This design comes from an exercise in tuning for small area and a short achievable clock period on the open sky130 flow, not from production work.
Where RTL was checked, it was by simulation tests only, not by an equivalence proof against the original.
Not every run is shown, and edits may drop behaviour that the tests do not exercise.
Only the layout flow was run in runs 6 to 10; the RTL was not checked for function there.

**design/flow/design.v**
```verilog
module async_ram_sp #(
	parameter MEM_DEPTH = 256, 
	parameter ADDR_SIZE = 8
	) (
	input [9:0] din,
	input clk, rst_n, rx_valid,
	output reg [7:0] dout,
	output reg tx_valid
	);
reg [7:0] mem [MEM_DEPTH-1:0];
reg [ADDR_SIZE-1:0] R_Addr, W_Addr;
always @(posedge clk) begin
	if (~rst_n) begin
		dout <= 8'd0;
		tx_valid <= 1'b0;
		R_Addr <= 8'b0;
		W_Addr <= 8'b0;
	end
	else if (rx_valid) begin
		case (din[9:8])
		2'b00: begin 				 
			W_Addr <= din[7:0];
			tx_valid <= 1'b0;
		end 
		2'b01: begin 				 
			mem[W_Addr] <= din[7:0];
			tx_valid <= 1'b0;
		end 
		2'b10: begin  				 
			R_Addr <= din[7:0];
			tx_valid <= 1'b0;
		end 
		default: begin  			 
			dout <= mem[R_Addr];
			tx_valid <= 1'b1;		 
		end
		endcase
	end
	else begin
		tx_valid <= 1'b0;			 
	end
end
endmodule
module slave (
	input MOSI, SS_n, clk, rst_n, tx_valid,
	input [7:0] tx_data,
	output reg MISO, rx_valid,
	output reg [9:0] rx_data
	);
parameter IDLE = 3'b000;
parameter CHK_CMD = 3'b001;
parameter READ_ADD = 3'b010;
parameter READ_DATA = 3'b011;
parameter WRITE = 3'b100;
reg [2:0] cs, ns;  						 
reg [4:0] counter; 						 
reg [10:0] shift_reg; 					 
reg [7:0] tx_shift_reg;					 
reg flag; 								 
always @(posedge clk) begin
	if (~rst_n) 
		counter <= 0; 					 
	else if (SS_n)
		counter <= 0;					 
	else if (cs != IDLE) 
		if (cs != READ_DATA && counter == 11)
			counter <= 0;
		else if (cs == READ_DATA && counter == 20)
			counter <= 0;
		else
			counter <= counter + 1;		 
	else 
		counter <= 0;
end
always @(posedge clk) begin
    if (~rst_n)
        shift_reg <= 11'd0;				 
    else if (~SS_n && cs != IDLE)  		 
        shift_reg <= {shift_reg[9:0], MOSI};  
    else
        shift_reg <= 11'd0;				 
end
always @(posedge clk) begin
	if (~rst_n) begin
		cs <= IDLE;						 
		flag <= 1'b0;					 
	end
	else begin
		cs <= ns;						 
		if (cs == READ_ADD) 
			flag <= 1'b1;
		else if (cs == READ_DATA) 
			flag <= 1'b0;
	end
end
always @(*) begin
	ns = cs;							 
	case (cs)
		IDLE: 
			if (SS_n) 
				ns = IDLE;				 
			else 
				ns = CHK_CMD;
		CHK_CMD: begin
            if (SS_n)
                ns = IDLE;
            else if (counter) begin
            	if (shift_reg[0]) begin  
                	ns = flag ? READ_DATA : READ_ADD;
            	end else begin
                	ns = WRITE; 		 
            	end
            end
        end
		READ_ADD: 
			if (SS_n) 
				ns = IDLE;
			else if (counter == 11)
				ns = READ_ADD;			 
		READ_DATA: 
			if (SS_n)
				ns = IDLE;
			else if (counter == 11)
				ns = READ_DATA;			 
		WRITE: 
			if (SS_n)
				ns = IDLE;
			else if (counter == 11)
				ns = WRITE;
		default: ns = IDLE;
	endcase
end
always @(posedge clk) begin
	if (~rst_n) begin
		MISO <= 1'd0;
		rx_valid <= 1'd0;
		rx_data <= 10'd0;
		tx_shift_reg <= 8'd0;
	end
	else begin
		case (cs)
		IDLE, CHK_CMD: begin
			MISO <= 1'd0;
			rx_valid <= 1'd0;
			rx_data <= 10'd0;
		end
		READ_ADD: begin
			MISO <= 1'b0;
			rx_valid <= 1'b0;
			if (counter == 11) begin 		 
				rx_data <= shift_reg[9:0];	 
				rx_valid <= 1'b1;			 
			end
			else 
				rx_valid <= 1'b0;
		end
		READ_DATA: begin
			rx_valid <= 1'b0;
            if (counter == 11) begin 		 
            	rx_data <= shift_reg[9:0];
				rx_valid <= 1'b1;
			end
			else if (counter == 13) begin 	 
    			tx_shift_reg <= tx_data;  	 
    			MISO <= tx_data[7];       	 
			end 
			else if (counter > 13) begin  	 
   				tx_shift_reg <= {tx_shift_reg[6:0], 1'b0};  
    			MISO <= tx_shift_reg[6];  	 
			end
			else begin
				MISO <= 1'b0;				 
			end
		end
		WRITE: begin
			rx_valid <= 1'b0;
            MISO <= 1'b0;
            if (counter == 11) begin
                rx_data <= shift_reg[9:0];	 
                rx_valid <= 1'b1;  			 
            end 
		end
		default: begin
			MISO <= 1'b0;
			rx_valid <= 1'b0;
			rx_data <= 10'd0;
		end
		endcase
	end
end
endmodule
module top (
    input clk, rst_n, MOSI, SS_n,
    output MISO
    );
wire [9:0] rx_data; 
wire rx_valid;
wire [7:0] tx_data; 
wire tx_valid;
slave dut (
    .MOSI(MOSI), 
    .SS_n(SS_n), 
    .clk(clk), 
    .rst_n(rst_n), 
    .tx_valid(tx_valid), 
    .tx_data(tx_data), 
    .MISO(MISO), 
    .rx_valid(rx_valid), 
    .rx_data(rx_data)
    );
async_ram_sp my_ram (
    .din(rx_data),
    .dout(tx_data),
    .rx_valid(rx_valid),
    .tx_valid(tx_valid),
    .clk(clk),
    .rst_n(rst_n)
    );
endmodule
```
**design/flow/run.sh**
```bash
#!/bin/bash
# synth_recipe.tcl (not shown) runs the flow's synth.tcl, then flattens the netlist and writes it again
# the make line also repeats each setting of config.mk as NAME=value (left out here)
make -C /OpenROAD-flow-scripts/flow DESIGN_CONFIG=/design/flow/config.mk WORK_HOME=/design/flow/orfs CLKGATE_MAP_FILE= SYNTH_SCRIPT=/design/flow/synth_recipe.tcl finish
```
**design/flow/constraint.sdc**
```tcl
create_clock -name core_clock -period 4.0 [get_ports {clk}]
set_input_delay 0.8000 -clock core_clock [delete_from_list [all_inputs] [get_ports {clk}]]
set_output_delay 0.8000 -clock core_clock [all_outputs]
set_load 0.01 [all_outputs]
```
**design/flow/config.mk**
```make
export PLATFORM = sky130hd
export DESIGN_NAME = top
export DESIGN_NICKNAME = top
export VERILOG_FILES = /design/flow/design.v
export SDC_FILE = /design/flow/constraint.sdc
export NUM_CORES = 8
export LEC_CHECK = 0
export CAP_MARGIN = 20
export CORE_MARGIN = 2
export CORE_UTILIZATION = 40
export SLEW_MARGIN = 20
```
==> impl_metrics.tcl, run 1 <==
set metrics [dict create \
    routed.top_layer "met4" \
    drtPass1Iterations 5 \
    status "no timing/DRC/antenna violations" \
    r2r_start "my_ram.R_Addr[0]$_SDFFE_PN0P_" \
    core_mm2 0.206 \
    rows 167 \
    finalHoldViolCount 0 \
    critPathArrivalTime_ns 4.32 \
    crit_required_ns 4.71 \
    io_buffer_count 4 \
    cts_max_level 4 \
    grt_pass1_wl_mm 316 \
    layout_setup_ws_ns 0.386 \
    yosys.cell_types.count 74 \
    path_class "reg2reg" \
    netlist_area_mm2 0.0829 \
    startpoint_type "register" \
    crit_start "my_ram.R_Addr[0]$_SDFFE_PN0P_" \
    ctsHoldBuffers 0 \
    synthCells 4065 \
    fin_hold_ws_ns 0.441 \
    grt_max_degree 132 \
    synth_compound_area_share_pct 3.31 \
    ys_seq_area_share_pct 75.7 \
    cts_sinks 2110 \
    postCtsSetupBuffers 0 \
    drive_gt1_share_pct 25.7 \
    post_drt_via_cell_ratio 5.78 \
    start_util_pct 40.2 \
    synth-adder-area-share_pct 0.0453 \
    min_from "dut.shift_reg[2]$_SDFF_PN0_" \
    drtIter0Drc 5246 \
    tightest_slew_ns 1.20 \
    finalNetCount 4550 \
    yosys.area_share.simple_pct 3.22 \
    fmax_ghz 0.277 \
    wl_met2_mm 103 \
    final_max_slew_viol_count 0 \
    ys_warn_count 2 \
    dp_slack_ns 0.385 \
    synthToLayoutAreaGrowth_pct 15.5 \
    grt-ovfl-total 0 \
    async_flop_share_pct 0 \
    cts_max_path_buffers 3 \
]
## run 1: cell families (layout without fill, tap and decap cells)
family,Yosys count,count (layout)
AOI/OAI and AO/OA,391,391
xor gates and xnor gates,3,3
adders and majority gates,3,3
buffers and inverters,263,910
DFF,2110,2110
muxes,687,687
other,0,1
and+or+nand+nor,608,608
## run 1: layer usage
| layer | GRT usage [%] | vias up |
|---|---|---|
| met4 | 6.71 | 0 |
| met1 | 29.6 | 22700 |
| met5 | 0 | - |
| met3 | 3.92 | 364 |
| met2 | 32.5 | 1983 |
| li1 | - | 17800 |
## run 1: Yosys cell counts, types with 15 or more instances
master,n,area share [%]
o21ai_0,42,0.25
clkbuf_1,89,0.40
a22oi_1,41,0.37
nor2_1,332,1.5
buf_6,19,0.26
a211oi_1,33,0.30
edfxtp_1,2048,74
buf_12,15,0.36
mux4_2,351,9.5
o221ai_1,44,0.46
buf_8,28,0.51
nor3_1,20,0.12
mux2i_1,252,3.0
a21oi_1,58,0.35
buf_2,46,0.28
and2_1,21,0.16
clkbuf_8,31,0.51
nand3_1,49,0.30
dfxtp_1,62,1.5
nand2_1,106,0.48
o22ai_1,82,0.62
mux4_1,79,2.5
## run 1: area by class of cell
| class | count | area (um2) |
|---|---|---|
| flip-flops and latches | 2110 | 62800 |
| fillers | 17100 | 111000 |
| well taps | 2704 | 3380 |
| clock buffers | 255 | 5440 |
| multi-input cells | 1692 | 18100 |
| diodes | 1 | 2.50 |
| repair buffers | 522 | 4440 |
| clock inverters | 123 | 1540 |
| inverters | 10 | 40.0 |
## run 1: critical path, cell delays in order, from the launching register on
cell and delay (ns):
dfxtp_4 0.62, buf_12 0.25, buf_12 0.25, buf_4 0.26, mux4_2 0.52, o32ai_1 0.79
a2111oi_0 0.33, o2111ai_1 0.21, o311ai_1 0.13
## run 1: final timing paths
kind	slack (ns)	cells after the start	end
worst min register to register	0.44	2	dut.rx_data[2]$_SDFFE_PN0P_
worst max register to register	0.39	8	my_ram.dout[1]$_SDFFE_PN0P_
worst max-delay path	0.39	8	my_ram.dout[1]$_SDFFE_PN0P_
worst min-delay path	0.44	2	dut.rx_data[2]$_SDFFE_PN0P_
## run 1: placed cells by master (no fill, tap or decap), types with 44 or more instances in the layout
master	n
edfxtp_1	2048
buf_4	477
mux4_2	351
nor2_1	330
mux2i_1	252
clkbuf_16	207
nand2_1	105
o22ai_1	82
mux4_1	79
a21oi_1	58
dfxtp_1	50
nand3_1	49
o221ai_1	44
## run 1: per-stage QoR
step / instances / instance area (um2)
after floorplan: 4065 / 82900
after global placement: 7038 / 88700
after detailed placement: 7038 / 88700
after CTS: 7416 / 95700
after global routing: 7416 / 95700
final: 7417 / 95700
Figure 1. Hierarchy map of the flops (run 1).
(1 px per um)
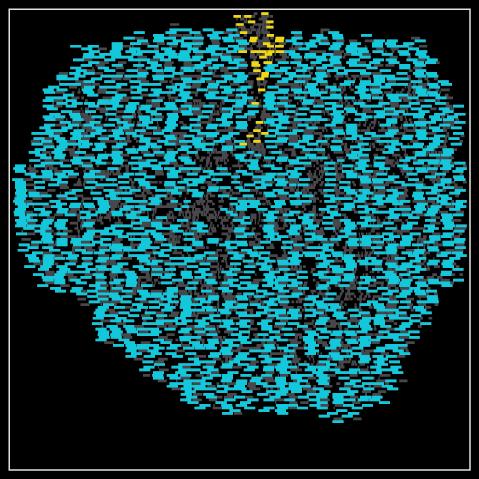
legend:
  yellow:
    scope: dut
    sequential_cells: 38
    where: north
  cyan:
    scope: my_ram
    sequential_cells: 2072
    where: spread over the die
Die ar.: 0.211 mm2
Layout Cells excl Fill: 7417
Finished Core Util: 46.4%

Figure 2. Metal layers overlaid (run 1).
(1.5 px per um)
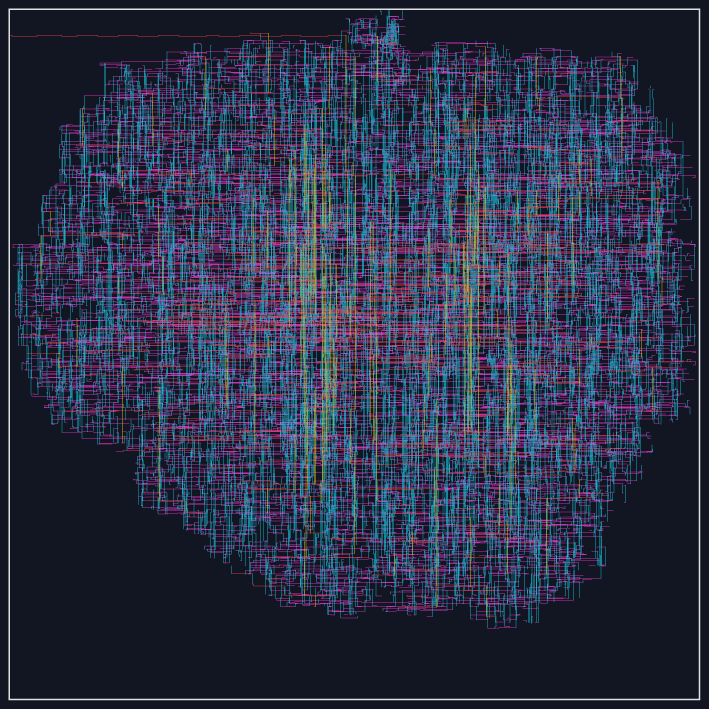
legend:
  cyan:
    layer: M2
    wire_length: 103 mm
  magenta:
    layer: M1
    wire_length: 91.6 mm
  yellow:
    layer: M4
    wire_length: 7110 um
  red:
    layer: M3
    wire_length: 18400 um
DR vias: 42900
GRT Total Usage: 20.8%

Figure 3. Top view of the die (run 1).
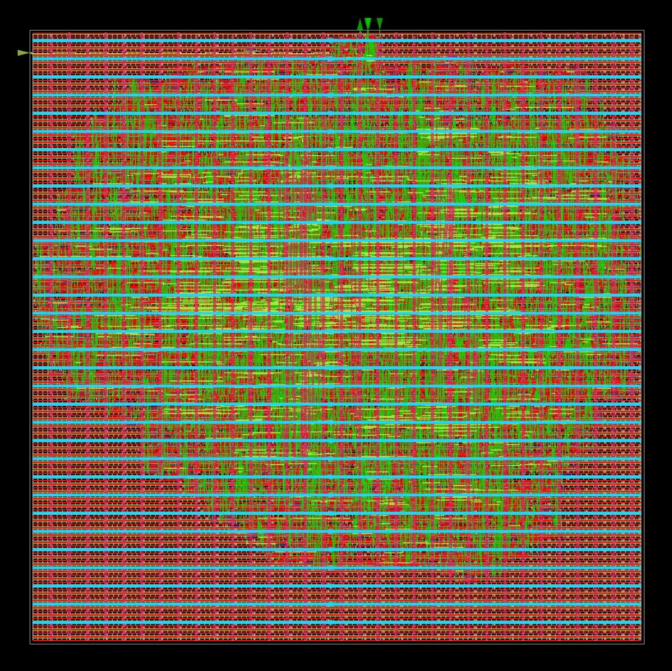
post-route cell area: 0.0957 mm2
final WL: 220 mm
io pins: 5
Die Span X: 459 um

Figure 4. M2 wires (run 1).
(1.5 px per um)
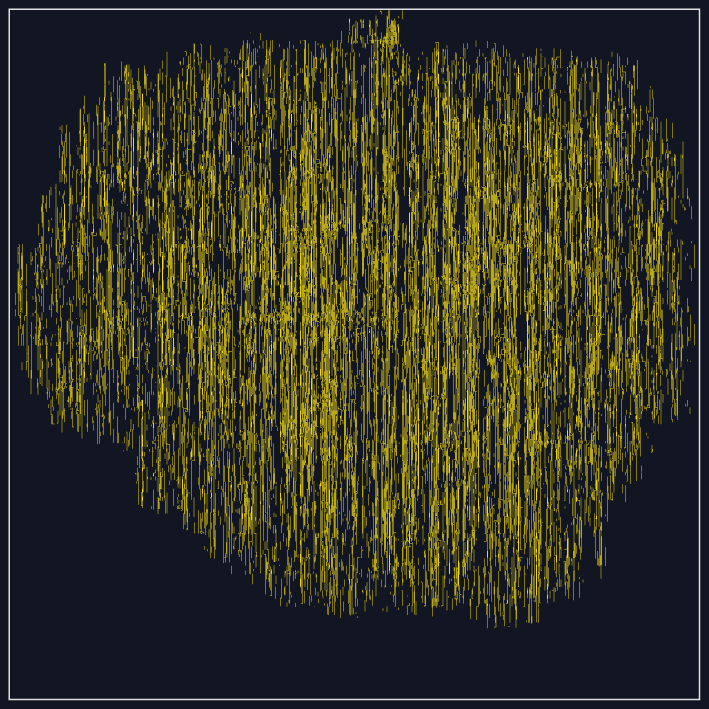

## Run 2: files that changed since run 1, shown whole
==> design/flow/design.v <==
module async_ram_sp (
	input clk, rst_n,
	input ho,               
	input [9:0] din,        
	output reg [7:0] dout   
	);
reg [4:0] d_ring;
reg [1:0] d_y;
always @(*) begin
	if (din[3:2] != 2'b11) begin
		d_ring = {1'b0, din[7:4]};
		d_y = din[3:2];
	end else begin
		case (din[7:4])
		4'd0:  begin d_ring = 5'd16; d_y = 2'd0; end
		4'd1:  begin d_ring = 5'd16; d_y = 2'd1; end
		4'd2:  begin d_ring = 5'd16; d_y = 2'd2; end
		4'd3:  begin d_ring = 5'd17; d_y = 2'd0; end
		4'd4:  begin d_ring = 5'd17; d_y = 2'd1; end
		4'd5:  begin d_ring = 5'd17; d_y = 2'd2; end
		4'd6:  begin d_ring = 5'd18; d_y = 2'd0; end
		4'd7:  begin d_ring = 5'd18; d_y = 2'd1; end
		4'd8:  begin d_ring = 5'd18; d_y = 2'd2; end
		4'd9:  begin d_ring = 5'd19; d_y = 2'd0; end
		4'd10: begin d_ring = 5'd19; d_y = 2'd1; end
		4'd11: begin d_ring = 5'd19; d_y = 2'd2; end
		4'd12: begin d_ring = 5'd20; d_y = 2'd0; end
		4'd13: begin d_ring = 5'd20; d_y = 2'd1; end
		4'd14: begin d_ring = 5'd20; d_y = 2'd2; end
		default: begin d_ring = 5'd21; d_y = 2'd0; end
		endcase
	end
end
wire [3:0] d_slot = {d_y, din[1:0]};
reg [1:0] phx, phy;
always @(posedge clk) begin
	phx <= phx + 2'd1;
	if (phx == 2'd3)
		phy <= (phy == 2'd2) ? 2'd0 : phy + 2'd1;
end
reg [4:0] r_ring, w_ring;    
reg [3:0] r_slot, w_slot;
reg [7:0] wdata;             
reg pw, pr;                  
reg wp;                      
reg wzd;                     
reg [7:0] pf;                
wire w_act = (pw & rst_n) | wp;
wire w_match = (phx == w_slot[1:0]) & ((phy == w_slot[3:2]) | (w_ring == 5'd21) | (w_slot[3:2] == 2'b11));
wire w_land = w_act & w_match;
wire w_keep = w_act & ~w_match;
wire r_match = (phx == r_slot[1:0]) & ((phy == r_slot[3:2]) | (r_ring == 5'd21));
wire [22*8-1:0] taps;
genvar g;
generate
	for (g = 0; g < 22; g = g + 1) begin : rg
		localparam N = (g == 21) ? 4 : 12;
		reg [8*N-1:0] s;
		wire [7:0] nxt = (w_land && w_ring == g) ? wdata : s[8*N-1 -: 8];
		always @(posedge clk)
			s <= {s[8*N-9:0], nxt};
		assign taps[8*g +: 8] = s[8*N-1 -: 8];
	end
endgenerate
wire hor = ho & rst_n;
wire zreq = ~rst_n | wzd;
always @(posedge clk) begin
	pw <= hor && din[9:8] == 2'b01;
	pr <= hor && din[9:8] == 2'b11;
	if (hor)
		wdata <= din[7:0];
	if (~rst_n) begin
		r_ring <= 5'd0;
		r_slot <= 4'd0;
	end else if (ho && din[9:8] == 2'b10) begin
		r_ring <= d_ring;
		r_slot <= d_slot;
	end
	wp <= w_keep;
	wzd <= zreq & w_keep;
	if (hor && din[9:8] == 2'b00) begin
		w_ring <= d_ring;
		w_slot <= d_slot;
	end else if (zreq && !w_keep) begin
		w_ring <= 5'd0;
		w_slot <= 4'd0;
	end
	if (r_match)
		pf <= (w_land && w_ring == r_ring) ? wdata : taps[8*r_ring +: 8];
	if (~rst_n)
		dout <= 8'd0;
	else if (pr)
		dout <= pf;
end
endmodule
module slave (
	input MOSI, SS_n, clk, rst_n,
	input [7:0] tx_data,
	output reg MISO,
	output ho,                   
	output reg [9:0] shift_reg   
	);
localparam IDLE = 3'b000;
localparam CHK_CMD = 3'b001;
localparam READ_ADD = 3'b010;
localparam READ_DATA = 3'b011;
localparam WRITE = 3'b100;
reg [2:0] cs, ns;
reg [4:0] counter;
reg flag;
always @(posedge clk) begin
	if (~rst_n)
		counter <= 0;
	else if (SS_n)
		counter <= 0;
	else if (cs != IDLE)
		if (cs != READ_DATA && counter == 11)
			counter <= 0;
		else if (cs == READ_DATA && counter == 20)
			counter <= 0;
		else
			counter <= counter + 1;
	else
		counter <= 0;
end
always @(posedge clk)
	shift_reg <= {shift_reg[8:0], MOSI};
always @(posedge clk) begin
	if (~rst_n) begin
		cs <= IDLE;
		flag <= 1'b0;
	end
	else begin
		cs <= ns;
		if (cs == READ_ADD)
			flag <= 1'b1;
		else if (cs == READ_DATA)
			flag <= 1'b0;
	end
end
always @(*) begin
	ns = cs;
	case (cs)
		IDLE:      ns = SS_n ? IDLE : CHK_CMD;
		CHK_CMD:   if (SS_n) ns = IDLE;
		           else if (counter != 0) ns = shift_reg[0] ? (flag ? READ_DATA : READ_ADD) : WRITE;
		READ_ADD,
		READ_DATA,
		WRITE:     if (SS_n) ns = IDLE;
		default:   ns = IDLE;
	endcase
end
assign ho = (cs == READ_ADD || cs == READ_DATA || cs == WRITE) && counter == 11;
wire [2:0] bit_idx = 3'd4 - counter[2:0];    
always @(posedge clk) begin
	if (~rst_n)
		MISO <= 1'b0;
	else
		MISO <= (cs == READ_DATA) && (counter >= 13) && tx_data[bit_idx];
end
endmodule
module top (
    input clk, rst_n, MOSI, SS_n,
    output MISO
    );
wire [9:0] sr;
wire ho;
wire [7:0] tx_data;
slave dut (
    .MOSI(MOSI),
    .SS_n(SS_n),
    .clk(clk),
    .rst_n(rst_n),
    .tx_data(tx_data),
    .MISO(MISO),
    .ho(ho),
    .shift_reg(sr)
    );
async_ram_sp my_ram (
    .clk(clk),
    .rst_n(rst_n),
    .ho(ho),
    .din(sr),
    .dout(tx_data)
    );
endmodule
Figure 5. M2 wires (run 2).
(2 px per um)
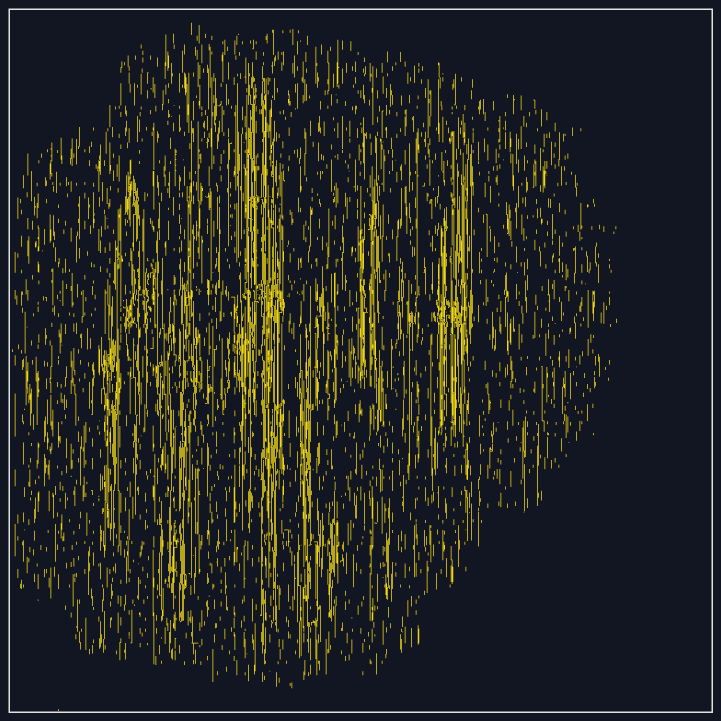
nets with wire on the layer: 2522
main direction: vertical
share of all routed wire: 40%
longest straight run: 101 um
wire length on this layer: 28.0 mm

Figure 6. Top view of the die (run 2).
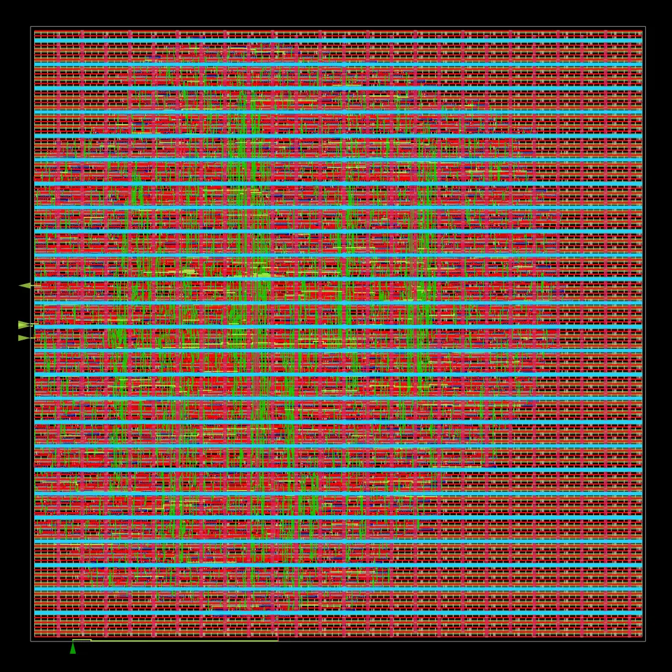
Die H: 351 um
Die ar.: 0.123 mm2
Die Span X: 351 um

==> run 2 against run 1 <==
Die area fell by 42%. First-iteration DRC count fell by 79%. Hold slack got worse by 0.15 ns. Sequential share of layout area grew 10 points. Count of clock-buffer cells in the layout grew 10. Utilization increased by 0.74 points. Global-route usage fell by 9.3 points. Critical path depth is 2 lower. Wire length shrank 69%. Cell area fell by 41%. Cell count decreased by 37%. Via count shrank 57%. Highest routed layer unchanged.
==> impl_metrics.tcl, run 2 <==
set metrics [dict create \
    status "no timing/DRC/antenna violations" \
    wl_mm 69.4 \
    crit_buf_inv 0 \
    finalNetCount 2916 \
    mostFrequentLayoutCells "dfxtp_1 (2094), clkbuf_16 (183), mux2_2 (155)" \
    grt-ovfl-total 0 \
    ys_warn_count 2 \
    drtPass1Iterations 4 \
    synth_top_area_share_pct 87.3 \
    grt_max_degree 41 \
    rows 127 \
    drtIter0Drc 1091 \
    drive_gt1_share_pct 17.4 \
    synthCells 2750 \
    async_flop_share_pct 0 \
    layout_commonest_cell "dfxtp_1" \
    start_util_pct 40.2 \
    multiInputGateArea_mm2 0.00501 \
    yosysMostFrequentCell "dfxtp_1" \
    cpPeakStageDelay_ns 0.59 \
    yosysTopAreaCell "dfxtp_1" \
    finalNonFillerCells 4666 \
    ctsHoldBuffers 0 \
    ios 5 \
    path_class "reg2reg" \
    startpoint_type "register" \
    antenna_cells 0 \
    post_drt_via_cell_ratio 3.99 \
    crit_required_ns 4.40 \
    ys_seq_area_share_pct 88.9 \
    cts_max_path_buffers 3 \
    yosys.cell_types.count 55 \
    post-place-cells 4332 \
    synthToLayoutAreaGrowth_pct 17.2 \
    critPathArrivalTime_ns 3.38 \
    final_max_slew_viol_count 0 \
    grt_pass1_wl_mm 107 \
    synthTopCellsByCount "dfxtp_1 (2096), mux2_2 (155), mux2i_1 (94)" \
    grt_use_total_pct 11.6 \
    netlist_area_mm2 0.0481 \
]
Figure 7. Hierarchy map of the flops (run 2).
(1.5 px per um)
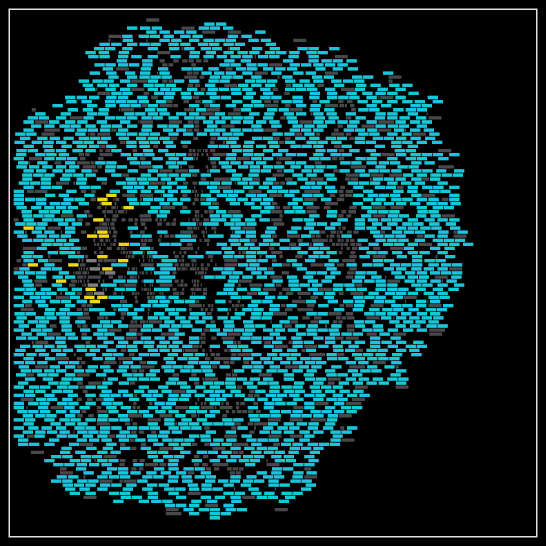
legend:
  yellow:
    scope: dut
    sequential_cells: 20
    where: west
  cyan:
    scope: my_ram
    sequential_cells: 2098
    where: spread over the die
not coloured: 5

## run 2: worst reg2reg max path, cell delays in order (launching register included)
cell and delay, ns:
dfxtp_1 0.53, ha_1 0.27, nor4bb_1 0.59, o21a_1 0.22, nand2_1 0.08, or3_1 0.47, o21ai_1 0.46
## run 2: cells by family (layout without fill, tap and decap cells)
logic type	count (synthesis)	count (layout)	share of synthesized area (%)
compound gates	85	85	1.18
xor+xnor	15	15	0.273
fa+ha+maj	9	9	0.234
buf+inv	70	374	0.674
flops	2123	2123	88.9
mux	286	286	6.82
simple gates	162	162	1.88
## run 2: worst paths after layout
check                              startpoint                        endpoint  slack [ns]  cells after the start
setup / recovery    dut.counter[0]$_SDFF_PP0_  my_ram.w_ring[4]$_SDFFCE_PN0P_        1.01                      6
hold / removal    my_ram.rg[21].s[19]$_DFF_P_     my_ram.rg[21].s[27]$_DFF_P_        0.29                      0
setup reg to reg    dut.counter[0]$_SDFF_PP0_  my_ram.w_ring[4]$_SDFFCE_PN0P_        1.01                      6
hold reg to reg   my_ram.rg[21].s[19]$_DFF_P_     my_ram.rg[21].s[27]$_DFF_P_        0.29                      0
## run 2: cell type report
class                   instances  area share, %
flip-flops and latches       2123           75.9
multi-input cells             557           8.89
well taps                    1612           3.58
clock inverters                69           1.70
clock buffers                 265           9.47
repair buffers                 25          0.373
inverters                      15         0.0999
## run 2: per-stage QoR
step / util [%] / worst slack [ns] / hold WS (ns)
floorplan: - / 1.35 / 0.310
global placement: 41.8 / 0.702 / 0.310
detailed placement: 41.8 / 0.709 / 0.312
CTS: 47.1 / 0.976 / 0.287
global route: 47.1 / 0.764 / 0.293
finish: 47.1 / 1.01 / 0.291
## run 2: routing by layer
layer	vias to the layer above	track usage, %	share of wire (%)
met4	0	5.68	3.7
met3	166	2.82	4.0
met1	8874	16.7	52
li1	9242	-	-
met5	-	0	0
met2	319	16.1	40
Figure 8. Metal layers overlaid (run 2).
(2 px per um)
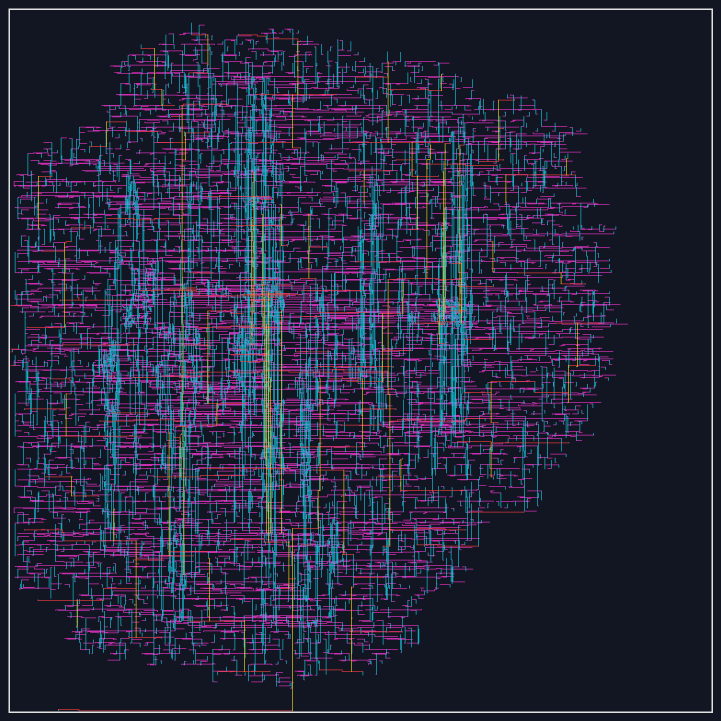

==> run 3, diff against run 2 <==
--- a/design/flow/design.v
+++ b/design/flow/design.v
@@ -47,7 +47,15 @@
 reg [7:0] pf;                
+wire [1:0] nphx = phx + 2'd1;
+wire [1:0] nphy = (phx != 2'd3) ? phy : (phy == 2'd2) ? 2'd0 : phy + 2'd1;
+wire r_set = rst_n & ho & (din[9:8] == 2'b10);
+wire [4:0] nr_ring = ~rst_n ? 5'd0 : r_set ? d_ring : r_ring;
+wire [3:0] nr_slot = ~rst_n ? 4'd0 : r_set ? d_slot : r_slot;
+reg w_match, r_match;
+always @(posedge clk) begin
+	w_match <= (nphx == w_slot[1:0]) & ((nphy == w_slot[3:2]) | (w_ring == 5'd21) | (w_slot[3:2] == 2'b11));
+	r_match <= (nphx == nr_slot[1:0]) & ((nphy == nr_slot[3:2]) | (nr_ring == 5'd21));
+end
 wire w_act = (pw & rst_n) | wp;
-wire w_match = (phx == w_slot[1:0]) & ((phy == w_slot[3:2]) | (w_ring == 5'd21) | (w_slot[3:2] == 2'b11));
 wire w_land = w_act & w_match;
 wire w_keep = w_act & ~w_match;
-wire r_match = (phx == r_slot[1:0]) & ((phy == r_slot[3:2]) | (r_ring == 5'd21));
 wire [22*8-1:0] taps;
@@ -71,9 +79,4 @@
 		wdata <= din[7:0];
-	if (~rst_n) begin
-		r_ring <= 5'd0;
-		r_slot <= 4'd0;
-	end else if (ho && din[9:8] == 2'b10) begin
-		r_ring <= d_ring;
-		r_slot <= d_slot;
-	end
+	r_ring <= nr_ring;
+	r_slot <= nr_slot;
 	wp <= w_keep;
@@ -99,3 +102,3 @@
 	output reg MISO,
-	output ho,                   
+	output reg ho,               
 	output reg [9:0] shift_reg   
@@ -110,2 +113,4 @@
 reg flag;
+reg show;    
+wire in_frame = (cs == READ_ADD) || (cs == READ_DATA) || (cs == WRITE);
 always @(posedge clk) begin
@@ -152,3 +157,6 @@
 end
-assign ho = (cs == READ_ADD || cs == READ_DATA || cs == WRITE) && counter == 11;
+always @(posedge clk) begin
+	ho <= rst_n && !SS_n && in_frame && counter == 10;
+	show <= rst_n && !SS_n && cs == READ_DATA && counter >= 12 && counter <= 19;
+end
 wire [2:0] bit_idx = 3'd4 - counter[2:0];    
@@ -158,3 +166,3 @@
 	else
-		MISO <= (cs == READ_DATA) && (counter >= 13) && tx_data[bit_idx];
+		MISO <= show && tx_data[bit_idx];
 end
--- a/design/flow/config.mk
+++ b/design/flow/config.mk
@@ -10,2 +10,3 @@
 export CORE_UTILIZATION = 40
+export SETUP_SLACK_MARGIN = 2.0
 export SLEW_MARGIN = 20
Figure 9. Metal layers overlaid (run 3).
(2 px per um)
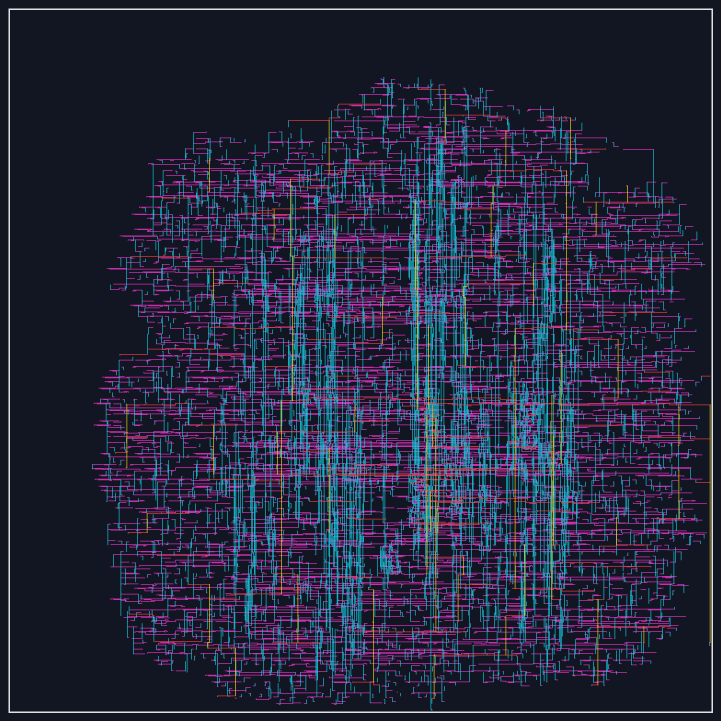
routed len/inst: 15.2 um
final WL: 71.6 mm
GRT Total Usage: 11.8%
DR vias: 19000

Figure 10. Hierarchy map of the flops (run 3).
(1.5 px per um)
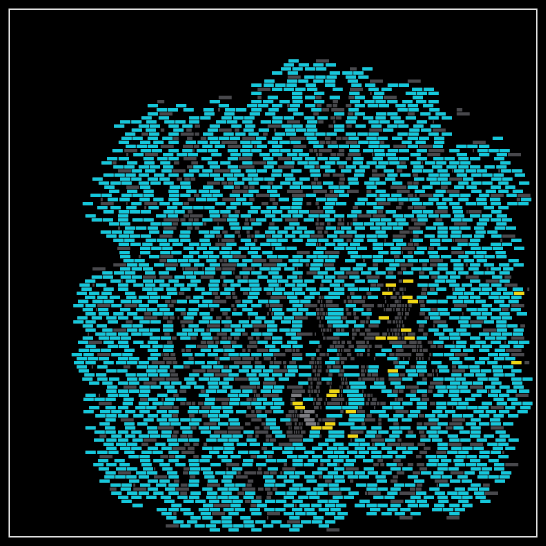
legend:
  cyan:
    scope: my_ram
    sequential_cells: 2100
    where: spread over the die
  yellow:
    scope: dut
    sequential_cells: 22
Die ar.: 0.123 mm2
Finished Core Util: 48.0%
Layout Cells excl Fill: 4718

Figure 11. M2 wires (run 3).
(2 px per um)
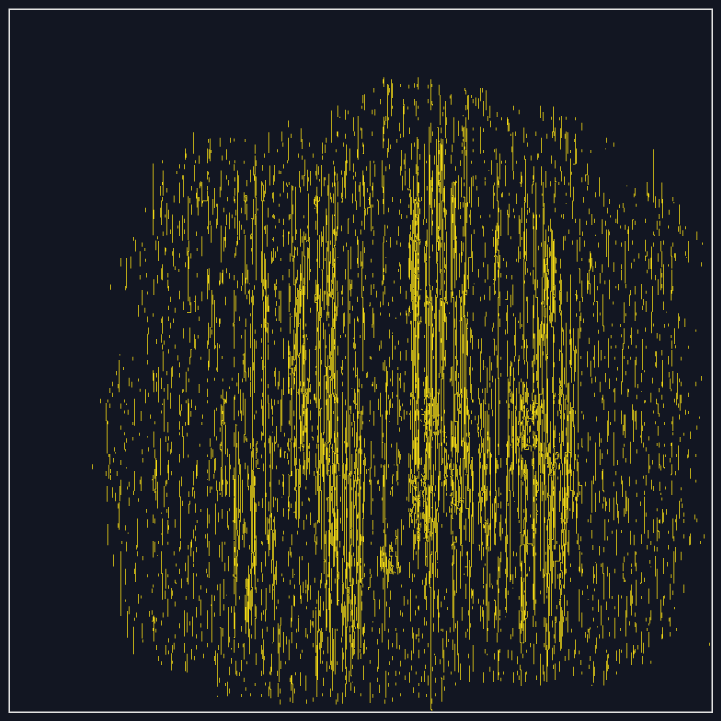
share of all routed wire: 42%
main direction: vertical
wire length on this layer: 30.0 mm
nets with wire on the layer: 2565
met2 usage: 16.9%

==> run 3 against run 2 <==
Still clean on timing, DRC and antenna. Cell area increased by 1.8%. Sequential share of layout area is 1.2 points lower. Maximum frequency is 48% higher. Worst setup slack better by 0.97 ns. Highest routed layer unchanged.
==> impl_metrics.tcl, run 3 <==
set metrics [dict create \
    synthToLayoutAreaGrowth_pct 19.3 \
    yosysTopAreaCell "dfxtp_1" \
    setup-violations-final 0 \
    cts_max_path_buffers 3 \
    ff2ff_path_depth 7 \
    synthCells 2756 \
    final_max_slew_viol_count 0 \
    crit_start "my_ram.r_ring[0]$_DFF_P_" \
    synth_area_leaders "dfxtp_1 (87%), mux2_2 (4.2%), mux2i_1 (1.9%)" \
    drive_gt1_share_pct 20.0 \
    grt-ovfl-total 0 \
    die_y_um 351 \
    critPathArrivalTime_ns 2.51 \
    finalNetCount 2962 \
    fin_hold_ws_ns 0.308 \
    ys_warn_count 2 \
    grt_max_degree 27 \
    antenna_left 0 \
    antenna_found_initial 5 \
    layout_commonest_cell "dfxtp_1" \
    status "no timing/DRC/antenna violations" \
    use_met1_pct 16.9 \
    drtIter0Drc 1057 \
    synthTopCellsByCount "dfxtp_1 (2100), mux2_2 (180), mux2i_1 (92)" \
    cpPeakStageDelay_ns 0.42 \
    rows 127 \
    r2r-end "my_ram.pf[0]$_DFFE_PP_" \
    top_usage_layer "met2" \
    yosysMostFrequentCell "dfxtp_1" \
    start_util_pct 40.2 \
    r2r_start "my_ram.r_ring[0]$_DFF_P_" \
    holdPathStages 0 \
    ios 5 \
    grt_pass1_wl_mm 108 \
    async_flop_share_pct 0 \
    yosys.cell_types.count 56 \
    mostFrequentLayoutCells "dfxtp_1 (2097), clkbuf_16 (189), mux2_2 (171)" \
    ys_seq_area_share_pct 89.1 \
    netlist_area_mm2 0.0481 \
    ctsHoldBuffers 0 \
    post_drt_via_cell_ratio 4.02 \
    drtPass1Iterations 5 \
    synth_top_area_share_pct 87.4 \
    die_w_um 351 \
    startpoint_type "register" \
    drv_cap 0 \
    path_class "reg2reg" \
    endpoint "my_ram.pf[0]$_DFFE_PP_" \
    r2r_slack_ns 1.98 \
]
==> run 3: how the worst min path moves through the flow <==
| stage | start | endpoint | slack [ns] |
|---|---|---|---|
| 2_1_floorplan | my_ram.rg[0].s[2]$_DFF_P_ | my_ram.rg[0].s[10]$_DFF_P_ | 0.31 |
| 3_3_place_gp | my_ram.rg[1].s[41]$_DFF_P_ | my_ram.rg[1].s[49]$_DFF_P_ | 0.31 |
| 3_5_place_dp | my_ram.rg[12].s[24]$_DFF_P_ | my_ram.rg[12].s[32]$_DFF_P_ | 0.31 |
| 4_1_cts | my_ram.rg[4].s[62]$_DFF_P_ | my_ram.rg[4].s[70]$_DFF_P_ | 0.31 |
| 5_1_grt | my_ram.rg[4].s[62]$_DFF_P_ | my_ram.rg[4].s[70]$_DFF_P_ | 0.31 |
| 6_report | my_ram.rg[4].s[46]$_DFF_P_ | my_ram.rg[4].s[54]$_DFF_P_ | 0.31 |
==> run 3: worst max-delay path: cells and delay by family, from the launching register on <==
family	cells	cell delay, ns
buffers and inverters	3	0.46
flip-flops	1	0.42
multiplexers	1	0.42
AO/OA/AOI/OAI	2	0.26
AND/OR/NAND/NOR	1	0.17
==> run 3: final cells by class <==
type	instances	area, um2	share of cell area, %
Clock buffer	262	5320	9.28
Tap cell	1612	2020	3.51
Sequential cell	2127	42900	74.7
Multi-Input combinational cell	561	5340	9.30
Inverter	15	56.3	0.0981
Clock inverter	80	1080	1.88
Timing Repair Buffer	61	708	1.23
==> run 3: logic make-up (layout without fill, tap and decap cells) <==
family | after synthesis | after routing | synth area share [%]
AO/OA/AOI/OAI | 94 | 94 | 1.42
buffers and inverters | 68 | 418 | 0.700
adder cells (fa/ha/maj) | 8 | 8 | 0.208
AND/OR/NAND/NOR | 168 | 168 | 1.91
XOR/XNOR | 13 | 13 | 0.237
flip-flops | 2127 | 2127 | 89.1
multiplexers | 278 | 278 | 6.41
==> run 3: routing by layer <==
metal  share of wire, %  wire, um
met1                 51     36600
met2                 42     30000
met3                4.1      2970
met4                2.8      1980
met5                  0         0
==> run 3: timing repair <==
item,CTS,global route
gates cloned,2,0
setup endpoints to repair,195,50
buffers inserted,26,7
resized for setup,61,31
pin swaps,12,11
==> run 3: stage by stage <==
| stage | setup WS [ns] | std cells | cell area (um2) |
|---|---|---|---|
| 3_5_place_dp | 0.782 | 4341 | 50100 |
| 2_1_floorplan | 1.85 | 2756 | 48200 |
| 4_1_cts | 1.94 | 4711 | 57200 |
| 6_report | 1.98 | 4718 | 57400 |
| 3_3_place_gp | 0.833 | 4341 | 50100 |
| 5_1_grt | 1.91 | 4718 | 57400 |
Figure 12. Top view of the die (run 3).
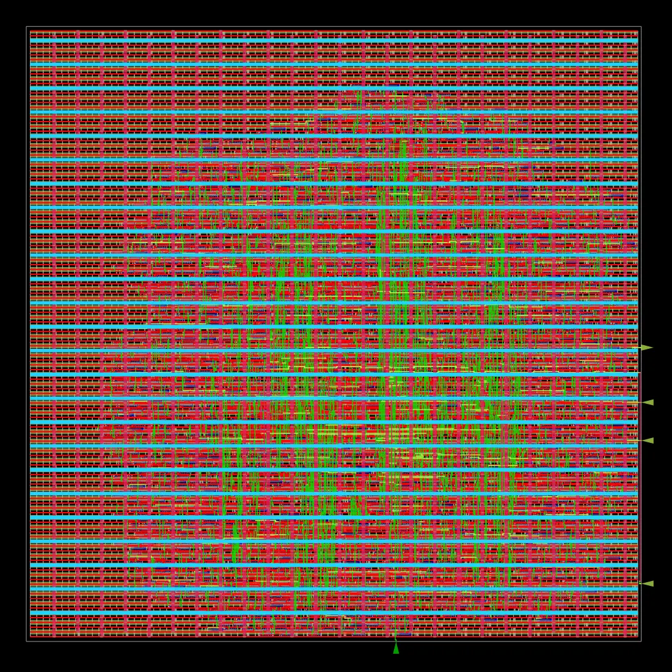

==> run 4, diff against run 3 <==
--- a/design/flow/config.mk
+++ b/design/flow/config.mk
@@ -9,3 +9,6 @@
 export CORE_MARGIN = 2
-export CORE_UTILIZATION = 40
+export CORE_UTILIZATION = 60
+export CTS_CLUSTER_DIAMETER = 80
+export CTS_CLUSTER_SIZE = 26
+export PLACE_DENSITY = 0.7
 export SETUP_SLACK_MARGIN = 2.0
Figure 13. Top view of the die (run 4).
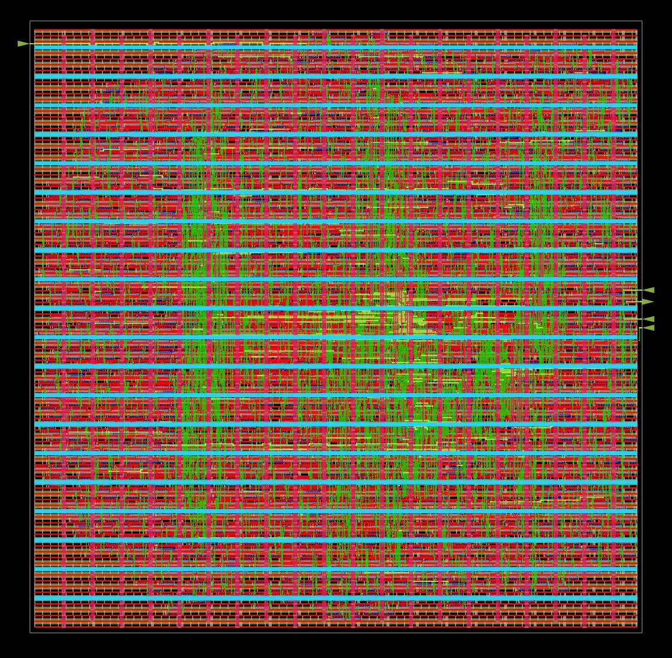
final WL: 73.6 mm
Die Span X: 287 um

Figure 14. Metal layers overlaid (run 4).
(3 px per um)
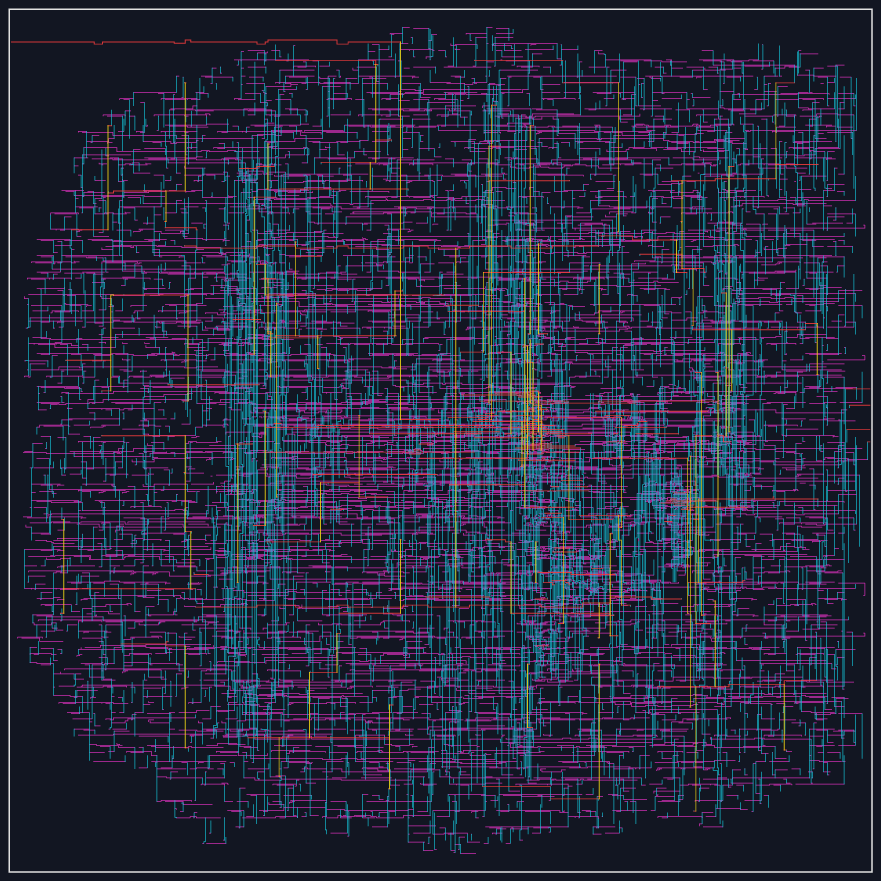
routed len/inst: 18.8 um
GRT Total Usage: 17.8%
DR vias: 18500

==> run 4 against run 3 <==
Area after synthesis stayed put. Worst setup slack better by 0.016 ns. First-iteration DRC count is 8.6% higher. Clock skew is 0.0028 ns higher. Global-route usage is 6.0 points higher. Count of clock-buffer cells in the layout is 164 lower. Highest routed layer unchanged. Hold slack better by 0.0060 ns. Synthesized cell count stayed put. Critical path depth is 1 lower. Cell count is 17% lower. Sequential share of layout area is 6.8 points higher.
==> impl_metrics.tcl, run 4 <==
set metrics [dict create \
    grt_max_degree 33 \
    grt-ovfl-total 0 \
    layout_commonest_cell "dfxtp_1" \
    drtIter0Drc 1148 \
    ios 5 \
    synthToLayoutAreaGrowth_pct 9.42 \
    final_max_slew_viol_count 0 \
    ctsHoldBuffers 0 \
    grt_pass1_wl_mm 110 \
    ys_seq_area_share_pct 89.1 \
    netlist_area_mm2 0.0481 \
    layout_setup_ws_ns 2.00 \
    synth_top_area_share_pct 87.4 \
    startpoint_type "register" \
    mostFrequentLayoutCells "dfxtp_1 (2096), mux2_2 (173), clkbuf_16 (97)" \
    antenna_found_initial 0 \
    dp_slack_ns 0.551 \
    finalNetCount 2862 \
    critPathArrivalTime_ns 2.41 \
    setup-violations-final 0 \
    start_util_pct 60.8 \
    post_drt_via_cell_ratio 4.73 \
    synthCells 2756 \
    drive_gt1_share_pct 14.3 \
    status "no timing/DRC/antenna violations" \
    cts_max_path_buffers 3 \
    die_area_mm2 0.0824 \
    yosysTopAreaCell "dfxtp_1" \
    yosysMostFrequentCell "dfxtp_1" \
    rows 103 \
    antenna_left 0 \
]
Figure 15. M2 wires (run 4).
(3 px per um)
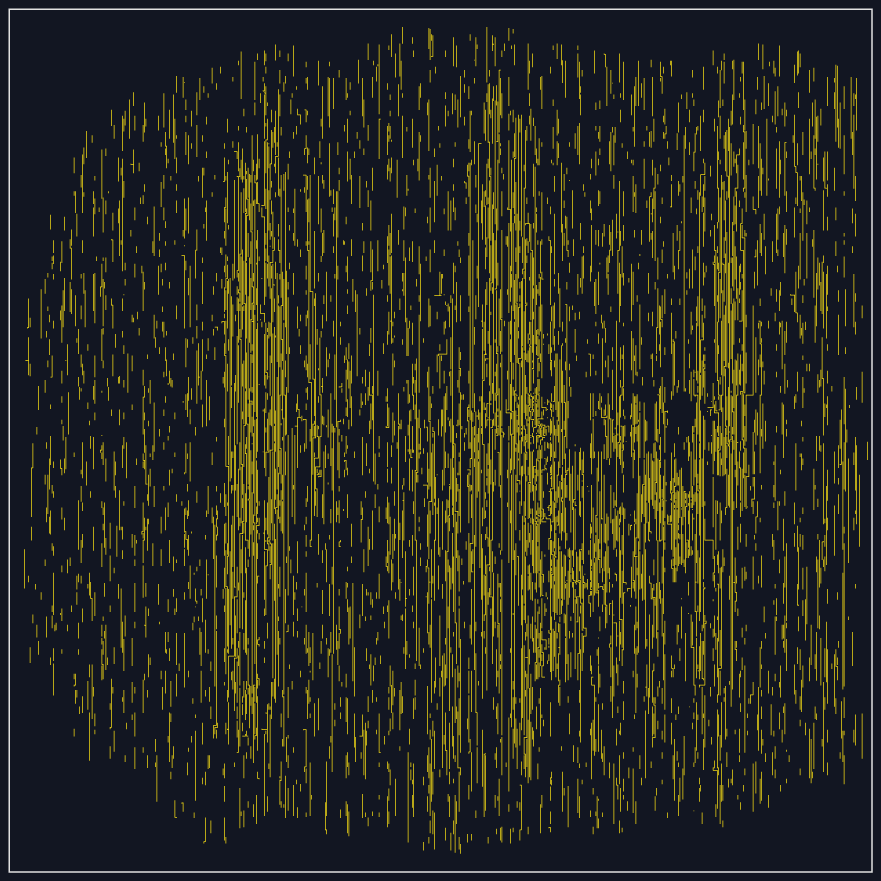
main direction: vertical
longest straight run: 99.6 um
share of all routed wire: 44%
nets with wire on the layer: 2554

## run 4: cell counts after synthesis
Identical to the previous run, type by type.
## run 4: cells by family (layout without fill, tap and decap cells)
| kind of cell | count (synthesis) | count (layout) | share of synthesized area, % |
|---|---|---|---|
| flip-flops | 2127 | 2127 | 89.1 |
| multiplexers | 278 | 278 | 6.41 |
| AND/OR/NAND/NOR | 168 | 168 | 1.91 |
| AO/OA/AOI/OAI | 94 | 94 | 1.42 |
| buffers and inverters | 68 | 174 | 0.700 |
| XOR/XNOR | 13 | 13 | 0.237 |
| adder cells (fa/ha/maj) | 8 | 8 | 0.208 |
| other | 0 | 2 | 0 |
## run 4: critical path: stages, from the launching register on
cell and delay (ns):
dfxtp_4 0.39, buf_12 0.14, buf_16 0.19, mux2i_1 0.47, a221oi_2 0.21, a22oi_1 0.22
a31oi_1 0.10
## run 4: worst paths after layout
| path | slack, ns | end | cells past startpoint | startpoint |
|---|---|---|---|---|
| min reg2reg | 0.31 | my_ram.rg[13].s[73]$_DFF_P_ | 0 | my_ram.rg[13].s[65]$_DFF_P_ |
| min | 0.31 | my_ram.rg[13].s[73]$_DFF_P_ | 0 | my_ram.rg[13].s[65]$_DFF_P_ |
| max reg2reg | 2.00 | my_ram.pf[6]$_DFFE_PP_ | 6 | my_ram.r_ring[0]$_DFF_P_ |
| max | 2.00 | my_ram.pf[6]$_DFFE_PP_ | 6 | my_ram.r_ring[0]$_DFF_P_ |
## run 4: stage by stage
step	hold WS [ns]	util, %	area, um2	cells
after global routing	0.325	66.5	52600	3912
after global placement	0.310	62.4	49400	3775
final	0.314	66.5	52600	3914
after floorplan	0.310	-	48200	2756
after detailed placement	0.312	62.4	49400	3775
after CTS	0.319	66.2	52400	3905
## run 4: repair_timing
| action | 4_1_cts | 5_1_grt |
|---|---|---|
| gates resized for setup | 54 | 27 |
| endpoints found under the setup margin | 200 | 72 |
| buffers inserted | 24 | 4 |
| cloned | 0 | 3 |
| pin swaps | 6 | 9 |
## run 4: area by class of cell
cell class                 instances  area, um2  area share [%]
sequential                      2127      42900            81.5
multi-input combinational        561       5270            10.0
clock buffer                      98       2370            4.50
tap                             1050       1310            2.50
timing repair buffer              53        633            1.20
clock inverter                     8        116           0.221
inverter                          15       56.3           0.107
antenna                            2       5.00         0.00951
## run 4: routing by layer
| layer | wire (um) | share of wire (%) | track usage [%] | up-vias |
|---|---|---|---|---|
| li1 | - | - | - | 9036 |
| met3 | 2900 | 3.9 | 3.02 | 164 |
| met5 | 0 | 0 | 0 | - |
| met1 | 35400 | 48 | 25.3 | 8935 |
| met2 | 32700 | 44 | 27.3 | 372 |
| met4 | 2640 | 3.6 | 7.38 | 0 |
Figure 16. Hierarchy map of the flops (run 4).
(1.5 px per um)
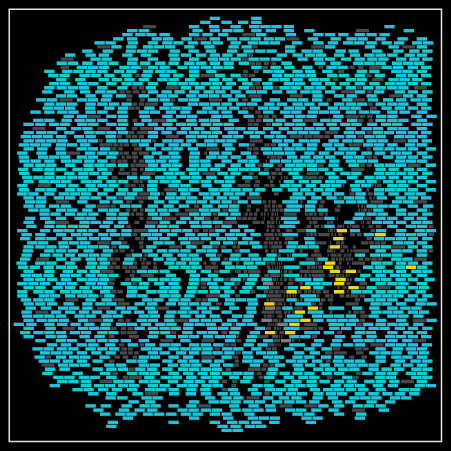

==> run 5, diff against run 4 <==
--- a/design/flow/config.mk
+++ b/design/flow/config.mk
@@ -9,6 +9,6 @@
 export CORE_MARGIN = 2
-export CORE_UTILIZATION = 60
-export CTS_CLUSTER_DIAMETER = 80
-export CTS_CLUSTER_SIZE = 26
-export PLACE_DENSITY = 0.7
+export CORE_UTILIZATION = 70
+export CTS_CLUSTER_DIAMETER = 100
+export CTS_CLUSTER_SIZE = 30
+export PLACE_DENSITY = 0.8
 export SETUP_SLACK_MARGIN = 2.0
Figure 17. Hierarchy map of the flops (run 5).
(2 px per um)
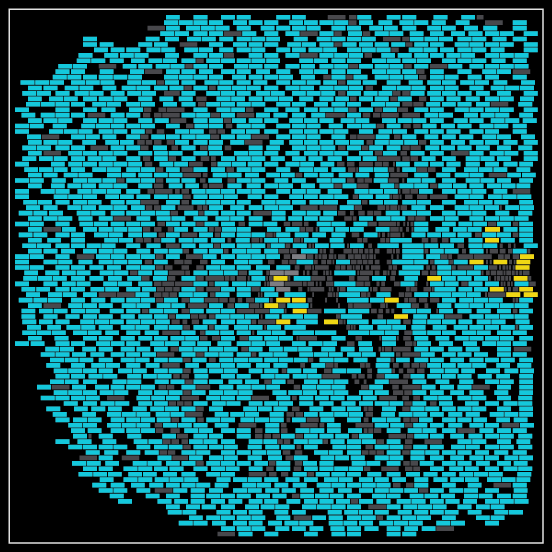
legend:
  cyan:
    scope: my_ram
    sequential_cells: 2100
    where: spread over the die
  yellow:
    scope: dut
    sequential_cells: 22
Die ar.: 0.0708 mm2
Finished Core Util: 76.2%
Layout Cells excl Fill: 3738

Figure 18. Cells by drive strength (run 5).
(1.5 px per um)
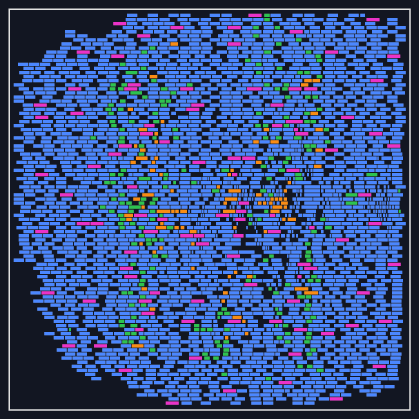
legend:
  blue:
    size: x1 and smaller
    cells: 2447
    most_used: dfxtp_1
  orange:
    size: x3 and x4
    cells: 85
    most_used: buf_4
  magenta:
    size: x6 and larger
    cells: 103
    most_used: clkbuf_16
  green:
    size: x2
    cells: 220
    most_used: mux2_2
Syn-to-layout area delta: 8.36%
Non-clk bufs: 61
final worst slack: 1.97 ns
post-route cell area: 0.0521 mm2

Figure 19. M2 wires (run 5).
(3 px per um)
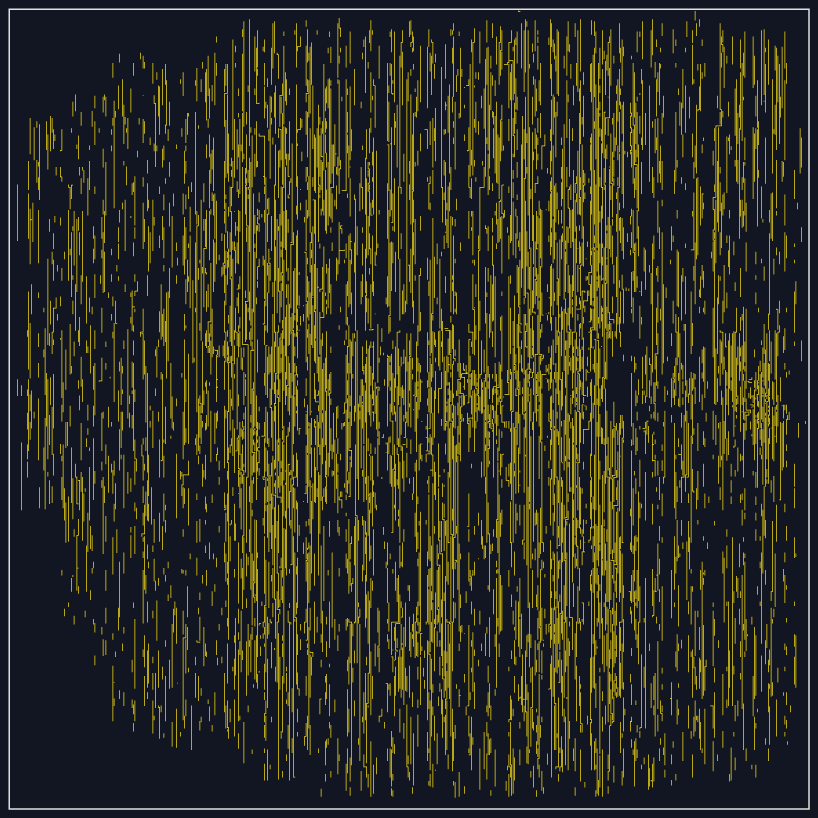
main direction: vertical
wire length on this layer: 37.7 mm
longest straight run: 80.2 um

==> run 5 against run 4 <==
Wire length is 8.2% higher. Utilization is 9.7 points higher. First-iteration DRC count is 1.7% higher. Critical path type unchanged. Critical endpoint is now my_ram.pf[4]$_DFFE_PP_.
==> impl_metrics.tcl, run 5 <==
set metrics [dict create \
    dp_slack_ns 0.755 \
    drive_gt1_share_pct 14.3 \
    ff2ff_path_depth 6 \
    critPathArrivalTime_ns 2.43 \
    setup-violations-final 0 \
    holdPathStages 0 \
    rows 96 \
    antenna_left 0 \
    grt_max_degree 34 \
    grt_pass1_wl_mm 116 \
    yosysTopAreaCell "dfxtp_1" \
    antenna_found_initial 1 \
    mostFrequentLayoutCells "dfxtp_1 (2096), mux2_2 (171), mux2i_1 (83), clkbuf_16 (83), buf_4 (41)" \
    status "no timing/DRC/antenna violations" \
    startpoint_type "register" \
    regArea_mm2 0.0429 \
    finalNetCount 2858 \
    final_max_slew_viol_count 0 \
    grt_use_total_pct 22.1 \
    ys_seq_area_share_pct 89.1 \
    start_util_pct 70.4 \
    r2r_slack_ns 1.97 \
    layout_commonest_cell "dfxtp_1" \
    dr_total_vias 18800 \
    synthCells 2756 \
    wl_mm 79.7 \
    worstPathCellList "buf_12 > mux4_2 > mux2i_4 > nand2_1 > nand4_1 > o221ai_2" \
    routedWlPerCell_um 21.3 \
    ios 5 \
    netlist_area_mm2 0.0481 \
    drtIter0Drc 1167 \
    die_w_um 266 \
    yosysMostFrequentCell "dfxtp_1" \
    cts_max_path_buffers 3 \
    holdPathEnd "my_ram.rg[20].s[56]$_DFF_P_" \
    fin_hold_ws_ns 0.320 \
    post_drt_via_cell_ratio 5.02 \
]
run 5: cell counts after synthesis:
Identical to the previous run, type by type.
run 5: worst max-delay path: cells and delay by family (launching register included):
family                 cells  cell delay (ns)
multiplexers               2             0.85
flip-flops                 1             0.40
AND/OR/NAND/NOR            2             0.23
buffers and inverters      1             0.17
AO/OA/AOI/OAI              1             0.10
run 5: cells by family (layout without fill, tap and decap cells):
kind of cell / Yosys count / after routing / share of synthesized area [%]
DFF: 2127 / 2127 / 89.1
muxes: 278 / 278 / 6.41
and+or+nand+nor: 168 / 168 / 1.91
AOI/OAI and AO/OA: 94 / 94 / 1.42
buffers and inverters: 68 / 167 / 0.700
xor gates and xnor gates: 13 / 13 / 0.237
adders and majority gates: 8 / 8 / 0.208
other: 0 / 1 / 0
run 5: metal layers:
| layer | track usage [%] | part of all wire (%) | vias up |
|---|---|---|---|
| li1 | - | - | 9017 |
| met1 | 30.8 | 46 | 9220 |
| met2 | 36.0 | 47 | 377 |
| met3 | 3.11 | 3.6 | 139 |
| met4 | 7.70 | 2.8 | 2 |
| met5 | 0 | 0.015 | - |
run 5: metrics by stage:
step           util [%]
2_1_floorplan         -
3_3_place_gp       72.0
3_5_place_dp       72.0
4_1_cts            75.8
5_1_grt            76.2
6_report           76.2
run 5: timing repair:
item	CTS	global route
resized for setup	55	34
endpoints found under the setup margin	203	122
pin swaps	7	8
cloned	1	1
buffers inserted	27	10
run 5: area by class of cell:
class,count,share of cell area (%)
inverter,15,0.108
clock inverter,4,0.0744
timing repair buffer,61,1.28
tap,882,2.12
multi-input combinational,561,10.2
clock buffer,87,3.97
antenna,1,0.00480
sequential,2127,82.3
run 5: worst max-delay path by stage:
stage                             start                         end  slack, ns  cells past startpoint
5_1_grt        my_ram.r_ring[0]$_DFF_P_      my_ram.pf[2]$_DFFE_PP_       1.94                      6
4_1_cts        my_ram.r_ring[0]$_DFF_P_      my_ram.pf[3]$_DFFE_PP_       1.97                      6
3_5_place_dp                      rst_n   my_ram.rg[2].s[7]$_DFF_P_       0.76                      6
6_report       my_ram.r_ring[0]$_DFF_P_      my_ram.pf[4]$_DFFE_PP_       1.97                      6
3_3_place_gp                      rst_n  my_ram.rg[15].s[6]$_DFF_P_       0.77                      6
2_1_floorplan                     rst_n   my_ram.rg[7].s[0]$_DFF_P_       1.85                      8
Figure 20. Top view of the die (run 5).
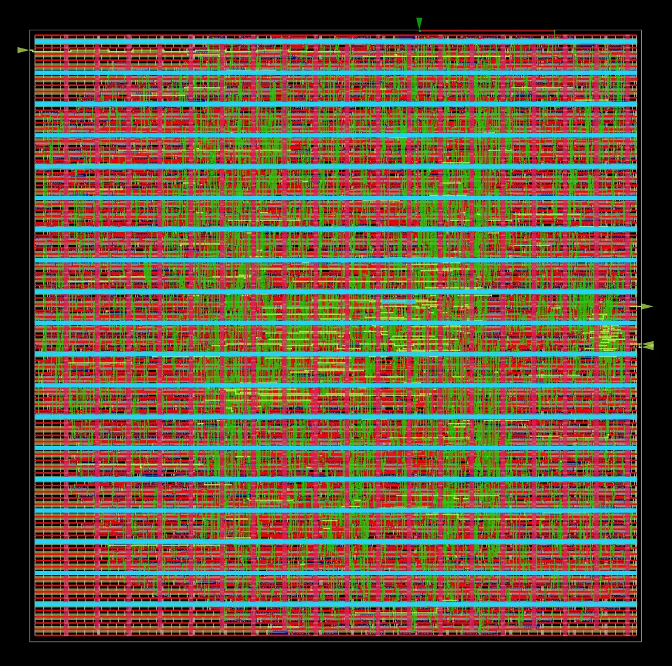

==> run 6, diff against run 5 <==
--- a/design/flow/design.v
+++ b/design/flow/design.v
@@ -2,3 +2,3 @@
 	input clk, rst_n,
-	input ho,               
+	input rx_valid,         
 	input [9:0] din,        
@@ -40,2 +40,4 @@
 end
+wire [1:0] nphx = phx + 2'd1;
+wire [1:0] nphy = (phx != 2'd3) ? phy : (phy == 2'd2) ? 2'd0 : phy + 2'd1;
 reg [4:0] r_ring, w_ring;    
@@ -43,3 +45,2 @@
 reg [7:0] wdata;             
-reg pw, pr;                  
 reg wp;                      
@@ -47,8 +48,11 @@
 reg [7:0] pf;                
-wire [1:0] nphx = phx + 2'd1;
-wire [1:0] nphy = (phx != 2'd3) ? phy : (phy == 2'd2) ? 2'd0 : phy + 2'd1;
-wire r_set = rst_n & ho & (din[9:8] == 2'b10);
-wire [4:0] nr_ring = ~rst_n ? 5'd0 : r_set ? d_ring : r_ring;
-wire [3:0] nr_slot = ~rst_n ? 4'd0 : r_set ? d_slot : r_slot;
-reg w_match, r_match;
+reg w_match, r_match;        
+wire go = rx_valid & rst_n;    
+wire c00 = go & (din[9:8] == 2'b00);
+wire c01 = go & (din[9:8] == 2'b01);
+wire c10 = go & (din[9:8] == 2'b10);
+wire c11 = go & (din[9:8] == 2'b11);
+wire r_new = rx_valid & (din[9:8] == 2'b10);
+wire [4:0] nr_ring = r_new ? d_ring : r_ring;
+wire [3:0] nr_slot = r_new ? d_slot : r_slot;
 always @(posedge clk) begin
@@ -57,5 +61,4 @@
 end
-wire w_act = (pw & rst_n) | wp;
-wire w_land = w_act & w_match;
-wire w_keep = w_act & ~w_match;
+wire w_land = wp & w_match;
+wire w_keep = wp & ~w_match;
 wire [22*8-1:0] taps;
@@ -72,14 +75,10 @@
 endgenerate
-wire hor = ho & rst_n;
+wire [7:0] pf_d = !r_match ? pf : (w_land && w_ring == r_ring) ? wdata : taps[8*r_ring +: 8];
 wire zreq = ~rst_n | wzd;
 always @(posedge clk) begin
-	pw <= hor && din[9:8] == 2'b01;
-	pr <= hor && din[9:8] == 2'b11;
-	if (hor)
+	if (c01)
 		wdata <= din[7:0];
-	r_ring <= nr_ring;
-	r_slot <= nr_slot;
-	wp <= w_keep;
+	wp <= c01 | w_keep;
 	wzd <= zreq & w_keep;
-	if (hor && din[9:8] == 2'b00) begin
+	if (c00) begin
 		w_ring <= d_ring;
@@ -90,8 +89,14 @@
 	end
-	if (r_match)
-		pf <= (w_land && w_ring == r_ring) ? wdata : taps[8*r_ring +: 8];
+	if (~rst_n) begin
+		r_ring <= 5'd0;
+		r_slot <= 4'd0;
+	end else if (c10) begin
+		r_ring <= d_ring;
+		r_slot <= d_slot;
+	end
+	pf <= pf_d;
 	if (~rst_n)
 		dout <= 8'd0;
-	else if (pr)
-		dout <= pf;
+	else if (c11)
+		dout <= pf_d;
 end
@@ -102,4 +107,4 @@
 	output reg MISO,
-	output reg ho,               
-	output reg [9:0] shift_reg   
+	output reg hv,               
+	output reg [10:0] shift_reg  
 	);
@@ -113,2 +118,3 @@
 reg flag;
+reg ho;      
 reg show;    
@@ -131,3 +137,3 @@
 always @(posedge clk)
-	shift_reg <= {shift_reg[8:0], MOSI};
+	shift_reg <= {shift_reg[9:0], MOSI};
 always @(posedge clk) begin
@@ -159,2 +165,3 @@
 	ho <= rst_n && !SS_n && in_frame && counter == 10;
+	hv <= rst_n && ho;
 	show <= rst_n && !SS_n && cs == READ_DATA && counter >= 12 && counter <= 19;
@@ -173,5 +180,5 @@
     );
-wire [9:0] sr;
-wire ho;
-wire [7:0] tx_data;
+wire [10:0] sr;      
+wire hv;             
+wire [7:0] tx_data;  
 slave dut (
@@ -183,3 +190,3 @@
     .MISO(MISO),
-    .ho(ho),
+    .hv(hv),
     .shift_reg(sr)
@@ -189,4 +196,4 @@
     .rst_n(rst_n),
-    .ho(ho),
-    .din(sr),
+    .rx_valid(hv),
+    .din(sr[10:1]),
     .dout(tx_data)
Figure 21. Top view of the die (run 6).
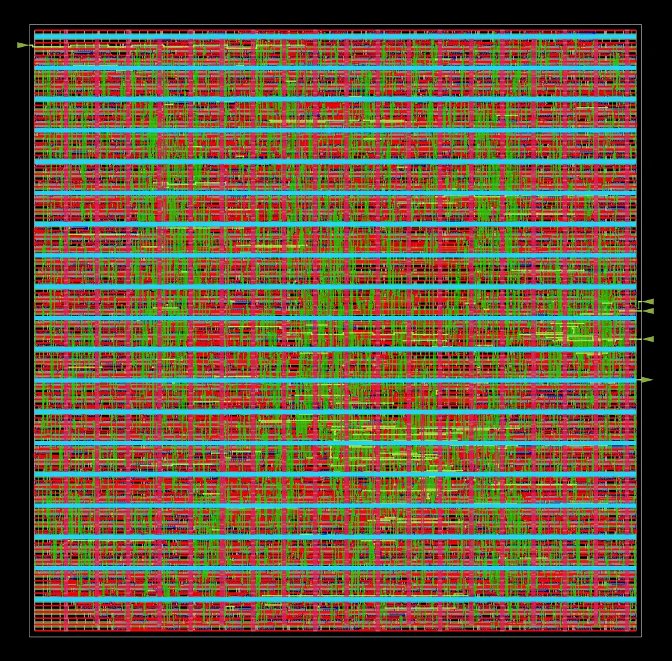
Layout Cells excl Fill: 3764
Die ar.: 0.0710 mm2
Finished Core Util: 76.9%

Figure 22. Metal layers overlaid (run 6).
(3 px per um)
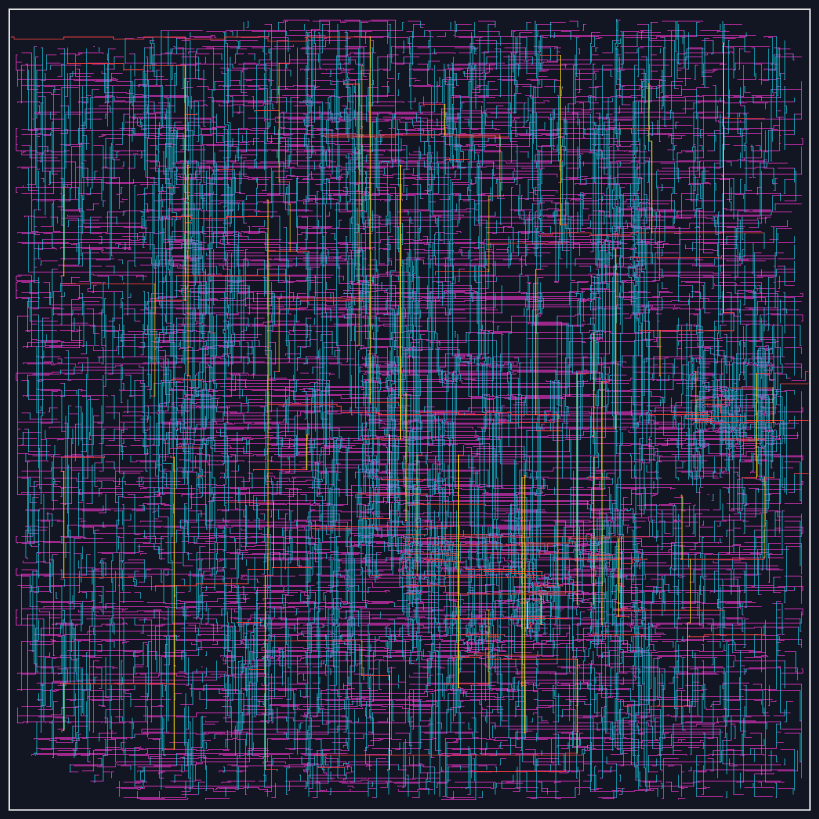
GRT Total Usage: 24.1%
DR vias: 19100
final WL: 85.1 mm

Figure 23. Cells by drive strength (run 6).
(1.5 px per um)
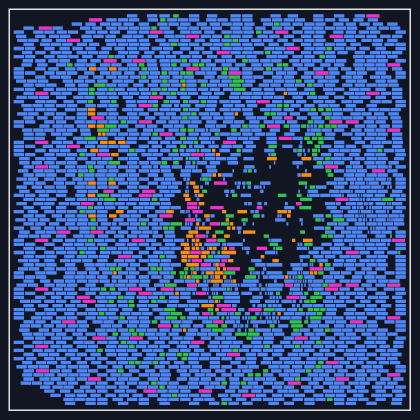
Non-clk bufs: 73
Syn-to-layout area delta: 9.03%
post-route cell area: 0.0525 mm2
final worst slack: 1.85 ns

==> run 6 against run 5 <==
Still clean. Die area increased by 0.22%. Critical path depth unchanged. Non-clock buffer count increased by 12. Worst setup slack got worse by 0.11 ns. Cell count increased by 0.70%. Maximum frequency decreased by 5.3%. Cell area increased by 0.85%. Sequential share of layout area decreased by 0.82 points. Utilization increased by 0.65 points. Via count increased by 2.0%.
==> impl_metrics.tcl, run 6 <==
set metrics [dict create \
    finalNetCount 2885 \
    grt_pass1_wl_mm 124 \
    mostFrequentLayoutCells "dfxtp_1 (2097), mux2_2 (182), clkbuf_16 (84)" \
    grt-ovfl-total 0 \
    skew_ns 0.0314 \
    final_max_slew_viol_count 0 \
    maxSlewHeadroom_pct 29.6 \
    start_util_pct 70.5 \
    yosysMostFrequentCell "dfxtp_1" \
    rows 96 \
    synthCells 2775 \
    status "no timing/DRC/antenna violations" \
    ys_seq_area_share_pct 88.7 \
    grt_max_degree 32 \
    drtIter0Drc 1312 \
    setup-violations-final 0 \
    ios 5 \
    crit_required_ns 4.58 \
    die_w_um 266 \
    cts_root_buf "clkbuf_16" \
    cts_tree "built" \
    yosysTopAreaCell "dfxtp_1" \
    antenna_found_initial 2 \
    tightest_slew_ns 1.06 \
    netlist_area_mm2 0.0482 \
    routedWlPerCell_um 22.6 \
    regArea_mm2 0.0428 \
    startpoint_type "register" \
    post_drt_via_cell_ratio 5.08 \
    critPathArrivalTime_ns 2.73 \
    ys_dominant_reg_cell "dfxtp_1" \
    ys_warn_count 2 \
    antenna_left 0 \
    layout_commonest_cell "dfxtp_1" \
    numCtsBuffers 80 \
    drive_gt1_share_pct 16.7 \
    core_mm2 0.0683 \
    cts_max_path_buffers 3 \
]
-- run 6: path summary, 6_finish.rpt --
path / cells past startpoint / slack (ns) / to / start
max: 6 / 1.85 / my_ram.dout[3]$_SDFFE_PN0P_ / my_ram.r_ring[0]$_SDFFE_PN0P_
min: 0 / 0.32 / my_ram.rg[18].s[93]$_DFF_P_ / my_ram.rg[18].s[85]$_DFF_P_
min reg2reg: 0 / 0.32 / my_ram.rg[18].s[93]$_DFF_P_ / my_ram.rg[18].s[85]$_DFF_P_
max reg2reg: 6 / 1.85 / my_ram.dout[3]$_SDFFE_PN0P_ / my_ram.r_ring[0]$_SDFFE_PN0P_
-- run 6: cell families (layout without fill, tap and decap cells) --
group / Yosys count / in the layout / share of synthesized area, %
flops: 2127 / 2127 / 88.7
xor+xnor: 13 / 13 / 0.236
simple gates: 201 / 201 / 2.23
compound gates: 106 / 106 / 1.57
fa+ha+maj: 8 / 8 / 0.208
buf+inv: 72 / 177 / 0.672
other cells: 0 / 2 / 0
mux: 248 / 248 / 6.34
-- run 6: critical path, cell delays in order (launching register included) --
cell	delay, ns
dfxtp_4	0.42
buf_12	0.16
mux4_2	0.39
nor3_1	0.07
or4_4	0.54
o2111a_1	0.28
o41ai_2	0.18
-- run 6: stage by stage --
stage	instance area, um2	hold slack [ns]	setup WS (ns)
6_report	52500	0.321	1.85
5_1_grt	52500	0.325	1.84
4_1_cts	52300	0.325	1.86
3_5_place_dp	49200	0.312	0.987
3_3_place_gp	49200	0.310	1.01
2_1_floorplan	48200	0.310	2.01
-- run 6: timing repair --
action                                  4_1_cts  5_1_grt
gates cloned                                  1        1
setup buffers                                44       10
gates resized for setup                     101       50
endpoints found under the setup margin      208      158
pin swaps                                    25       26
-- run 6: layer usage --
layer | vias to the layer above | wire length, um | GRT usage (%)
met5 | - | 0 | 0
met1 | 9527 | 39700 | 33.8
met4 | 0 | 2360 | 7.49
met2 | 316 | 40700 | 39.6
met3 | 128 | 2390 | 2.88
li1 | 9157 | - | -
-- run 6: final cells by class --
cell class | instances | share of cell area [%]
clock buffer | 86 | 3.97
antenna | 2 | 0.00952
inverter | 15 | 0.107
timing repair buffer | 73 | 1.56
tap | 882 | 2.10
clock inverter | 3 | 0.0714
multi-input combinational | 576 | 10.7
sequential | 2127 | 81.4
Figure 24. Hierarchy map of the flops (run 6).
(2 px per um)
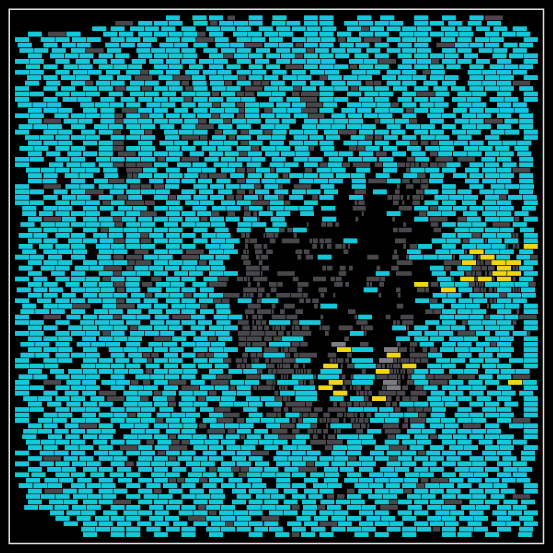

==> run 7, diff against run 6 <==
--- a/design/flow/design.v
+++ b/design/flow/design.v
@@ -57,2 +57,5 @@
 wire [3:0] nr_slot = r_new ? d_slot : r_slot;
+reg [21:0] rsel;
+always @(posedge clk)
+	rsel <= 22'd1 << nr_ring;
 always @(posedge clk) begin
@@ -75,3 +78,10 @@
 endgenerate
-wire [7:0] pf_d = !r_match ? pf : (w_land && w_ring == r_ring) ? wdata : taps[8*r_ring +: 8];
+reg [7:0] tap_r;
+integer i;
+always @(*) begin
+	tap_r = 8'd0;
+	for (i = 0; i < 22; i = i + 1)
+		tap_r = tap_r | (taps[8*i +: 8] & {8{rsel[i]}});
+end
+wire [7:0] pf_d = !r_match ? pf : (w_land && w_ring == r_ring) ? wdata : tap_r;
 wire zreq = ~rst_n | wzd;
Figure 25. Hierarchy map of the flops (run 7).
(2 px per um)
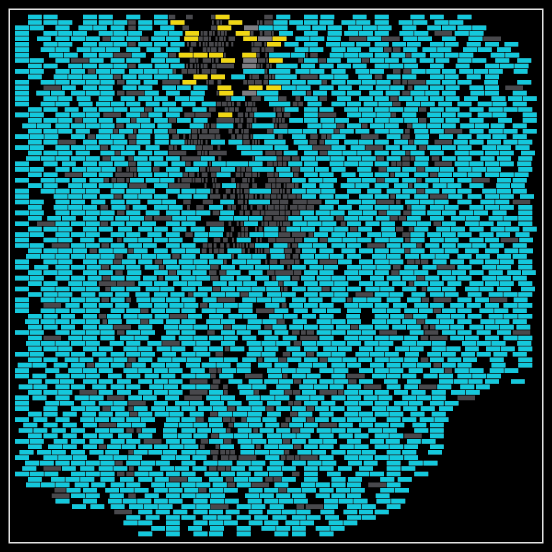
legend:
  yellow:
    scope: dut
    sequential_cells: 24
    where: north
  cyan:
    scope: my_ram
    sequential_cells: 2120
    where: spread over the die
not coloured: 5

Figure 26. Metal layers overlaid (run 7).
(3 px per um)
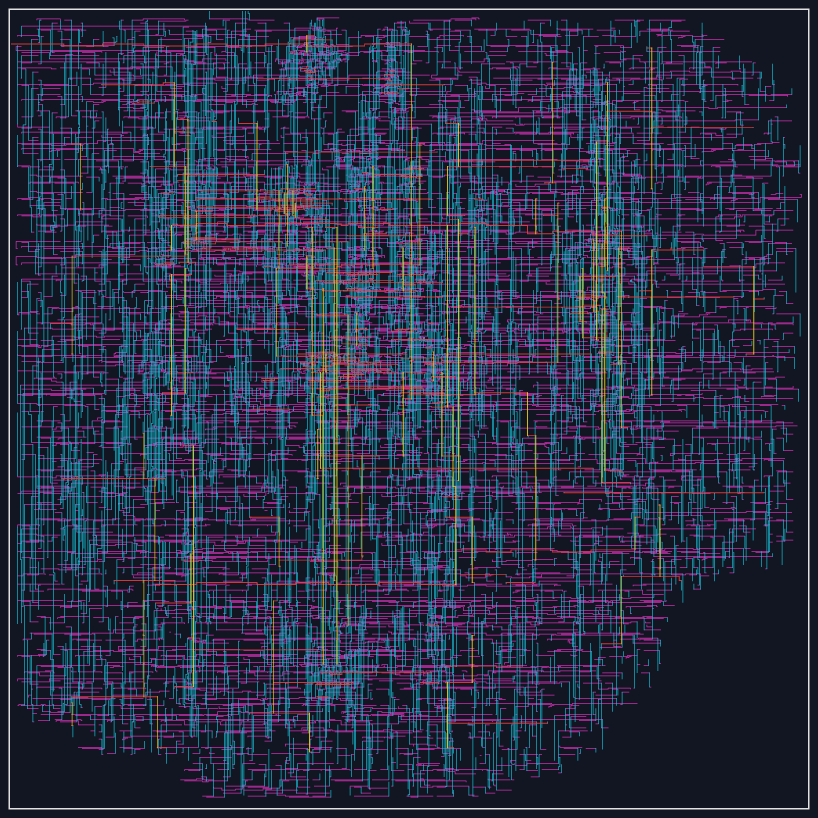
GRT Total Usage: 23.1%
routed len/inst: 21.7 um
DR vias: 19200
final WL: 81.4 mm

==> run 7 against run 6 <==
Die area decreased by 0.31%. Maximum frequency increased by 2.0%. Still clean on timing, DRC and antenna. First-iteration DRC count increased by 22%. Wire length decreased by 4.4%. Via count increased by 0.34%. Area after synthesis decreased by 0.31%. Synthesized cell count increased by 0.68%. Sequential share of layout area increased by 2.2 points.
==> impl_metrics.tcl, run 7 <==
set metrics [dict create \
    wl_met1_mm 35.8 \
    drtIter0Drc 1600 \
    cts_tree "built" \
    core_mm2 0.0682 \
    io_buffer_count 4 \
    antenna_found_initial 1 \
    synthCells 2794 \
    tightest_slew_ns 0.747 \
    routed.top_layer "met4" \
    antenna_left 0 \
    die_w_um 266 \
    ys_warn_count 2 \
    status "no timing/DRC/antenna violations" \
    regArea_mm2 0.0432 \
    r2r_slack_ns 1.90 \
    yosysTopAreaCell "dfxtp_1" \
    grt-ovfl-total 0 \
    holdPathStages 0 \
    post_drt_via_cell_ratio 5.12 \
    crit_start "my_ram.w_ring[4]$_SDFFCE_PN0P_" \
    rows 96 \
    antenna_cells 0 \
    drtPass1Iterations 8 \
    ys_dominant_reg_cell "dfxtp_1" \
    ios 5 \
    ys_seq_area_share_pct 89.9 \
    crit_required_ns 4.56 \
    r2r_start "my_ram.w_ring[4]$_SDFFCE_PN0P_" \
    fin_crit_sh_pct 52.6 \
    startpoint_type "register" \
    finalNetCount 2867 \
    die_area_mm2 0.0707 \
    endpoint "my_ram.rg[12].s[7]$_DFF_P_" \
    netlist_area_mm2 0.0480 \
    cts_max_path_buffers 3 \
    grt_max_degree 32 \
    start_util_pct 70.4 \
    cts_root_buf "clkbuf_16" \
    fin_hold_ws_ns 0.323 \
    wl_met2_mm 39.5 \
    maxSlewHeadroom_pct 50.2 \
    fin_util_pct 75.7 \
    grt_pass1_wl_mm 121 \
    final_max_slew_viol_count 0 \
    mostFrequentLayoutCells "dfxtp_1 (2128), mux2_2 (177), clkbuf_16 (84)" \
    numCtsBuffers 81 \
    layout_commonest_cell "dfxtp_1" \
    setup-violations-final 0 \
]
Figure 27. Cells by drive strength (run 7).
(1.5 px per um)
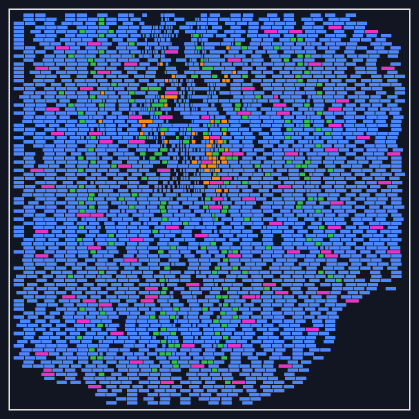
final worst slack: 1.90 ns
Non-clk bufs: 38
post-route cell area: 0.0516 mm2
Syn-to-layout area delta: 7.49%

[run 7: changes by cell type after synthesis, moves of 9 or more]
cell	previous run	this run
nor2_1	45	68
nand4_1	3	17
nor2b_1	21	12
mux2_2	200	177
mux2i_1	22	9
mux4_2	26	2
dfxtp_1	2108	2130
o22ai_1	9	0
a22oi_1	11	79
[run 7: cell type report]
cell class / count / area share, %
tap: 882 / 2.14
multi-input combinational: 573 / 9.10
timing repair buffer: 38 / 0.722
inverter: 12 / 0.0945
sequential: 2149 / 83.7
clock buffer: 89 / 4.11
clock inverter: 5 / 0.162
[run 7: how the worst min path moves through the flow]
| stage | startpoint | endpoint |
|---|---|---|
| global route | my_ram.rg[7].s[71]$_DFF_P_ | my_ram.rg[7].s[79]$_DFF_P_ |
| floorplan | my_ram.rg[0].s[2]$_DFF_P_ | my_ram.rg[0].s[10]$_DFF_P_ |
| detailed placement | my_ram.rg[15].s[86]$_DFF_P_ | my_ram.rg[15].s[94]$_DFF_P_ |
| finish | my_ram.rg[7].s[71]$_DFF_P_ | my_ram.rg[7].s[79]$_DFF_P_ |
| global placement | my_ram.rg[6].s[33]$_DFF_P_ | my_ram.rg[6].s[41]$_DFF_P_ |
| CTS | my_ram.rg[7].s[71]$_DFF_P_ | my_ram.rg[7].s[79]$_DFF_P_ |
[run 7: kinds of logic after synthesis]
logic type / count (synthesis) / share of synthesized area [%]
AND/OR/NAND/NOR: 214 / 2.16
AO/OA/AOI/OAI: 147 / 2.38
flip-flops: 2149 / 89.9
multiplexers: 188 / 4.43
XOR/XNOR: 15 / 0.273
buffers and inverters: 73 / 0.612
adder cells (fa/ha/maj): 8 / 0.208
[run 7: worst max-delay path: stages, from the launching register on]
cell and delay, ns:
edfxtp_1 0.52, nor2_1 0.23, and3_1 0.35, nand2_1 0.42, mux2_2 0.47
[run 7: per-stage QoR]
step	std cells	area, um2	setup slack, ns
final	3748	51600	1.90
after detailed placement	3629	49000	1.44
after CTS	3727	51300	1.88
after floorplan	2794	48000	2.04
after global routing	3748	51600	1.85
after global placement	3628	49000	1.51
[run 7: what timing repair did]
item | in CTS | in global routing
setup buffers | 3 | 21
gates resized for setup | 26 | 20
setup endpoints to repair | 161 | 168
pin swaps | 2 | 7
gates cloned | 1 | 0
[run 7: layer usage]
metal | up-vias | track usage [%]
li1 | 9123 | -
met1 | 9423 | 31.0
met2 | 474 | 38.9
met3 | 173 | 3.21
met4 | 0 | 8.32
met5 | - | 0
Figure 28. M2 wires (run 7).
(3 px per um)
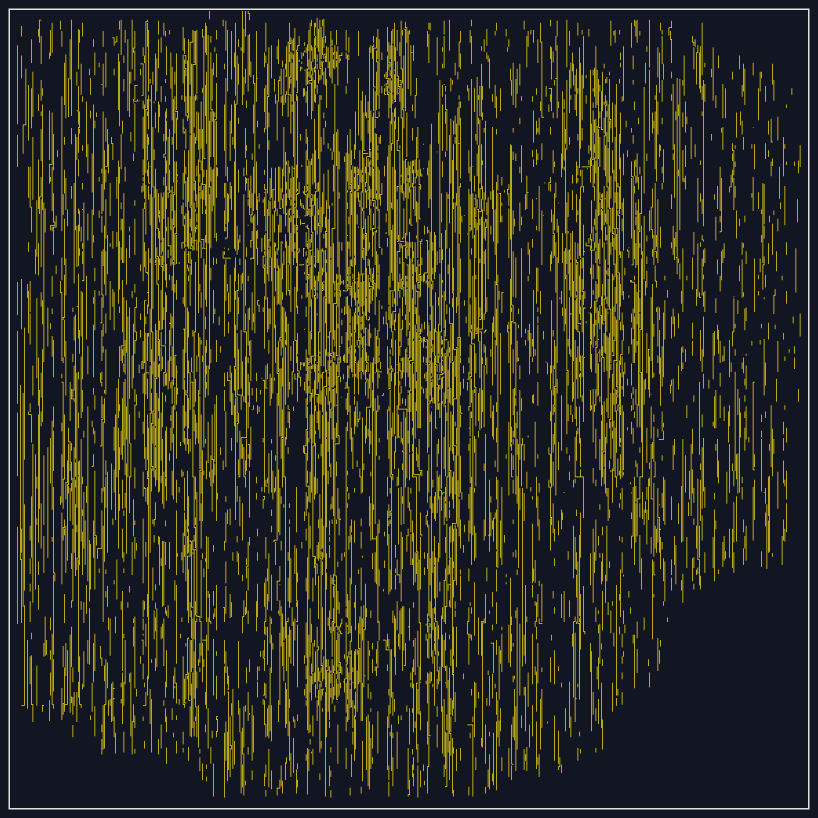

==> run 8, diff against run 7 <==
--- a/design/flow/design.v
+++ b/design/flow/design.v
@@ -60,4 +60,5 @@
 	rsel <= 22'd1 << nr_ring;
-always @(posedge clk) begin
-	w_match <= (nphx == w_slot[1:0]) & ((nphy == w_slot[3:2]) | (w_ring == 5'd21) | (w_slot[3:2] == 2'b11));
+wire w_match_d = (nphx == w_slot[1:0]) & ((nphy == w_slot[3:2]) | (w_ring == 5'd21) | (w_slot[3:2] == 2'b11));
+always @(posedge clk) begin
+	w_match <= w_match_d;
 	r_match <= (nphx == nr_slot[1:0]) & ((nphy == nr_slot[3:2]) | (nr_ring == 5'd21));
@@ -66,2 +67,6 @@
 wire w_keep = wp & ~w_match;
+wire wp_d = c01 | w_keep;
+reg [21:0] land;
+always @(posedge clk)
+	land <= (wp_d & w_match_d) ? (22'd1 << w_ring) : 22'd0;
 wire [22*8-1:0] taps;
@@ -72,3 +77,3 @@
 		reg [8*N-1:0] s;
-		wire [7:0] nxt = (w_land && w_ring == g) ? wdata : s[8*N-1 -: 8];
+		wire [7:0] nxt = land[g] ? wdata : s[8*N-1 -: 8];
 		always @(posedge clk)
@@ -90,3 +95,3 @@
 		wdata <= din[7:0];
-	wp <= c01 | w_keep;
+	wp <= wp_d;
 	wzd <= zreq & w_keep;
Figure 29. M2 wires (run 8).
(3 px per um)
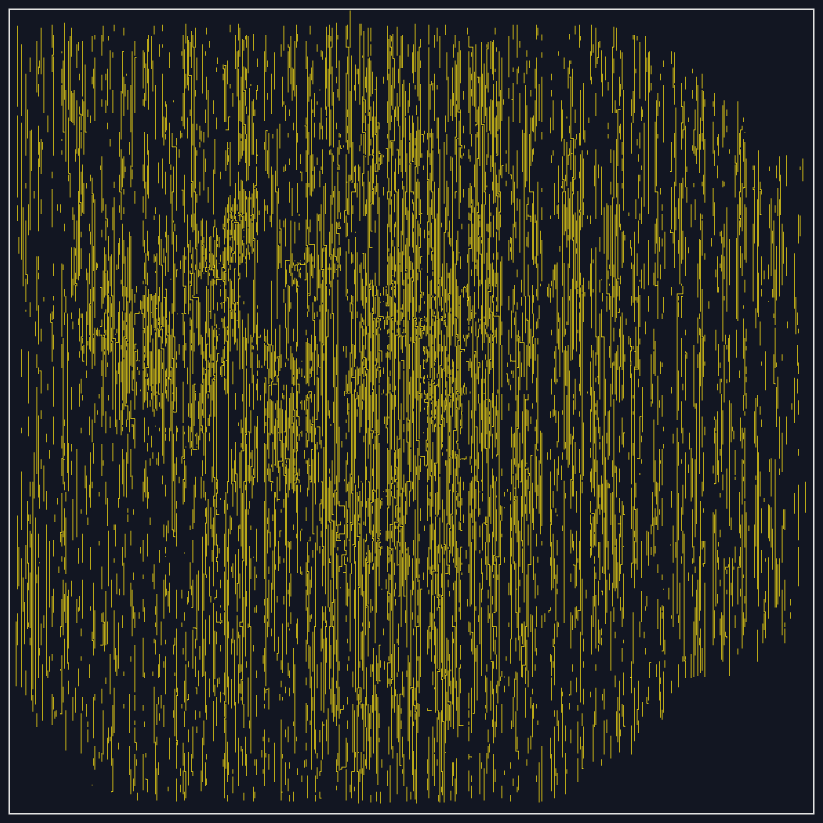
longest straight run: 120 um
wire length on this layer: 40.3 mm
main direction: vertical
share of all routed wire: 46%
DR vias: 19700
final WL: 87.3 mm
met2 usage: 39.1%

Figure 30. Metal layers overlaid (run 8).
(3 px per um)
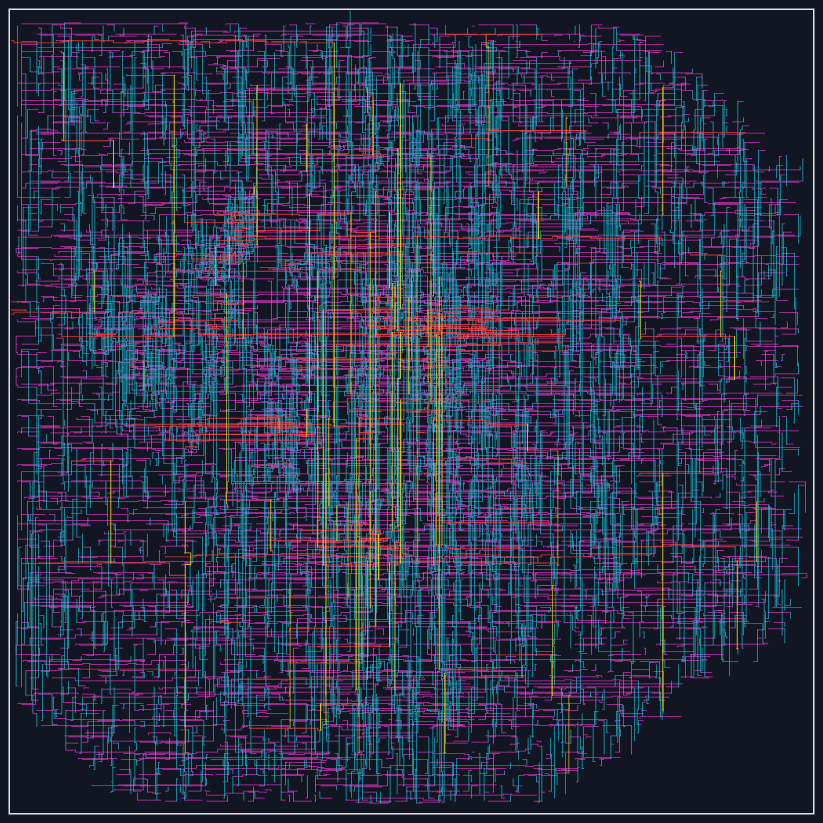
legend:
  red:
    layer: M3
    wire_length: 4460 um
  magenta:
    layer: M1
    wire_length: 39.4 mm
  yellow:
    layer: M4
    wire_length: 3250 um
  cyan:
    layer: M2
    wire_length: 40.3 mm
routed len/inst: 22.6 um
GRT Total Usage: 24.5%

Figure 31. Top view of the die (run 8).
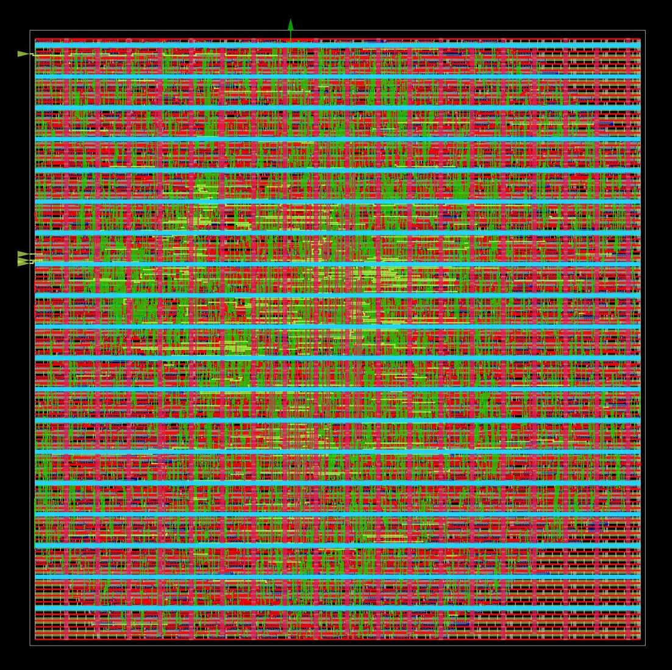
row cnt: 96
post-route cell area: 0.0523 mm2
Die H: 268 um
Layout Cells excl Fill: 3858
Die Span X: 268 um

==> run 8 against run 7 <==
Worst setup slack got worse by 0.024 ns. Area after synthesis rose by 1.3%. Via count rose by 2.7%. Maximum frequency fell by 1.1%. First-iteration DRC count fell by 5.7%. Synthesized cell count rose by 2.8%. Non-clock buffer count up 3. Flip-flop and latch count rose by 22. Wire length rose by 7.4%. Clock skew up 0.014 ns. Sequential share of layout area is 0.24 points lower.
==> impl_metrics.tcl, run 8 <==
set metrics [dict create \
    antenna_found_initial 0 \
    fin_hold_ws_ns 0.313 \
    grt_pass1_wl_mm 126 \
    synthCells 2872 \
    tightest_slew_ns 1.11 \
    finalNetCount 2928 \
    ys_seq_area_share_pct 89.7 \
    regArea_mm2 0.0437 \
    start_util_pct 70.8 \
    post_drt_via_cell_ratio 5.11 \
    cts_max_path_buffers 3 \
    final_max_slew_viol_count 0 \
    startpoint_type "register" \
    layout_commonest_cell "dfxtp_1" \
    cts_tree "built" \
    layout_setup_ws_ns 1.87 \
    grt-ovfl-total 0 \
    die_area_mm2 0.0716 \
    core_mm2 0.0687 \
    dp_slack_ns 1.09 \
    placed_area_mm2 0.0496 \
    ys_warn_count 2 \
    ios 5 \
    drtIter0Drc 1509 \
    numCtsBuffers 82 \
    synthToLayoutAreaGrowth_pct 7.55 \
    cts_root_buf "clkbuf_16" \
    grt_max_degree 32 \
    status "no timing/DRC/antenna violations" \
    drtPass1Iterations 8 \
]
run 8: changes by cell type in the layout (fill, tap and decap cells not counted), sizes merged, moves of 8 or more:
cell	change
inv	+12
a21oi	+10
dfxtp	+22
nor4	+27
a221oi	-9
a22oi	+10
nand3	+11
a222oi	-8
o2bb2ai	-8
nor2	-15
run 8: metrics by stage:
step	util [%]
after floorplan	-
after global placement	72.2
after detailed placement	72.2
after CTS	75.6
after global routing	76.2
final	76.2
run 8: layer usage:
| layer | track usage, % | vias up | part of all wire (%) |
|---|---|---|---|
| met1 | 34.0 | 9665 | 45 |
| li1 | - | 9325 | - |
| met3 | 4.19 | 180 | 5.1 |
| met5 | 0 | - | 0 |
| met4 | 8.94 | 0 | 3.7 |
| met2 | 39.1 | 550 | 46 |
run 8: timing repair:
action / CTS / global route
cloned: 2 / 1
pin swaps: 3 / 14
resized for setup: 21 / 51
setup endpoints to repair: 67 / 46
buffers inserted: 7 / 20
endpoints found under the hold margin: 0 / 0
run 8: kinds of logic (layout without fill, tap and decap cells):
kind of cell,after synthesis,count (layout),synth area share (%)
DFF,2171,2171,89.7
and+or+nand+nor,229,230,2.36
muxes,188,188,4.37
AOI/OAI and AO/OA,157,159,2.23
buffers and inverters,105,156,0.861
xor gates and xnor gates,14,14,0.252
adders and majority gates,8,8,0.206
other,0,1,0
run 8: final timing paths:
| path | from | endpoint | slack [ns] | depth (start not counted) |
|---|---|---|---|---|
| worst max-delay path | my_ram.rsel[9]$_SDFF_PP0_ | my_ram.dout[2]$_SDFFE_PN0P_ | 1.87 | 6 |
| worst min register to register | my_ram.rg[14].s[21]$_DFF_P_ | my_ram.rg[14].s[29]$_DFF_P_ | 0.31 | 0 |
| worst max register to register | my_ram.rsel[9]$_SDFF_PP0_ | my_ram.dout[2]$_SDFFE_PN0P_ | 1.87 | 6 |
| worst min-delay path | my_ram.rg[14].s[21]$_DFF_P_ | my_ram.rg[14].s[29]$_DFF_P_ | 0.31 | 0 |
run 8: worst max-delay path, stage by stage (launching register included):
cell,delay [ns]
dfxtp_1,0.49
a22oi_1,0.59
nand3_1,0.23
nor4_1,0.32
a21oi_1,0.13
nor2_1,0.16
o21ai_1,0.10
run 8: layout make-up:
cell class              count  area share (%)
diodes                      1         0.00478
clock buffers              88            4.06
clock inverters             6           0.158
inverters                  21           0.151
multi-input cells         599            9.30
flip-flops and latches   2171            83.4
well taps                 931            2.23
repair buffers             41           0.655
Figure 32. Cells by drive strength (run 8).
(1.5 px per um)
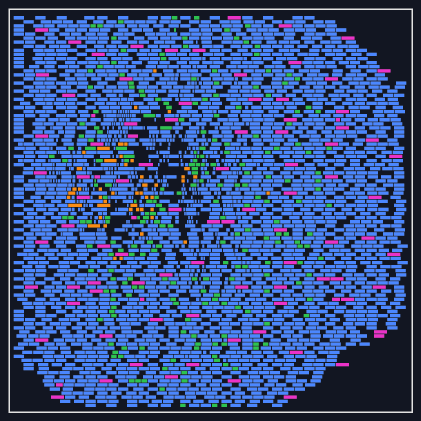

==> run 9, diff against run 8 <==
--- a/design/flow/config.mk
+++ b/design/flow/config.mk
@@ -10,4 +10,4 @@
 export CORE_UTILIZATION = 70
-export CTS_CLUSTER_DIAMETER = 100
-export CTS_CLUSTER_SIZE = 30
+export CTS_CLUSTER_DIAMETER = 80
+export CTS_CLUSTER_SIZE = 26
 export PLACE_DENSITY = 0.8
Figure 33. Cells by drive strength (run 9).
(1.5 px per um)
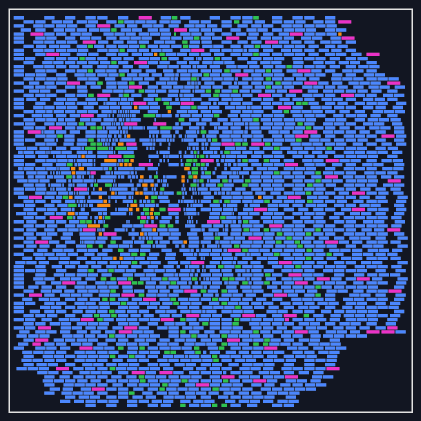
legend:
  magenta:
    size: x6 and larger
    cells: 106
    most_used: clkbuf_16
  orange:
    size: x3 and x4
    cells: 47
    most_used: buf_4
  green:
    size: x2
    cells: 227
    most_used: mux2_2
  blue:
    size: x1 and smaller
    cells: 2560
    most_used: dfxtp_1
final worst slack: 1.85 ns
Syn-to-layout area delta: 8.22%

Figure 34. Top view of the die (run 9).
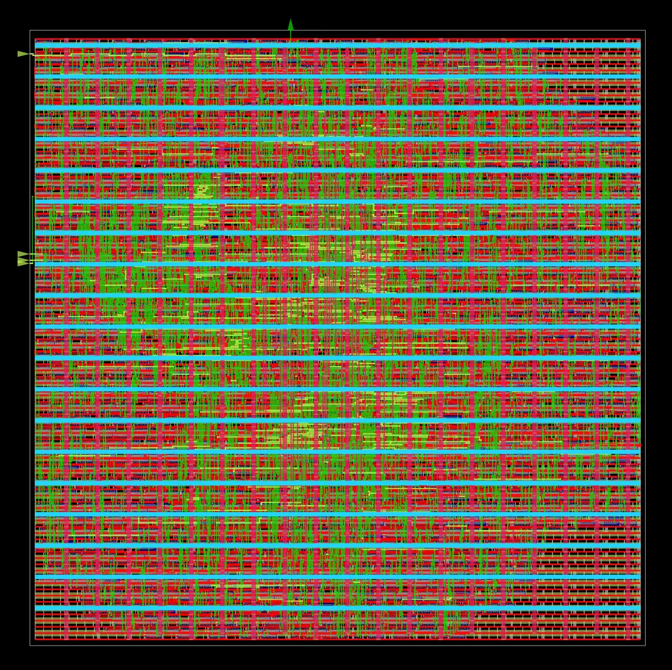
final WL: 89.3 mm
post-route cell area: 0.0527 mm2

Figure 35. Metal layers overlaid (run 9).
(3 px per um)
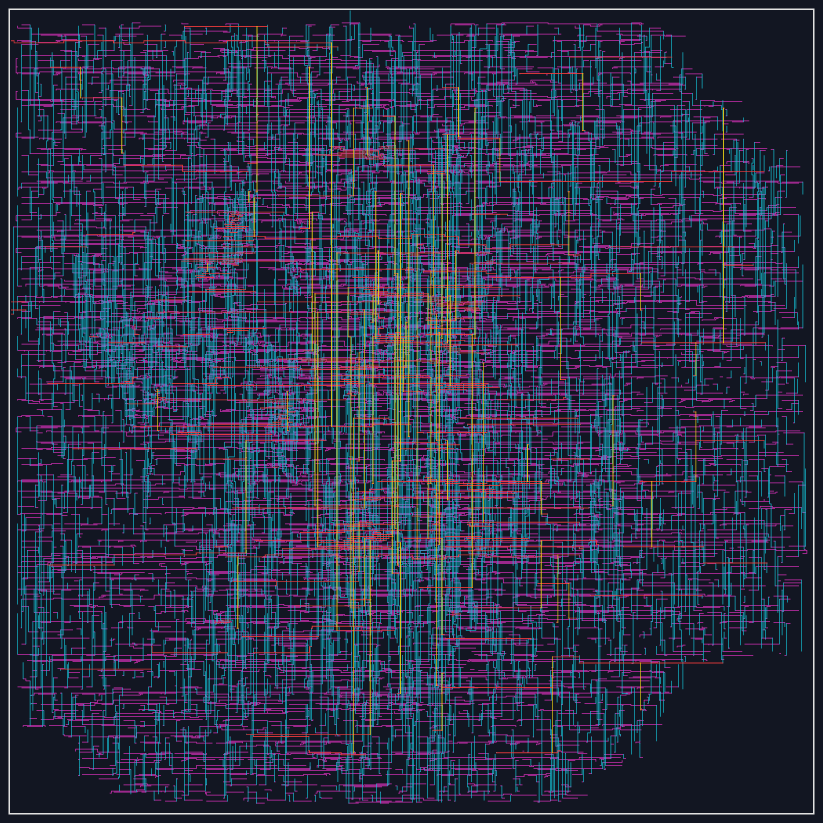
legend:
  red:
    layer: M3
    wire_length: 4520 um
  cyan:
    layer: M2
    wire_length: 41.8 mm
  yellow:
    layer: M4
    wire_length: 3120 um
  magenta:
    layer: M1
    wire_length: 39.8 mm
GRT Total Usage: 25.0%
routed len/inst: 23.1 um
DR vias: 20000

==> run 9 against run 8 <==
First-iteration DRC count rose by 11%. Area after synthesis is the same. Still clean. Critical path type unchanged. Cell area rose by 0.62%. Utilization rose by 0.47 points. Global-route usage grew 0.53 points. Maximum frequency is 1.2% lower.
==> impl_metrics.tcl, run 9 <==
set metrics [dict create \
    status "no timing/DRC/antenna violations" \
    finalNetCount 2941 \
    antenna_found_initial 1 \
    holdPathEnd "my_ram.rg[15].s[54]$_DFF_P_" \
    layout_commonest_cell "dfxtp_1" \
    postSynthAreaPerCell_um2 16.9 \
    drtIter0Drc 1674 \
    die_area_mm2 0.0716 \
    r2r-end "my_ram.dout[6]$_SDFFE_PN0P_" \
    maxSlewHeadroom_pct 25.1 \
    placed_area_mm2 0.0496 \
    ys_warn_count 2 \
    die_y_um 268 \
    tightest_slew_ns 1.12 \
    grt-ovfl-total 0 \
    ios 5 \
    rows 96 \
    drcViolationCount 0 \
    cts_max_path_buffers 3 \
    r2r_slack_ns 1.85 \
    startpoint_type "register" \
    core_mm2 0.0687 \
    synthCells 2872 \
    die_w_um 268 \
    grt_pass1_wl_mm 129 \
    cts_root_buf "clkbuf_16" \
    clkTransAtPathRegs_ns 0.10 \
    holdPathStages 0 \
    syn_nets 2884 \
    min_from "my_ram.rg[15].s[46]$_DFF_P_" \
    ff2ff_path_depth 6 \
    drtPass1Iterations 5 \
    largest_reg_flops 2048 \
    cts_tree "built" \
    use_met1_pct 34.3 \
    grt_util_met3_pct 4.17 \
    ys_seq_area_share_pct 89.7 \
    grt_max_degree 28 \
    met2_usage_pct 40.2 \
    r2r_start "my_ram.rsel[9]$_SDFF_PP0_" \
    async_flop_share_pct 0 \
    post_drt_via_cell_ratio 5.15 \
    regArea_mm2 0.0437 \
    grt_pass1_vias 20600 \
    start_util_pct 70.8 \
    final_max_slew_viol_count 0 \
    numCtsBuffers 94 \
    top_usage_layer "met2" \
]
==> run 9: cell counts after synthesis <==
No cell type changed its count.
==> run 9: what timing repair did <==
| item | 4_1_cts | 5_1_grt |
|---|---|---|
| endpoints found under the setup margin | 62 | 47 |
| setup buffers | 7 | 21 |
| gates resized for setup | 20 | 46 |
| hold buffers | 0 | 0 |
| cloned | 2 | 1 |
| endpoints found under the hold margin | 0 | 0 |
| pin swaps | 3 | 12 |
==> run 9: worst max path at each step <==
stage | end | slack (ns) | depth (start not counted) | start
2_1_floorplan | my_ram.w_ring[0]$_SDFFCE_PN0P_ | 2.00 | 3 | rst_n
6_report | my_ram.dout[6]$_SDFFE_PN0P_ | 1.85 | 6 | my_ram.rsel[9]$_SDFF_PP0_
3_5_place_dp | my_ram.w_ring[2]$_SDFFCE_PN0P_ | 1.09 | 4 | rst_n
3_3_place_gp | my_ram.w_ring[1]$_SDFFCE_PN0P_ | 1.26 | 4 | rst_n
5_1_grt | my_ram.dout[1]$_SDFFE_PN0P_ | 1.83 | 6 | my_ram.w_ring[4]$_SDFFCE_PN0P_
4_1_cts | my_ram.land[15]$_SDFF_PP0_ | 1.98 | 4 | my_ram.w_ring[3]$_SDFFCE_PN0P_
==> run 9: kinds of logic (layout without fill, tap and decap cells) <==
| kind of cell | after synthesis | count (layout) | synth area share [%] |
|---|---|---|---|
| AOI/OAI and AO/OA | 157 | 159 | 2.23 |
| muxes | 188 | 188 | 4.37 |
| adders and majority gates | 8 | 8 | 0.206 |
| buffers and inverters | 105 | 170 | 0.861 |
| other | 0 | 1 | 0 |
| xor gates and xnor gates | 14 | 14 | 0.252 |
| DFF | 2171 | 2171 | 89.7 |
| and+or+nand+nor | 229 | 230 | 2.36 |
==> run 9: final cells by class <==
type                    instances  share of cell area [%]
diodes                          1                 0.00475
clock buffers                 102                    4.73
clock inverters                 5                   0.138
inverters                      21                   0.150
multi-input cells             599                    9.18
flip-flops and latches       2171                    82.9
well taps                     931                    2.21
repair buffers                 42                   0.665
==> run 9: critical path: stages (launching register included) <==
cell,delay [ns]
dfxtp_1,0.52
a22oi_1,0.42
nand3_1,0.32
nor4_1,0.41
a21oi_2,0.12
nor2_2,0.15
o21ai_1,0.09
==> run 9: routing by layer <==
| metal | up-vias | share of wire (%) |
|---|---|---|
| li1 | 9348 | - |
| met1 | 9858 | 45 |
| met2 | 587 | 47 |
| met3 | 165 | 5.1 |
| met4 | 0 | 3.5 |
| met5 | - | 0 |
==> run 9: per-stage QoR <==
step	utilization, %	setup WS (ns)	instances	hold slack [ns]
after floorplan	-	2.00	2872	0.310
after global placement	72.2	1.26	3732	0.310
after detailed placement	72.2	1.09	3733	0.312
after CTS	76.1	1.98	3849	0.310
after global routing	76.6	1.83	3871	0.309
final	76.6	1.85	3872	0.310
Figure 36. Hierarchy map of the flops (run 9).
(2 px per um)
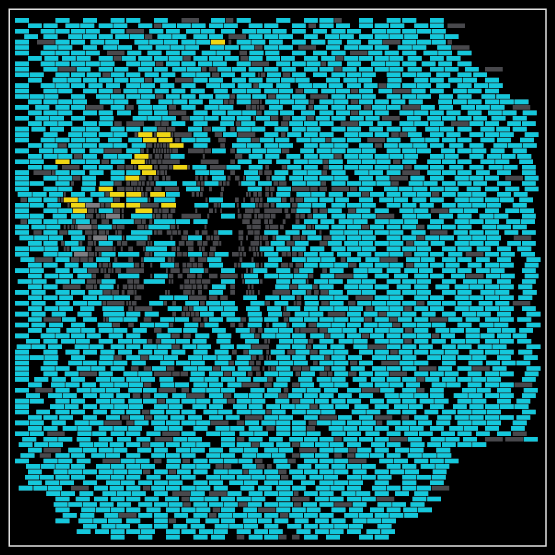

--- run 10: outline of the changes from run 9 ---
design/flow/design.v: 216 -> 222 lines; modules unchanged: 0
  async_ram_sp: edited, 118 -> 121 lines
  slave: edited, 73 -> 73 lines
  top: edited, 25 -> 28 lines
==> module slave as of run 10 <==
module slave (
	input MOSI, SS_n, clk, rst_n,
	input [7:0] tx_data,
	output reg MISO,
	output reg ho,               
	output reg hv,               
	output reg [10:0] shift_reg  
	);
localparam IDLE = 3'b000;
localparam CHK_CMD = 3'b001;
localparam READ_ADD = 3'b010;
localparam READ_DATA = 3'b011;
localparam WRITE = 3'b100;
reg [2:0] cs, ns;
reg [4:0] counter;
reg flag;
reg show;    
wire in_frame = (cs == READ_ADD) || (cs == READ_DATA) || (cs == WRITE);
always @(posedge clk) begin
	if (~rst_n)
		counter <= 0;
	else if (SS_n)
		counter <= 0;
	else if (cs != IDLE)
		if (cs != READ_DATA && counter == 11)
			counter <= 0;
		else if (cs == READ_DATA && counter == 20)
			counter <= 0;
		else
			counter <= counter + 1;
	else
		counter <= 0;
end
always @(posedge clk)
	shift_reg <= {shift_reg[9:0], MOSI};
always @(posedge clk) begin
	if (~rst_n) begin
		cs <= IDLE;
		flag <= 1'b0;
	end
	else begin
		cs <= ns;
		if (cs == READ_ADD)
			flag <= 1'b1;
		else if (cs == READ_DATA)
			flag <= 1'b0;
	end
end
always @(*) begin
	ns = cs;
	case (cs)
		IDLE:      ns = SS_n ? IDLE : CHK_CMD;
		CHK_CMD:   if (SS_n) ns = IDLE;
		           else if (counter != 0) ns = shift_reg[0] ? (flag ? READ_DATA : READ_ADD) : WRITE;
		READ_ADD,
		READ_DATA,
		WRITE:     if (SS_n) ns = IDLE;
		default:   ns = IDLE;
	endcase
end
always @(posedge clk) begin
	ho <= rst_n && !SS_n && in_frame && counter == 10;
	hv <= rst_n && ho;
	show <= rst_n && !SS_n && cs == READ_DATA && counter >= 12 && counter <= 19;
end
wire [2:0] bit_idx = 3'd4 - counter[2:0];    
always @(posedge clk) begin
	if (~rst_n)
		MISO <= 1'b0;
	else
		MISO <= show && tx_data[bit_idx];
end
endmodule
==> module top as of run 10 <==
module top (
    input clk, rst_n, MOSI, SS_n,
    output MISO
    );
wire [10:0] sr;      
wire ho;             
wire hv;             
wire [7:0] tx_data;  
slave dut (
    .MOSI(MOSI),
    .SS_n(SS_n),
    .clk(clk),
    .rst_n(rst_n),
    .tx_data(tx_data),
    .MISO(MISO),
    .ho(ho),
    .hv(hv),
    .shift_reg(sr)
    );
async_ram_sp my_ram (
    .clk(clk),
    .rst_n(rst_n),
    .ho(ho),
    .rx_valid(hv),
    .sr(sr),
    .dout(tx_data)
    );
endmodule
Figure 37. Hierarchy map of the flops (run 10).
(2 px per um)
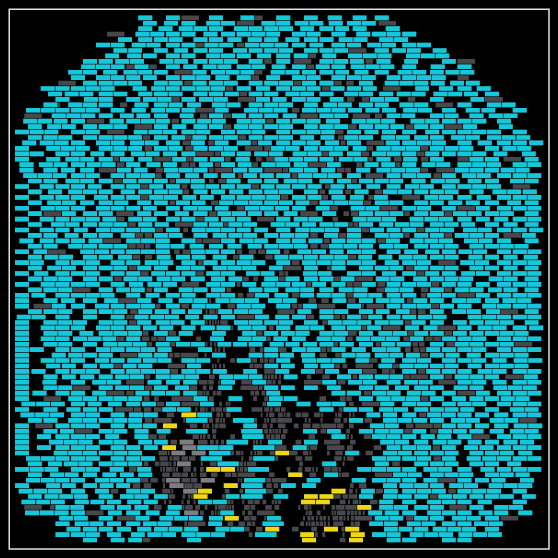
Layout Cells excl Fill: 3873
Finished Core Util: 75.8%

Figure 38. M2 wires (run 10).
(3 px per um)
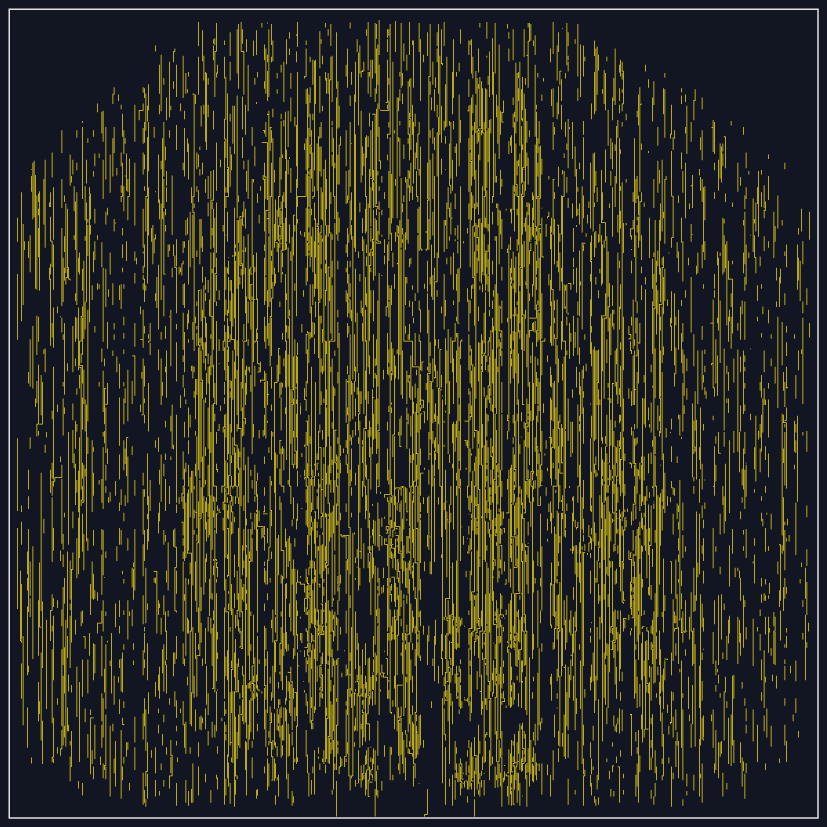
share of all routed wire: 48%
longest straight run: 99.6 um

Figure 39. Metal layers overlaid (run 10).
(3 px per um)
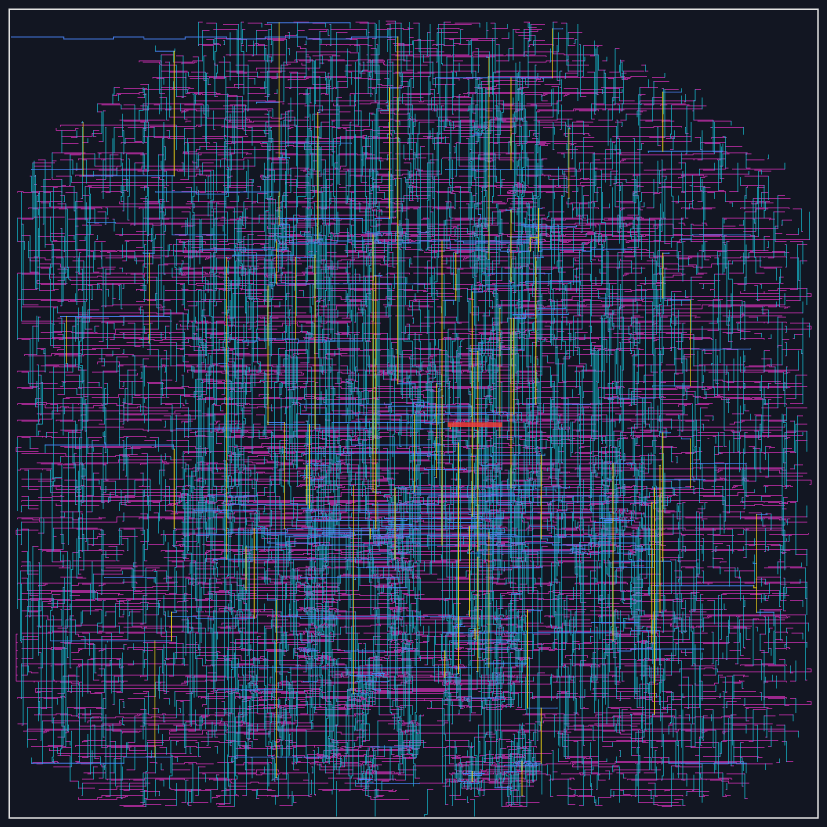
legend:
  red:
    layer: M5
    wire_length: 16.6 um
  blue:
    layer: M3
    wire_length: 3960 um
  magenta:
    layer: M1
    wire_length: 38.5 mm
  yellow:
    layer: M4
    wire_length: 2490 um
  cyan:
    layer: M2
    wire_length: 41.0 mm
GRT Total Usage: 23.8%
final WL: 85.9 mm
routed len/inst: 22.2 um
DR vias: 19800

==> run 10 against run 9 <==
Wire length shrank 3.8%. Synthesized cell count is 0.38% higher. Area after synthesis increased by 1.1%. Die area up 1.1%. Flip-flop and latch count rose by 13.
==> impl_metrics.tcl, run 10 <==
set metrics [dict create \
    status "no timing/DRC/antenna violations" \
    tap_cells 940 \
    drcViolationCount 0 \
    holdPathEnd "my_ram.rg[3].s[8]$_DFF_P_" \
    post-place-cells 3755 \
    ys_warn_count 2 \
    postSynthAreaPerCell_um2 17.1 \
    wl_met1_mm 38.5 \
    cts_tree "built" \
    placed_area_mm2 0.0502 \
    final_max_slew_viol_count 0 \
    critPathSlowestCell "or4_4" \
    synth_top_family_by_area "multiplexers" \
    grt_util_met3_pct 4.34 \
    maxSlewHeadroom_pct 36.5 \
    antenna_cells 0 \
    grt_pass1_vias 20400 \
    largest_reg_flops 2048 \
    holdPathStages 0 \
    start_util_pct 70.5 \
    grt_pass1_wl_mm 127 \
    core_mm2 0.0698 \
    die_area_mm2 0.0724 \
    numCtsBuffers 94 \
]
==> run 10: cell count changes after synthesis, sizes merged, moves of 9 or more <==
cell / previous run / this run
nor4: 30 / 15
o21ai: 22 / 5
dfxtp: 2152 / 2165
nand2: 46 / 24
clkbuf: 70 / 79
a221oi: 0 / 32
a22o: 0 / 30
nor2b: 17 / 6
nand3: 31 / 9
a22oi: 89 / 26
nor2: 56 / 75
buf: 14 / 5
==> run 10: timing repair <==
action,4_1_cts,5_1_grt
setup endpoints to repair,55,39
setup buffers,4,6
hold endpoints to repair,0,0
resized for setup,20,13
pin swaps,8,5
==> run 10: worst max-delay path by stage <==
stage	from	endpoint	slack, ns	cells past startpoint
floorplan	my_ram.w_ring[0]$_SDFFCE_PN0P_	my_ram.dout[0]$_SDFFE_PN0P_	2.00	4
global placement	rst_n	my_ram.land[7]$_SDFF_PP0_	1.06	6
detailed placement	rst_n	my_ram.land[11]$_SDFF_PP0_	0.92	6
CTS	my_ram.w_ring[3]$_SDFFCE_PN0P_	my_ram.dout[3]$_SDFFE_PN0P_	1.96	4
global route	my_ram.w_ring[3]$_SDFFCE_PN0P_	my_ram.dout[3]$_SDFFE_PN0P_	1.92	4
finish	my_ram.w_ring[3]$_SDFFCE_PN0P_	my_ram.dout[3]$_SDFFE_PN0P_	1.95	4

[afterwards: timing with drivers on the ports]
The results above use ideal ports. As a check the final layouts listed here were re-extracted and re-timed, cells and wires unchanged. Step 1, drivers: a clkbuf_16 drives clk and a buf_2 each remaining input, both assumed. Step 2, shift: input delay + t, output delay - t, t = (earliest + latest rising clock arrival at the registers) / 2. This alone moves slack from input paths to output paths. a / b / c = ideal / step 1 / step 2; a / b = the first two.
| run | t (ns) | setup slack, ns | hold WS [ns] | latest minus earliest clock arrival (ns) | worst data-port slew with drivers (ns) |
|---|---|---|---|---|---|
| run 1 | 0.928 | 0.386 / 0.386 / 0.150 | 0.441 / 0.441 / 0.441 | 0.065 / 0.065 | 0.03 |
| run 2 | 0.815 | 1.013 / 1.013 / 0.680 | 0.291 / 0.291 / 0.291 | 0.043 / 0.044 | 0.03 |
| run 3 | 0.815 | 1.982 / 1.964 / 1.312 | 0.308 / 0.308 / 0.308 | 0.025 / 0.025 | 0.09 |
| run 4 | 0.724 | 1.997 / 1.997 / 1.380 | 0.314 / 0.314 / 0.314 | 0.033 / 0.033 | 0.05 |
| run 5 | 0.708 | 1.970 / 1.970 / 1.532 | 0.320 / 0.320 / 0.320 | 0.033 / 0.033 | 0.05 |
| run 6 | 0.722 | 1.855 / 1.855 / 1.520 | 0.321 / 0.321 / 0.321 | 0.033 / 0.033 | 0.05 |
| run 7 | 0.732 | 1.897 / 1.897 / 1.450 | 0.323 / 0.323 / 0.323 | 0.033 / 0.033 | 0.03 |
| run 8 | 0.732 | 1.873 / 1.873 / 1.650 | 0.313 / 0.313 / 0.313 | 0.048 / 0.047 | 0.06 |
| run 9 | 0.725 | 1.848 / 1.848 / 1.644 | 0.310 / 0.310 / 0.310 | 0.040 / 0.040 | 0.06 |
| run 10 | 0.739 | 1.955 / 1.955 / 1.430 | 0.316 / 0.316 / 0.316 | 0.030 / 0.030 | 0.03 |
After both steps every run listed still meets setup and hold. The setup slack of run 3, which loses most, moves by -0.018 ns with the drivers and by -0.670 ns with both steps.
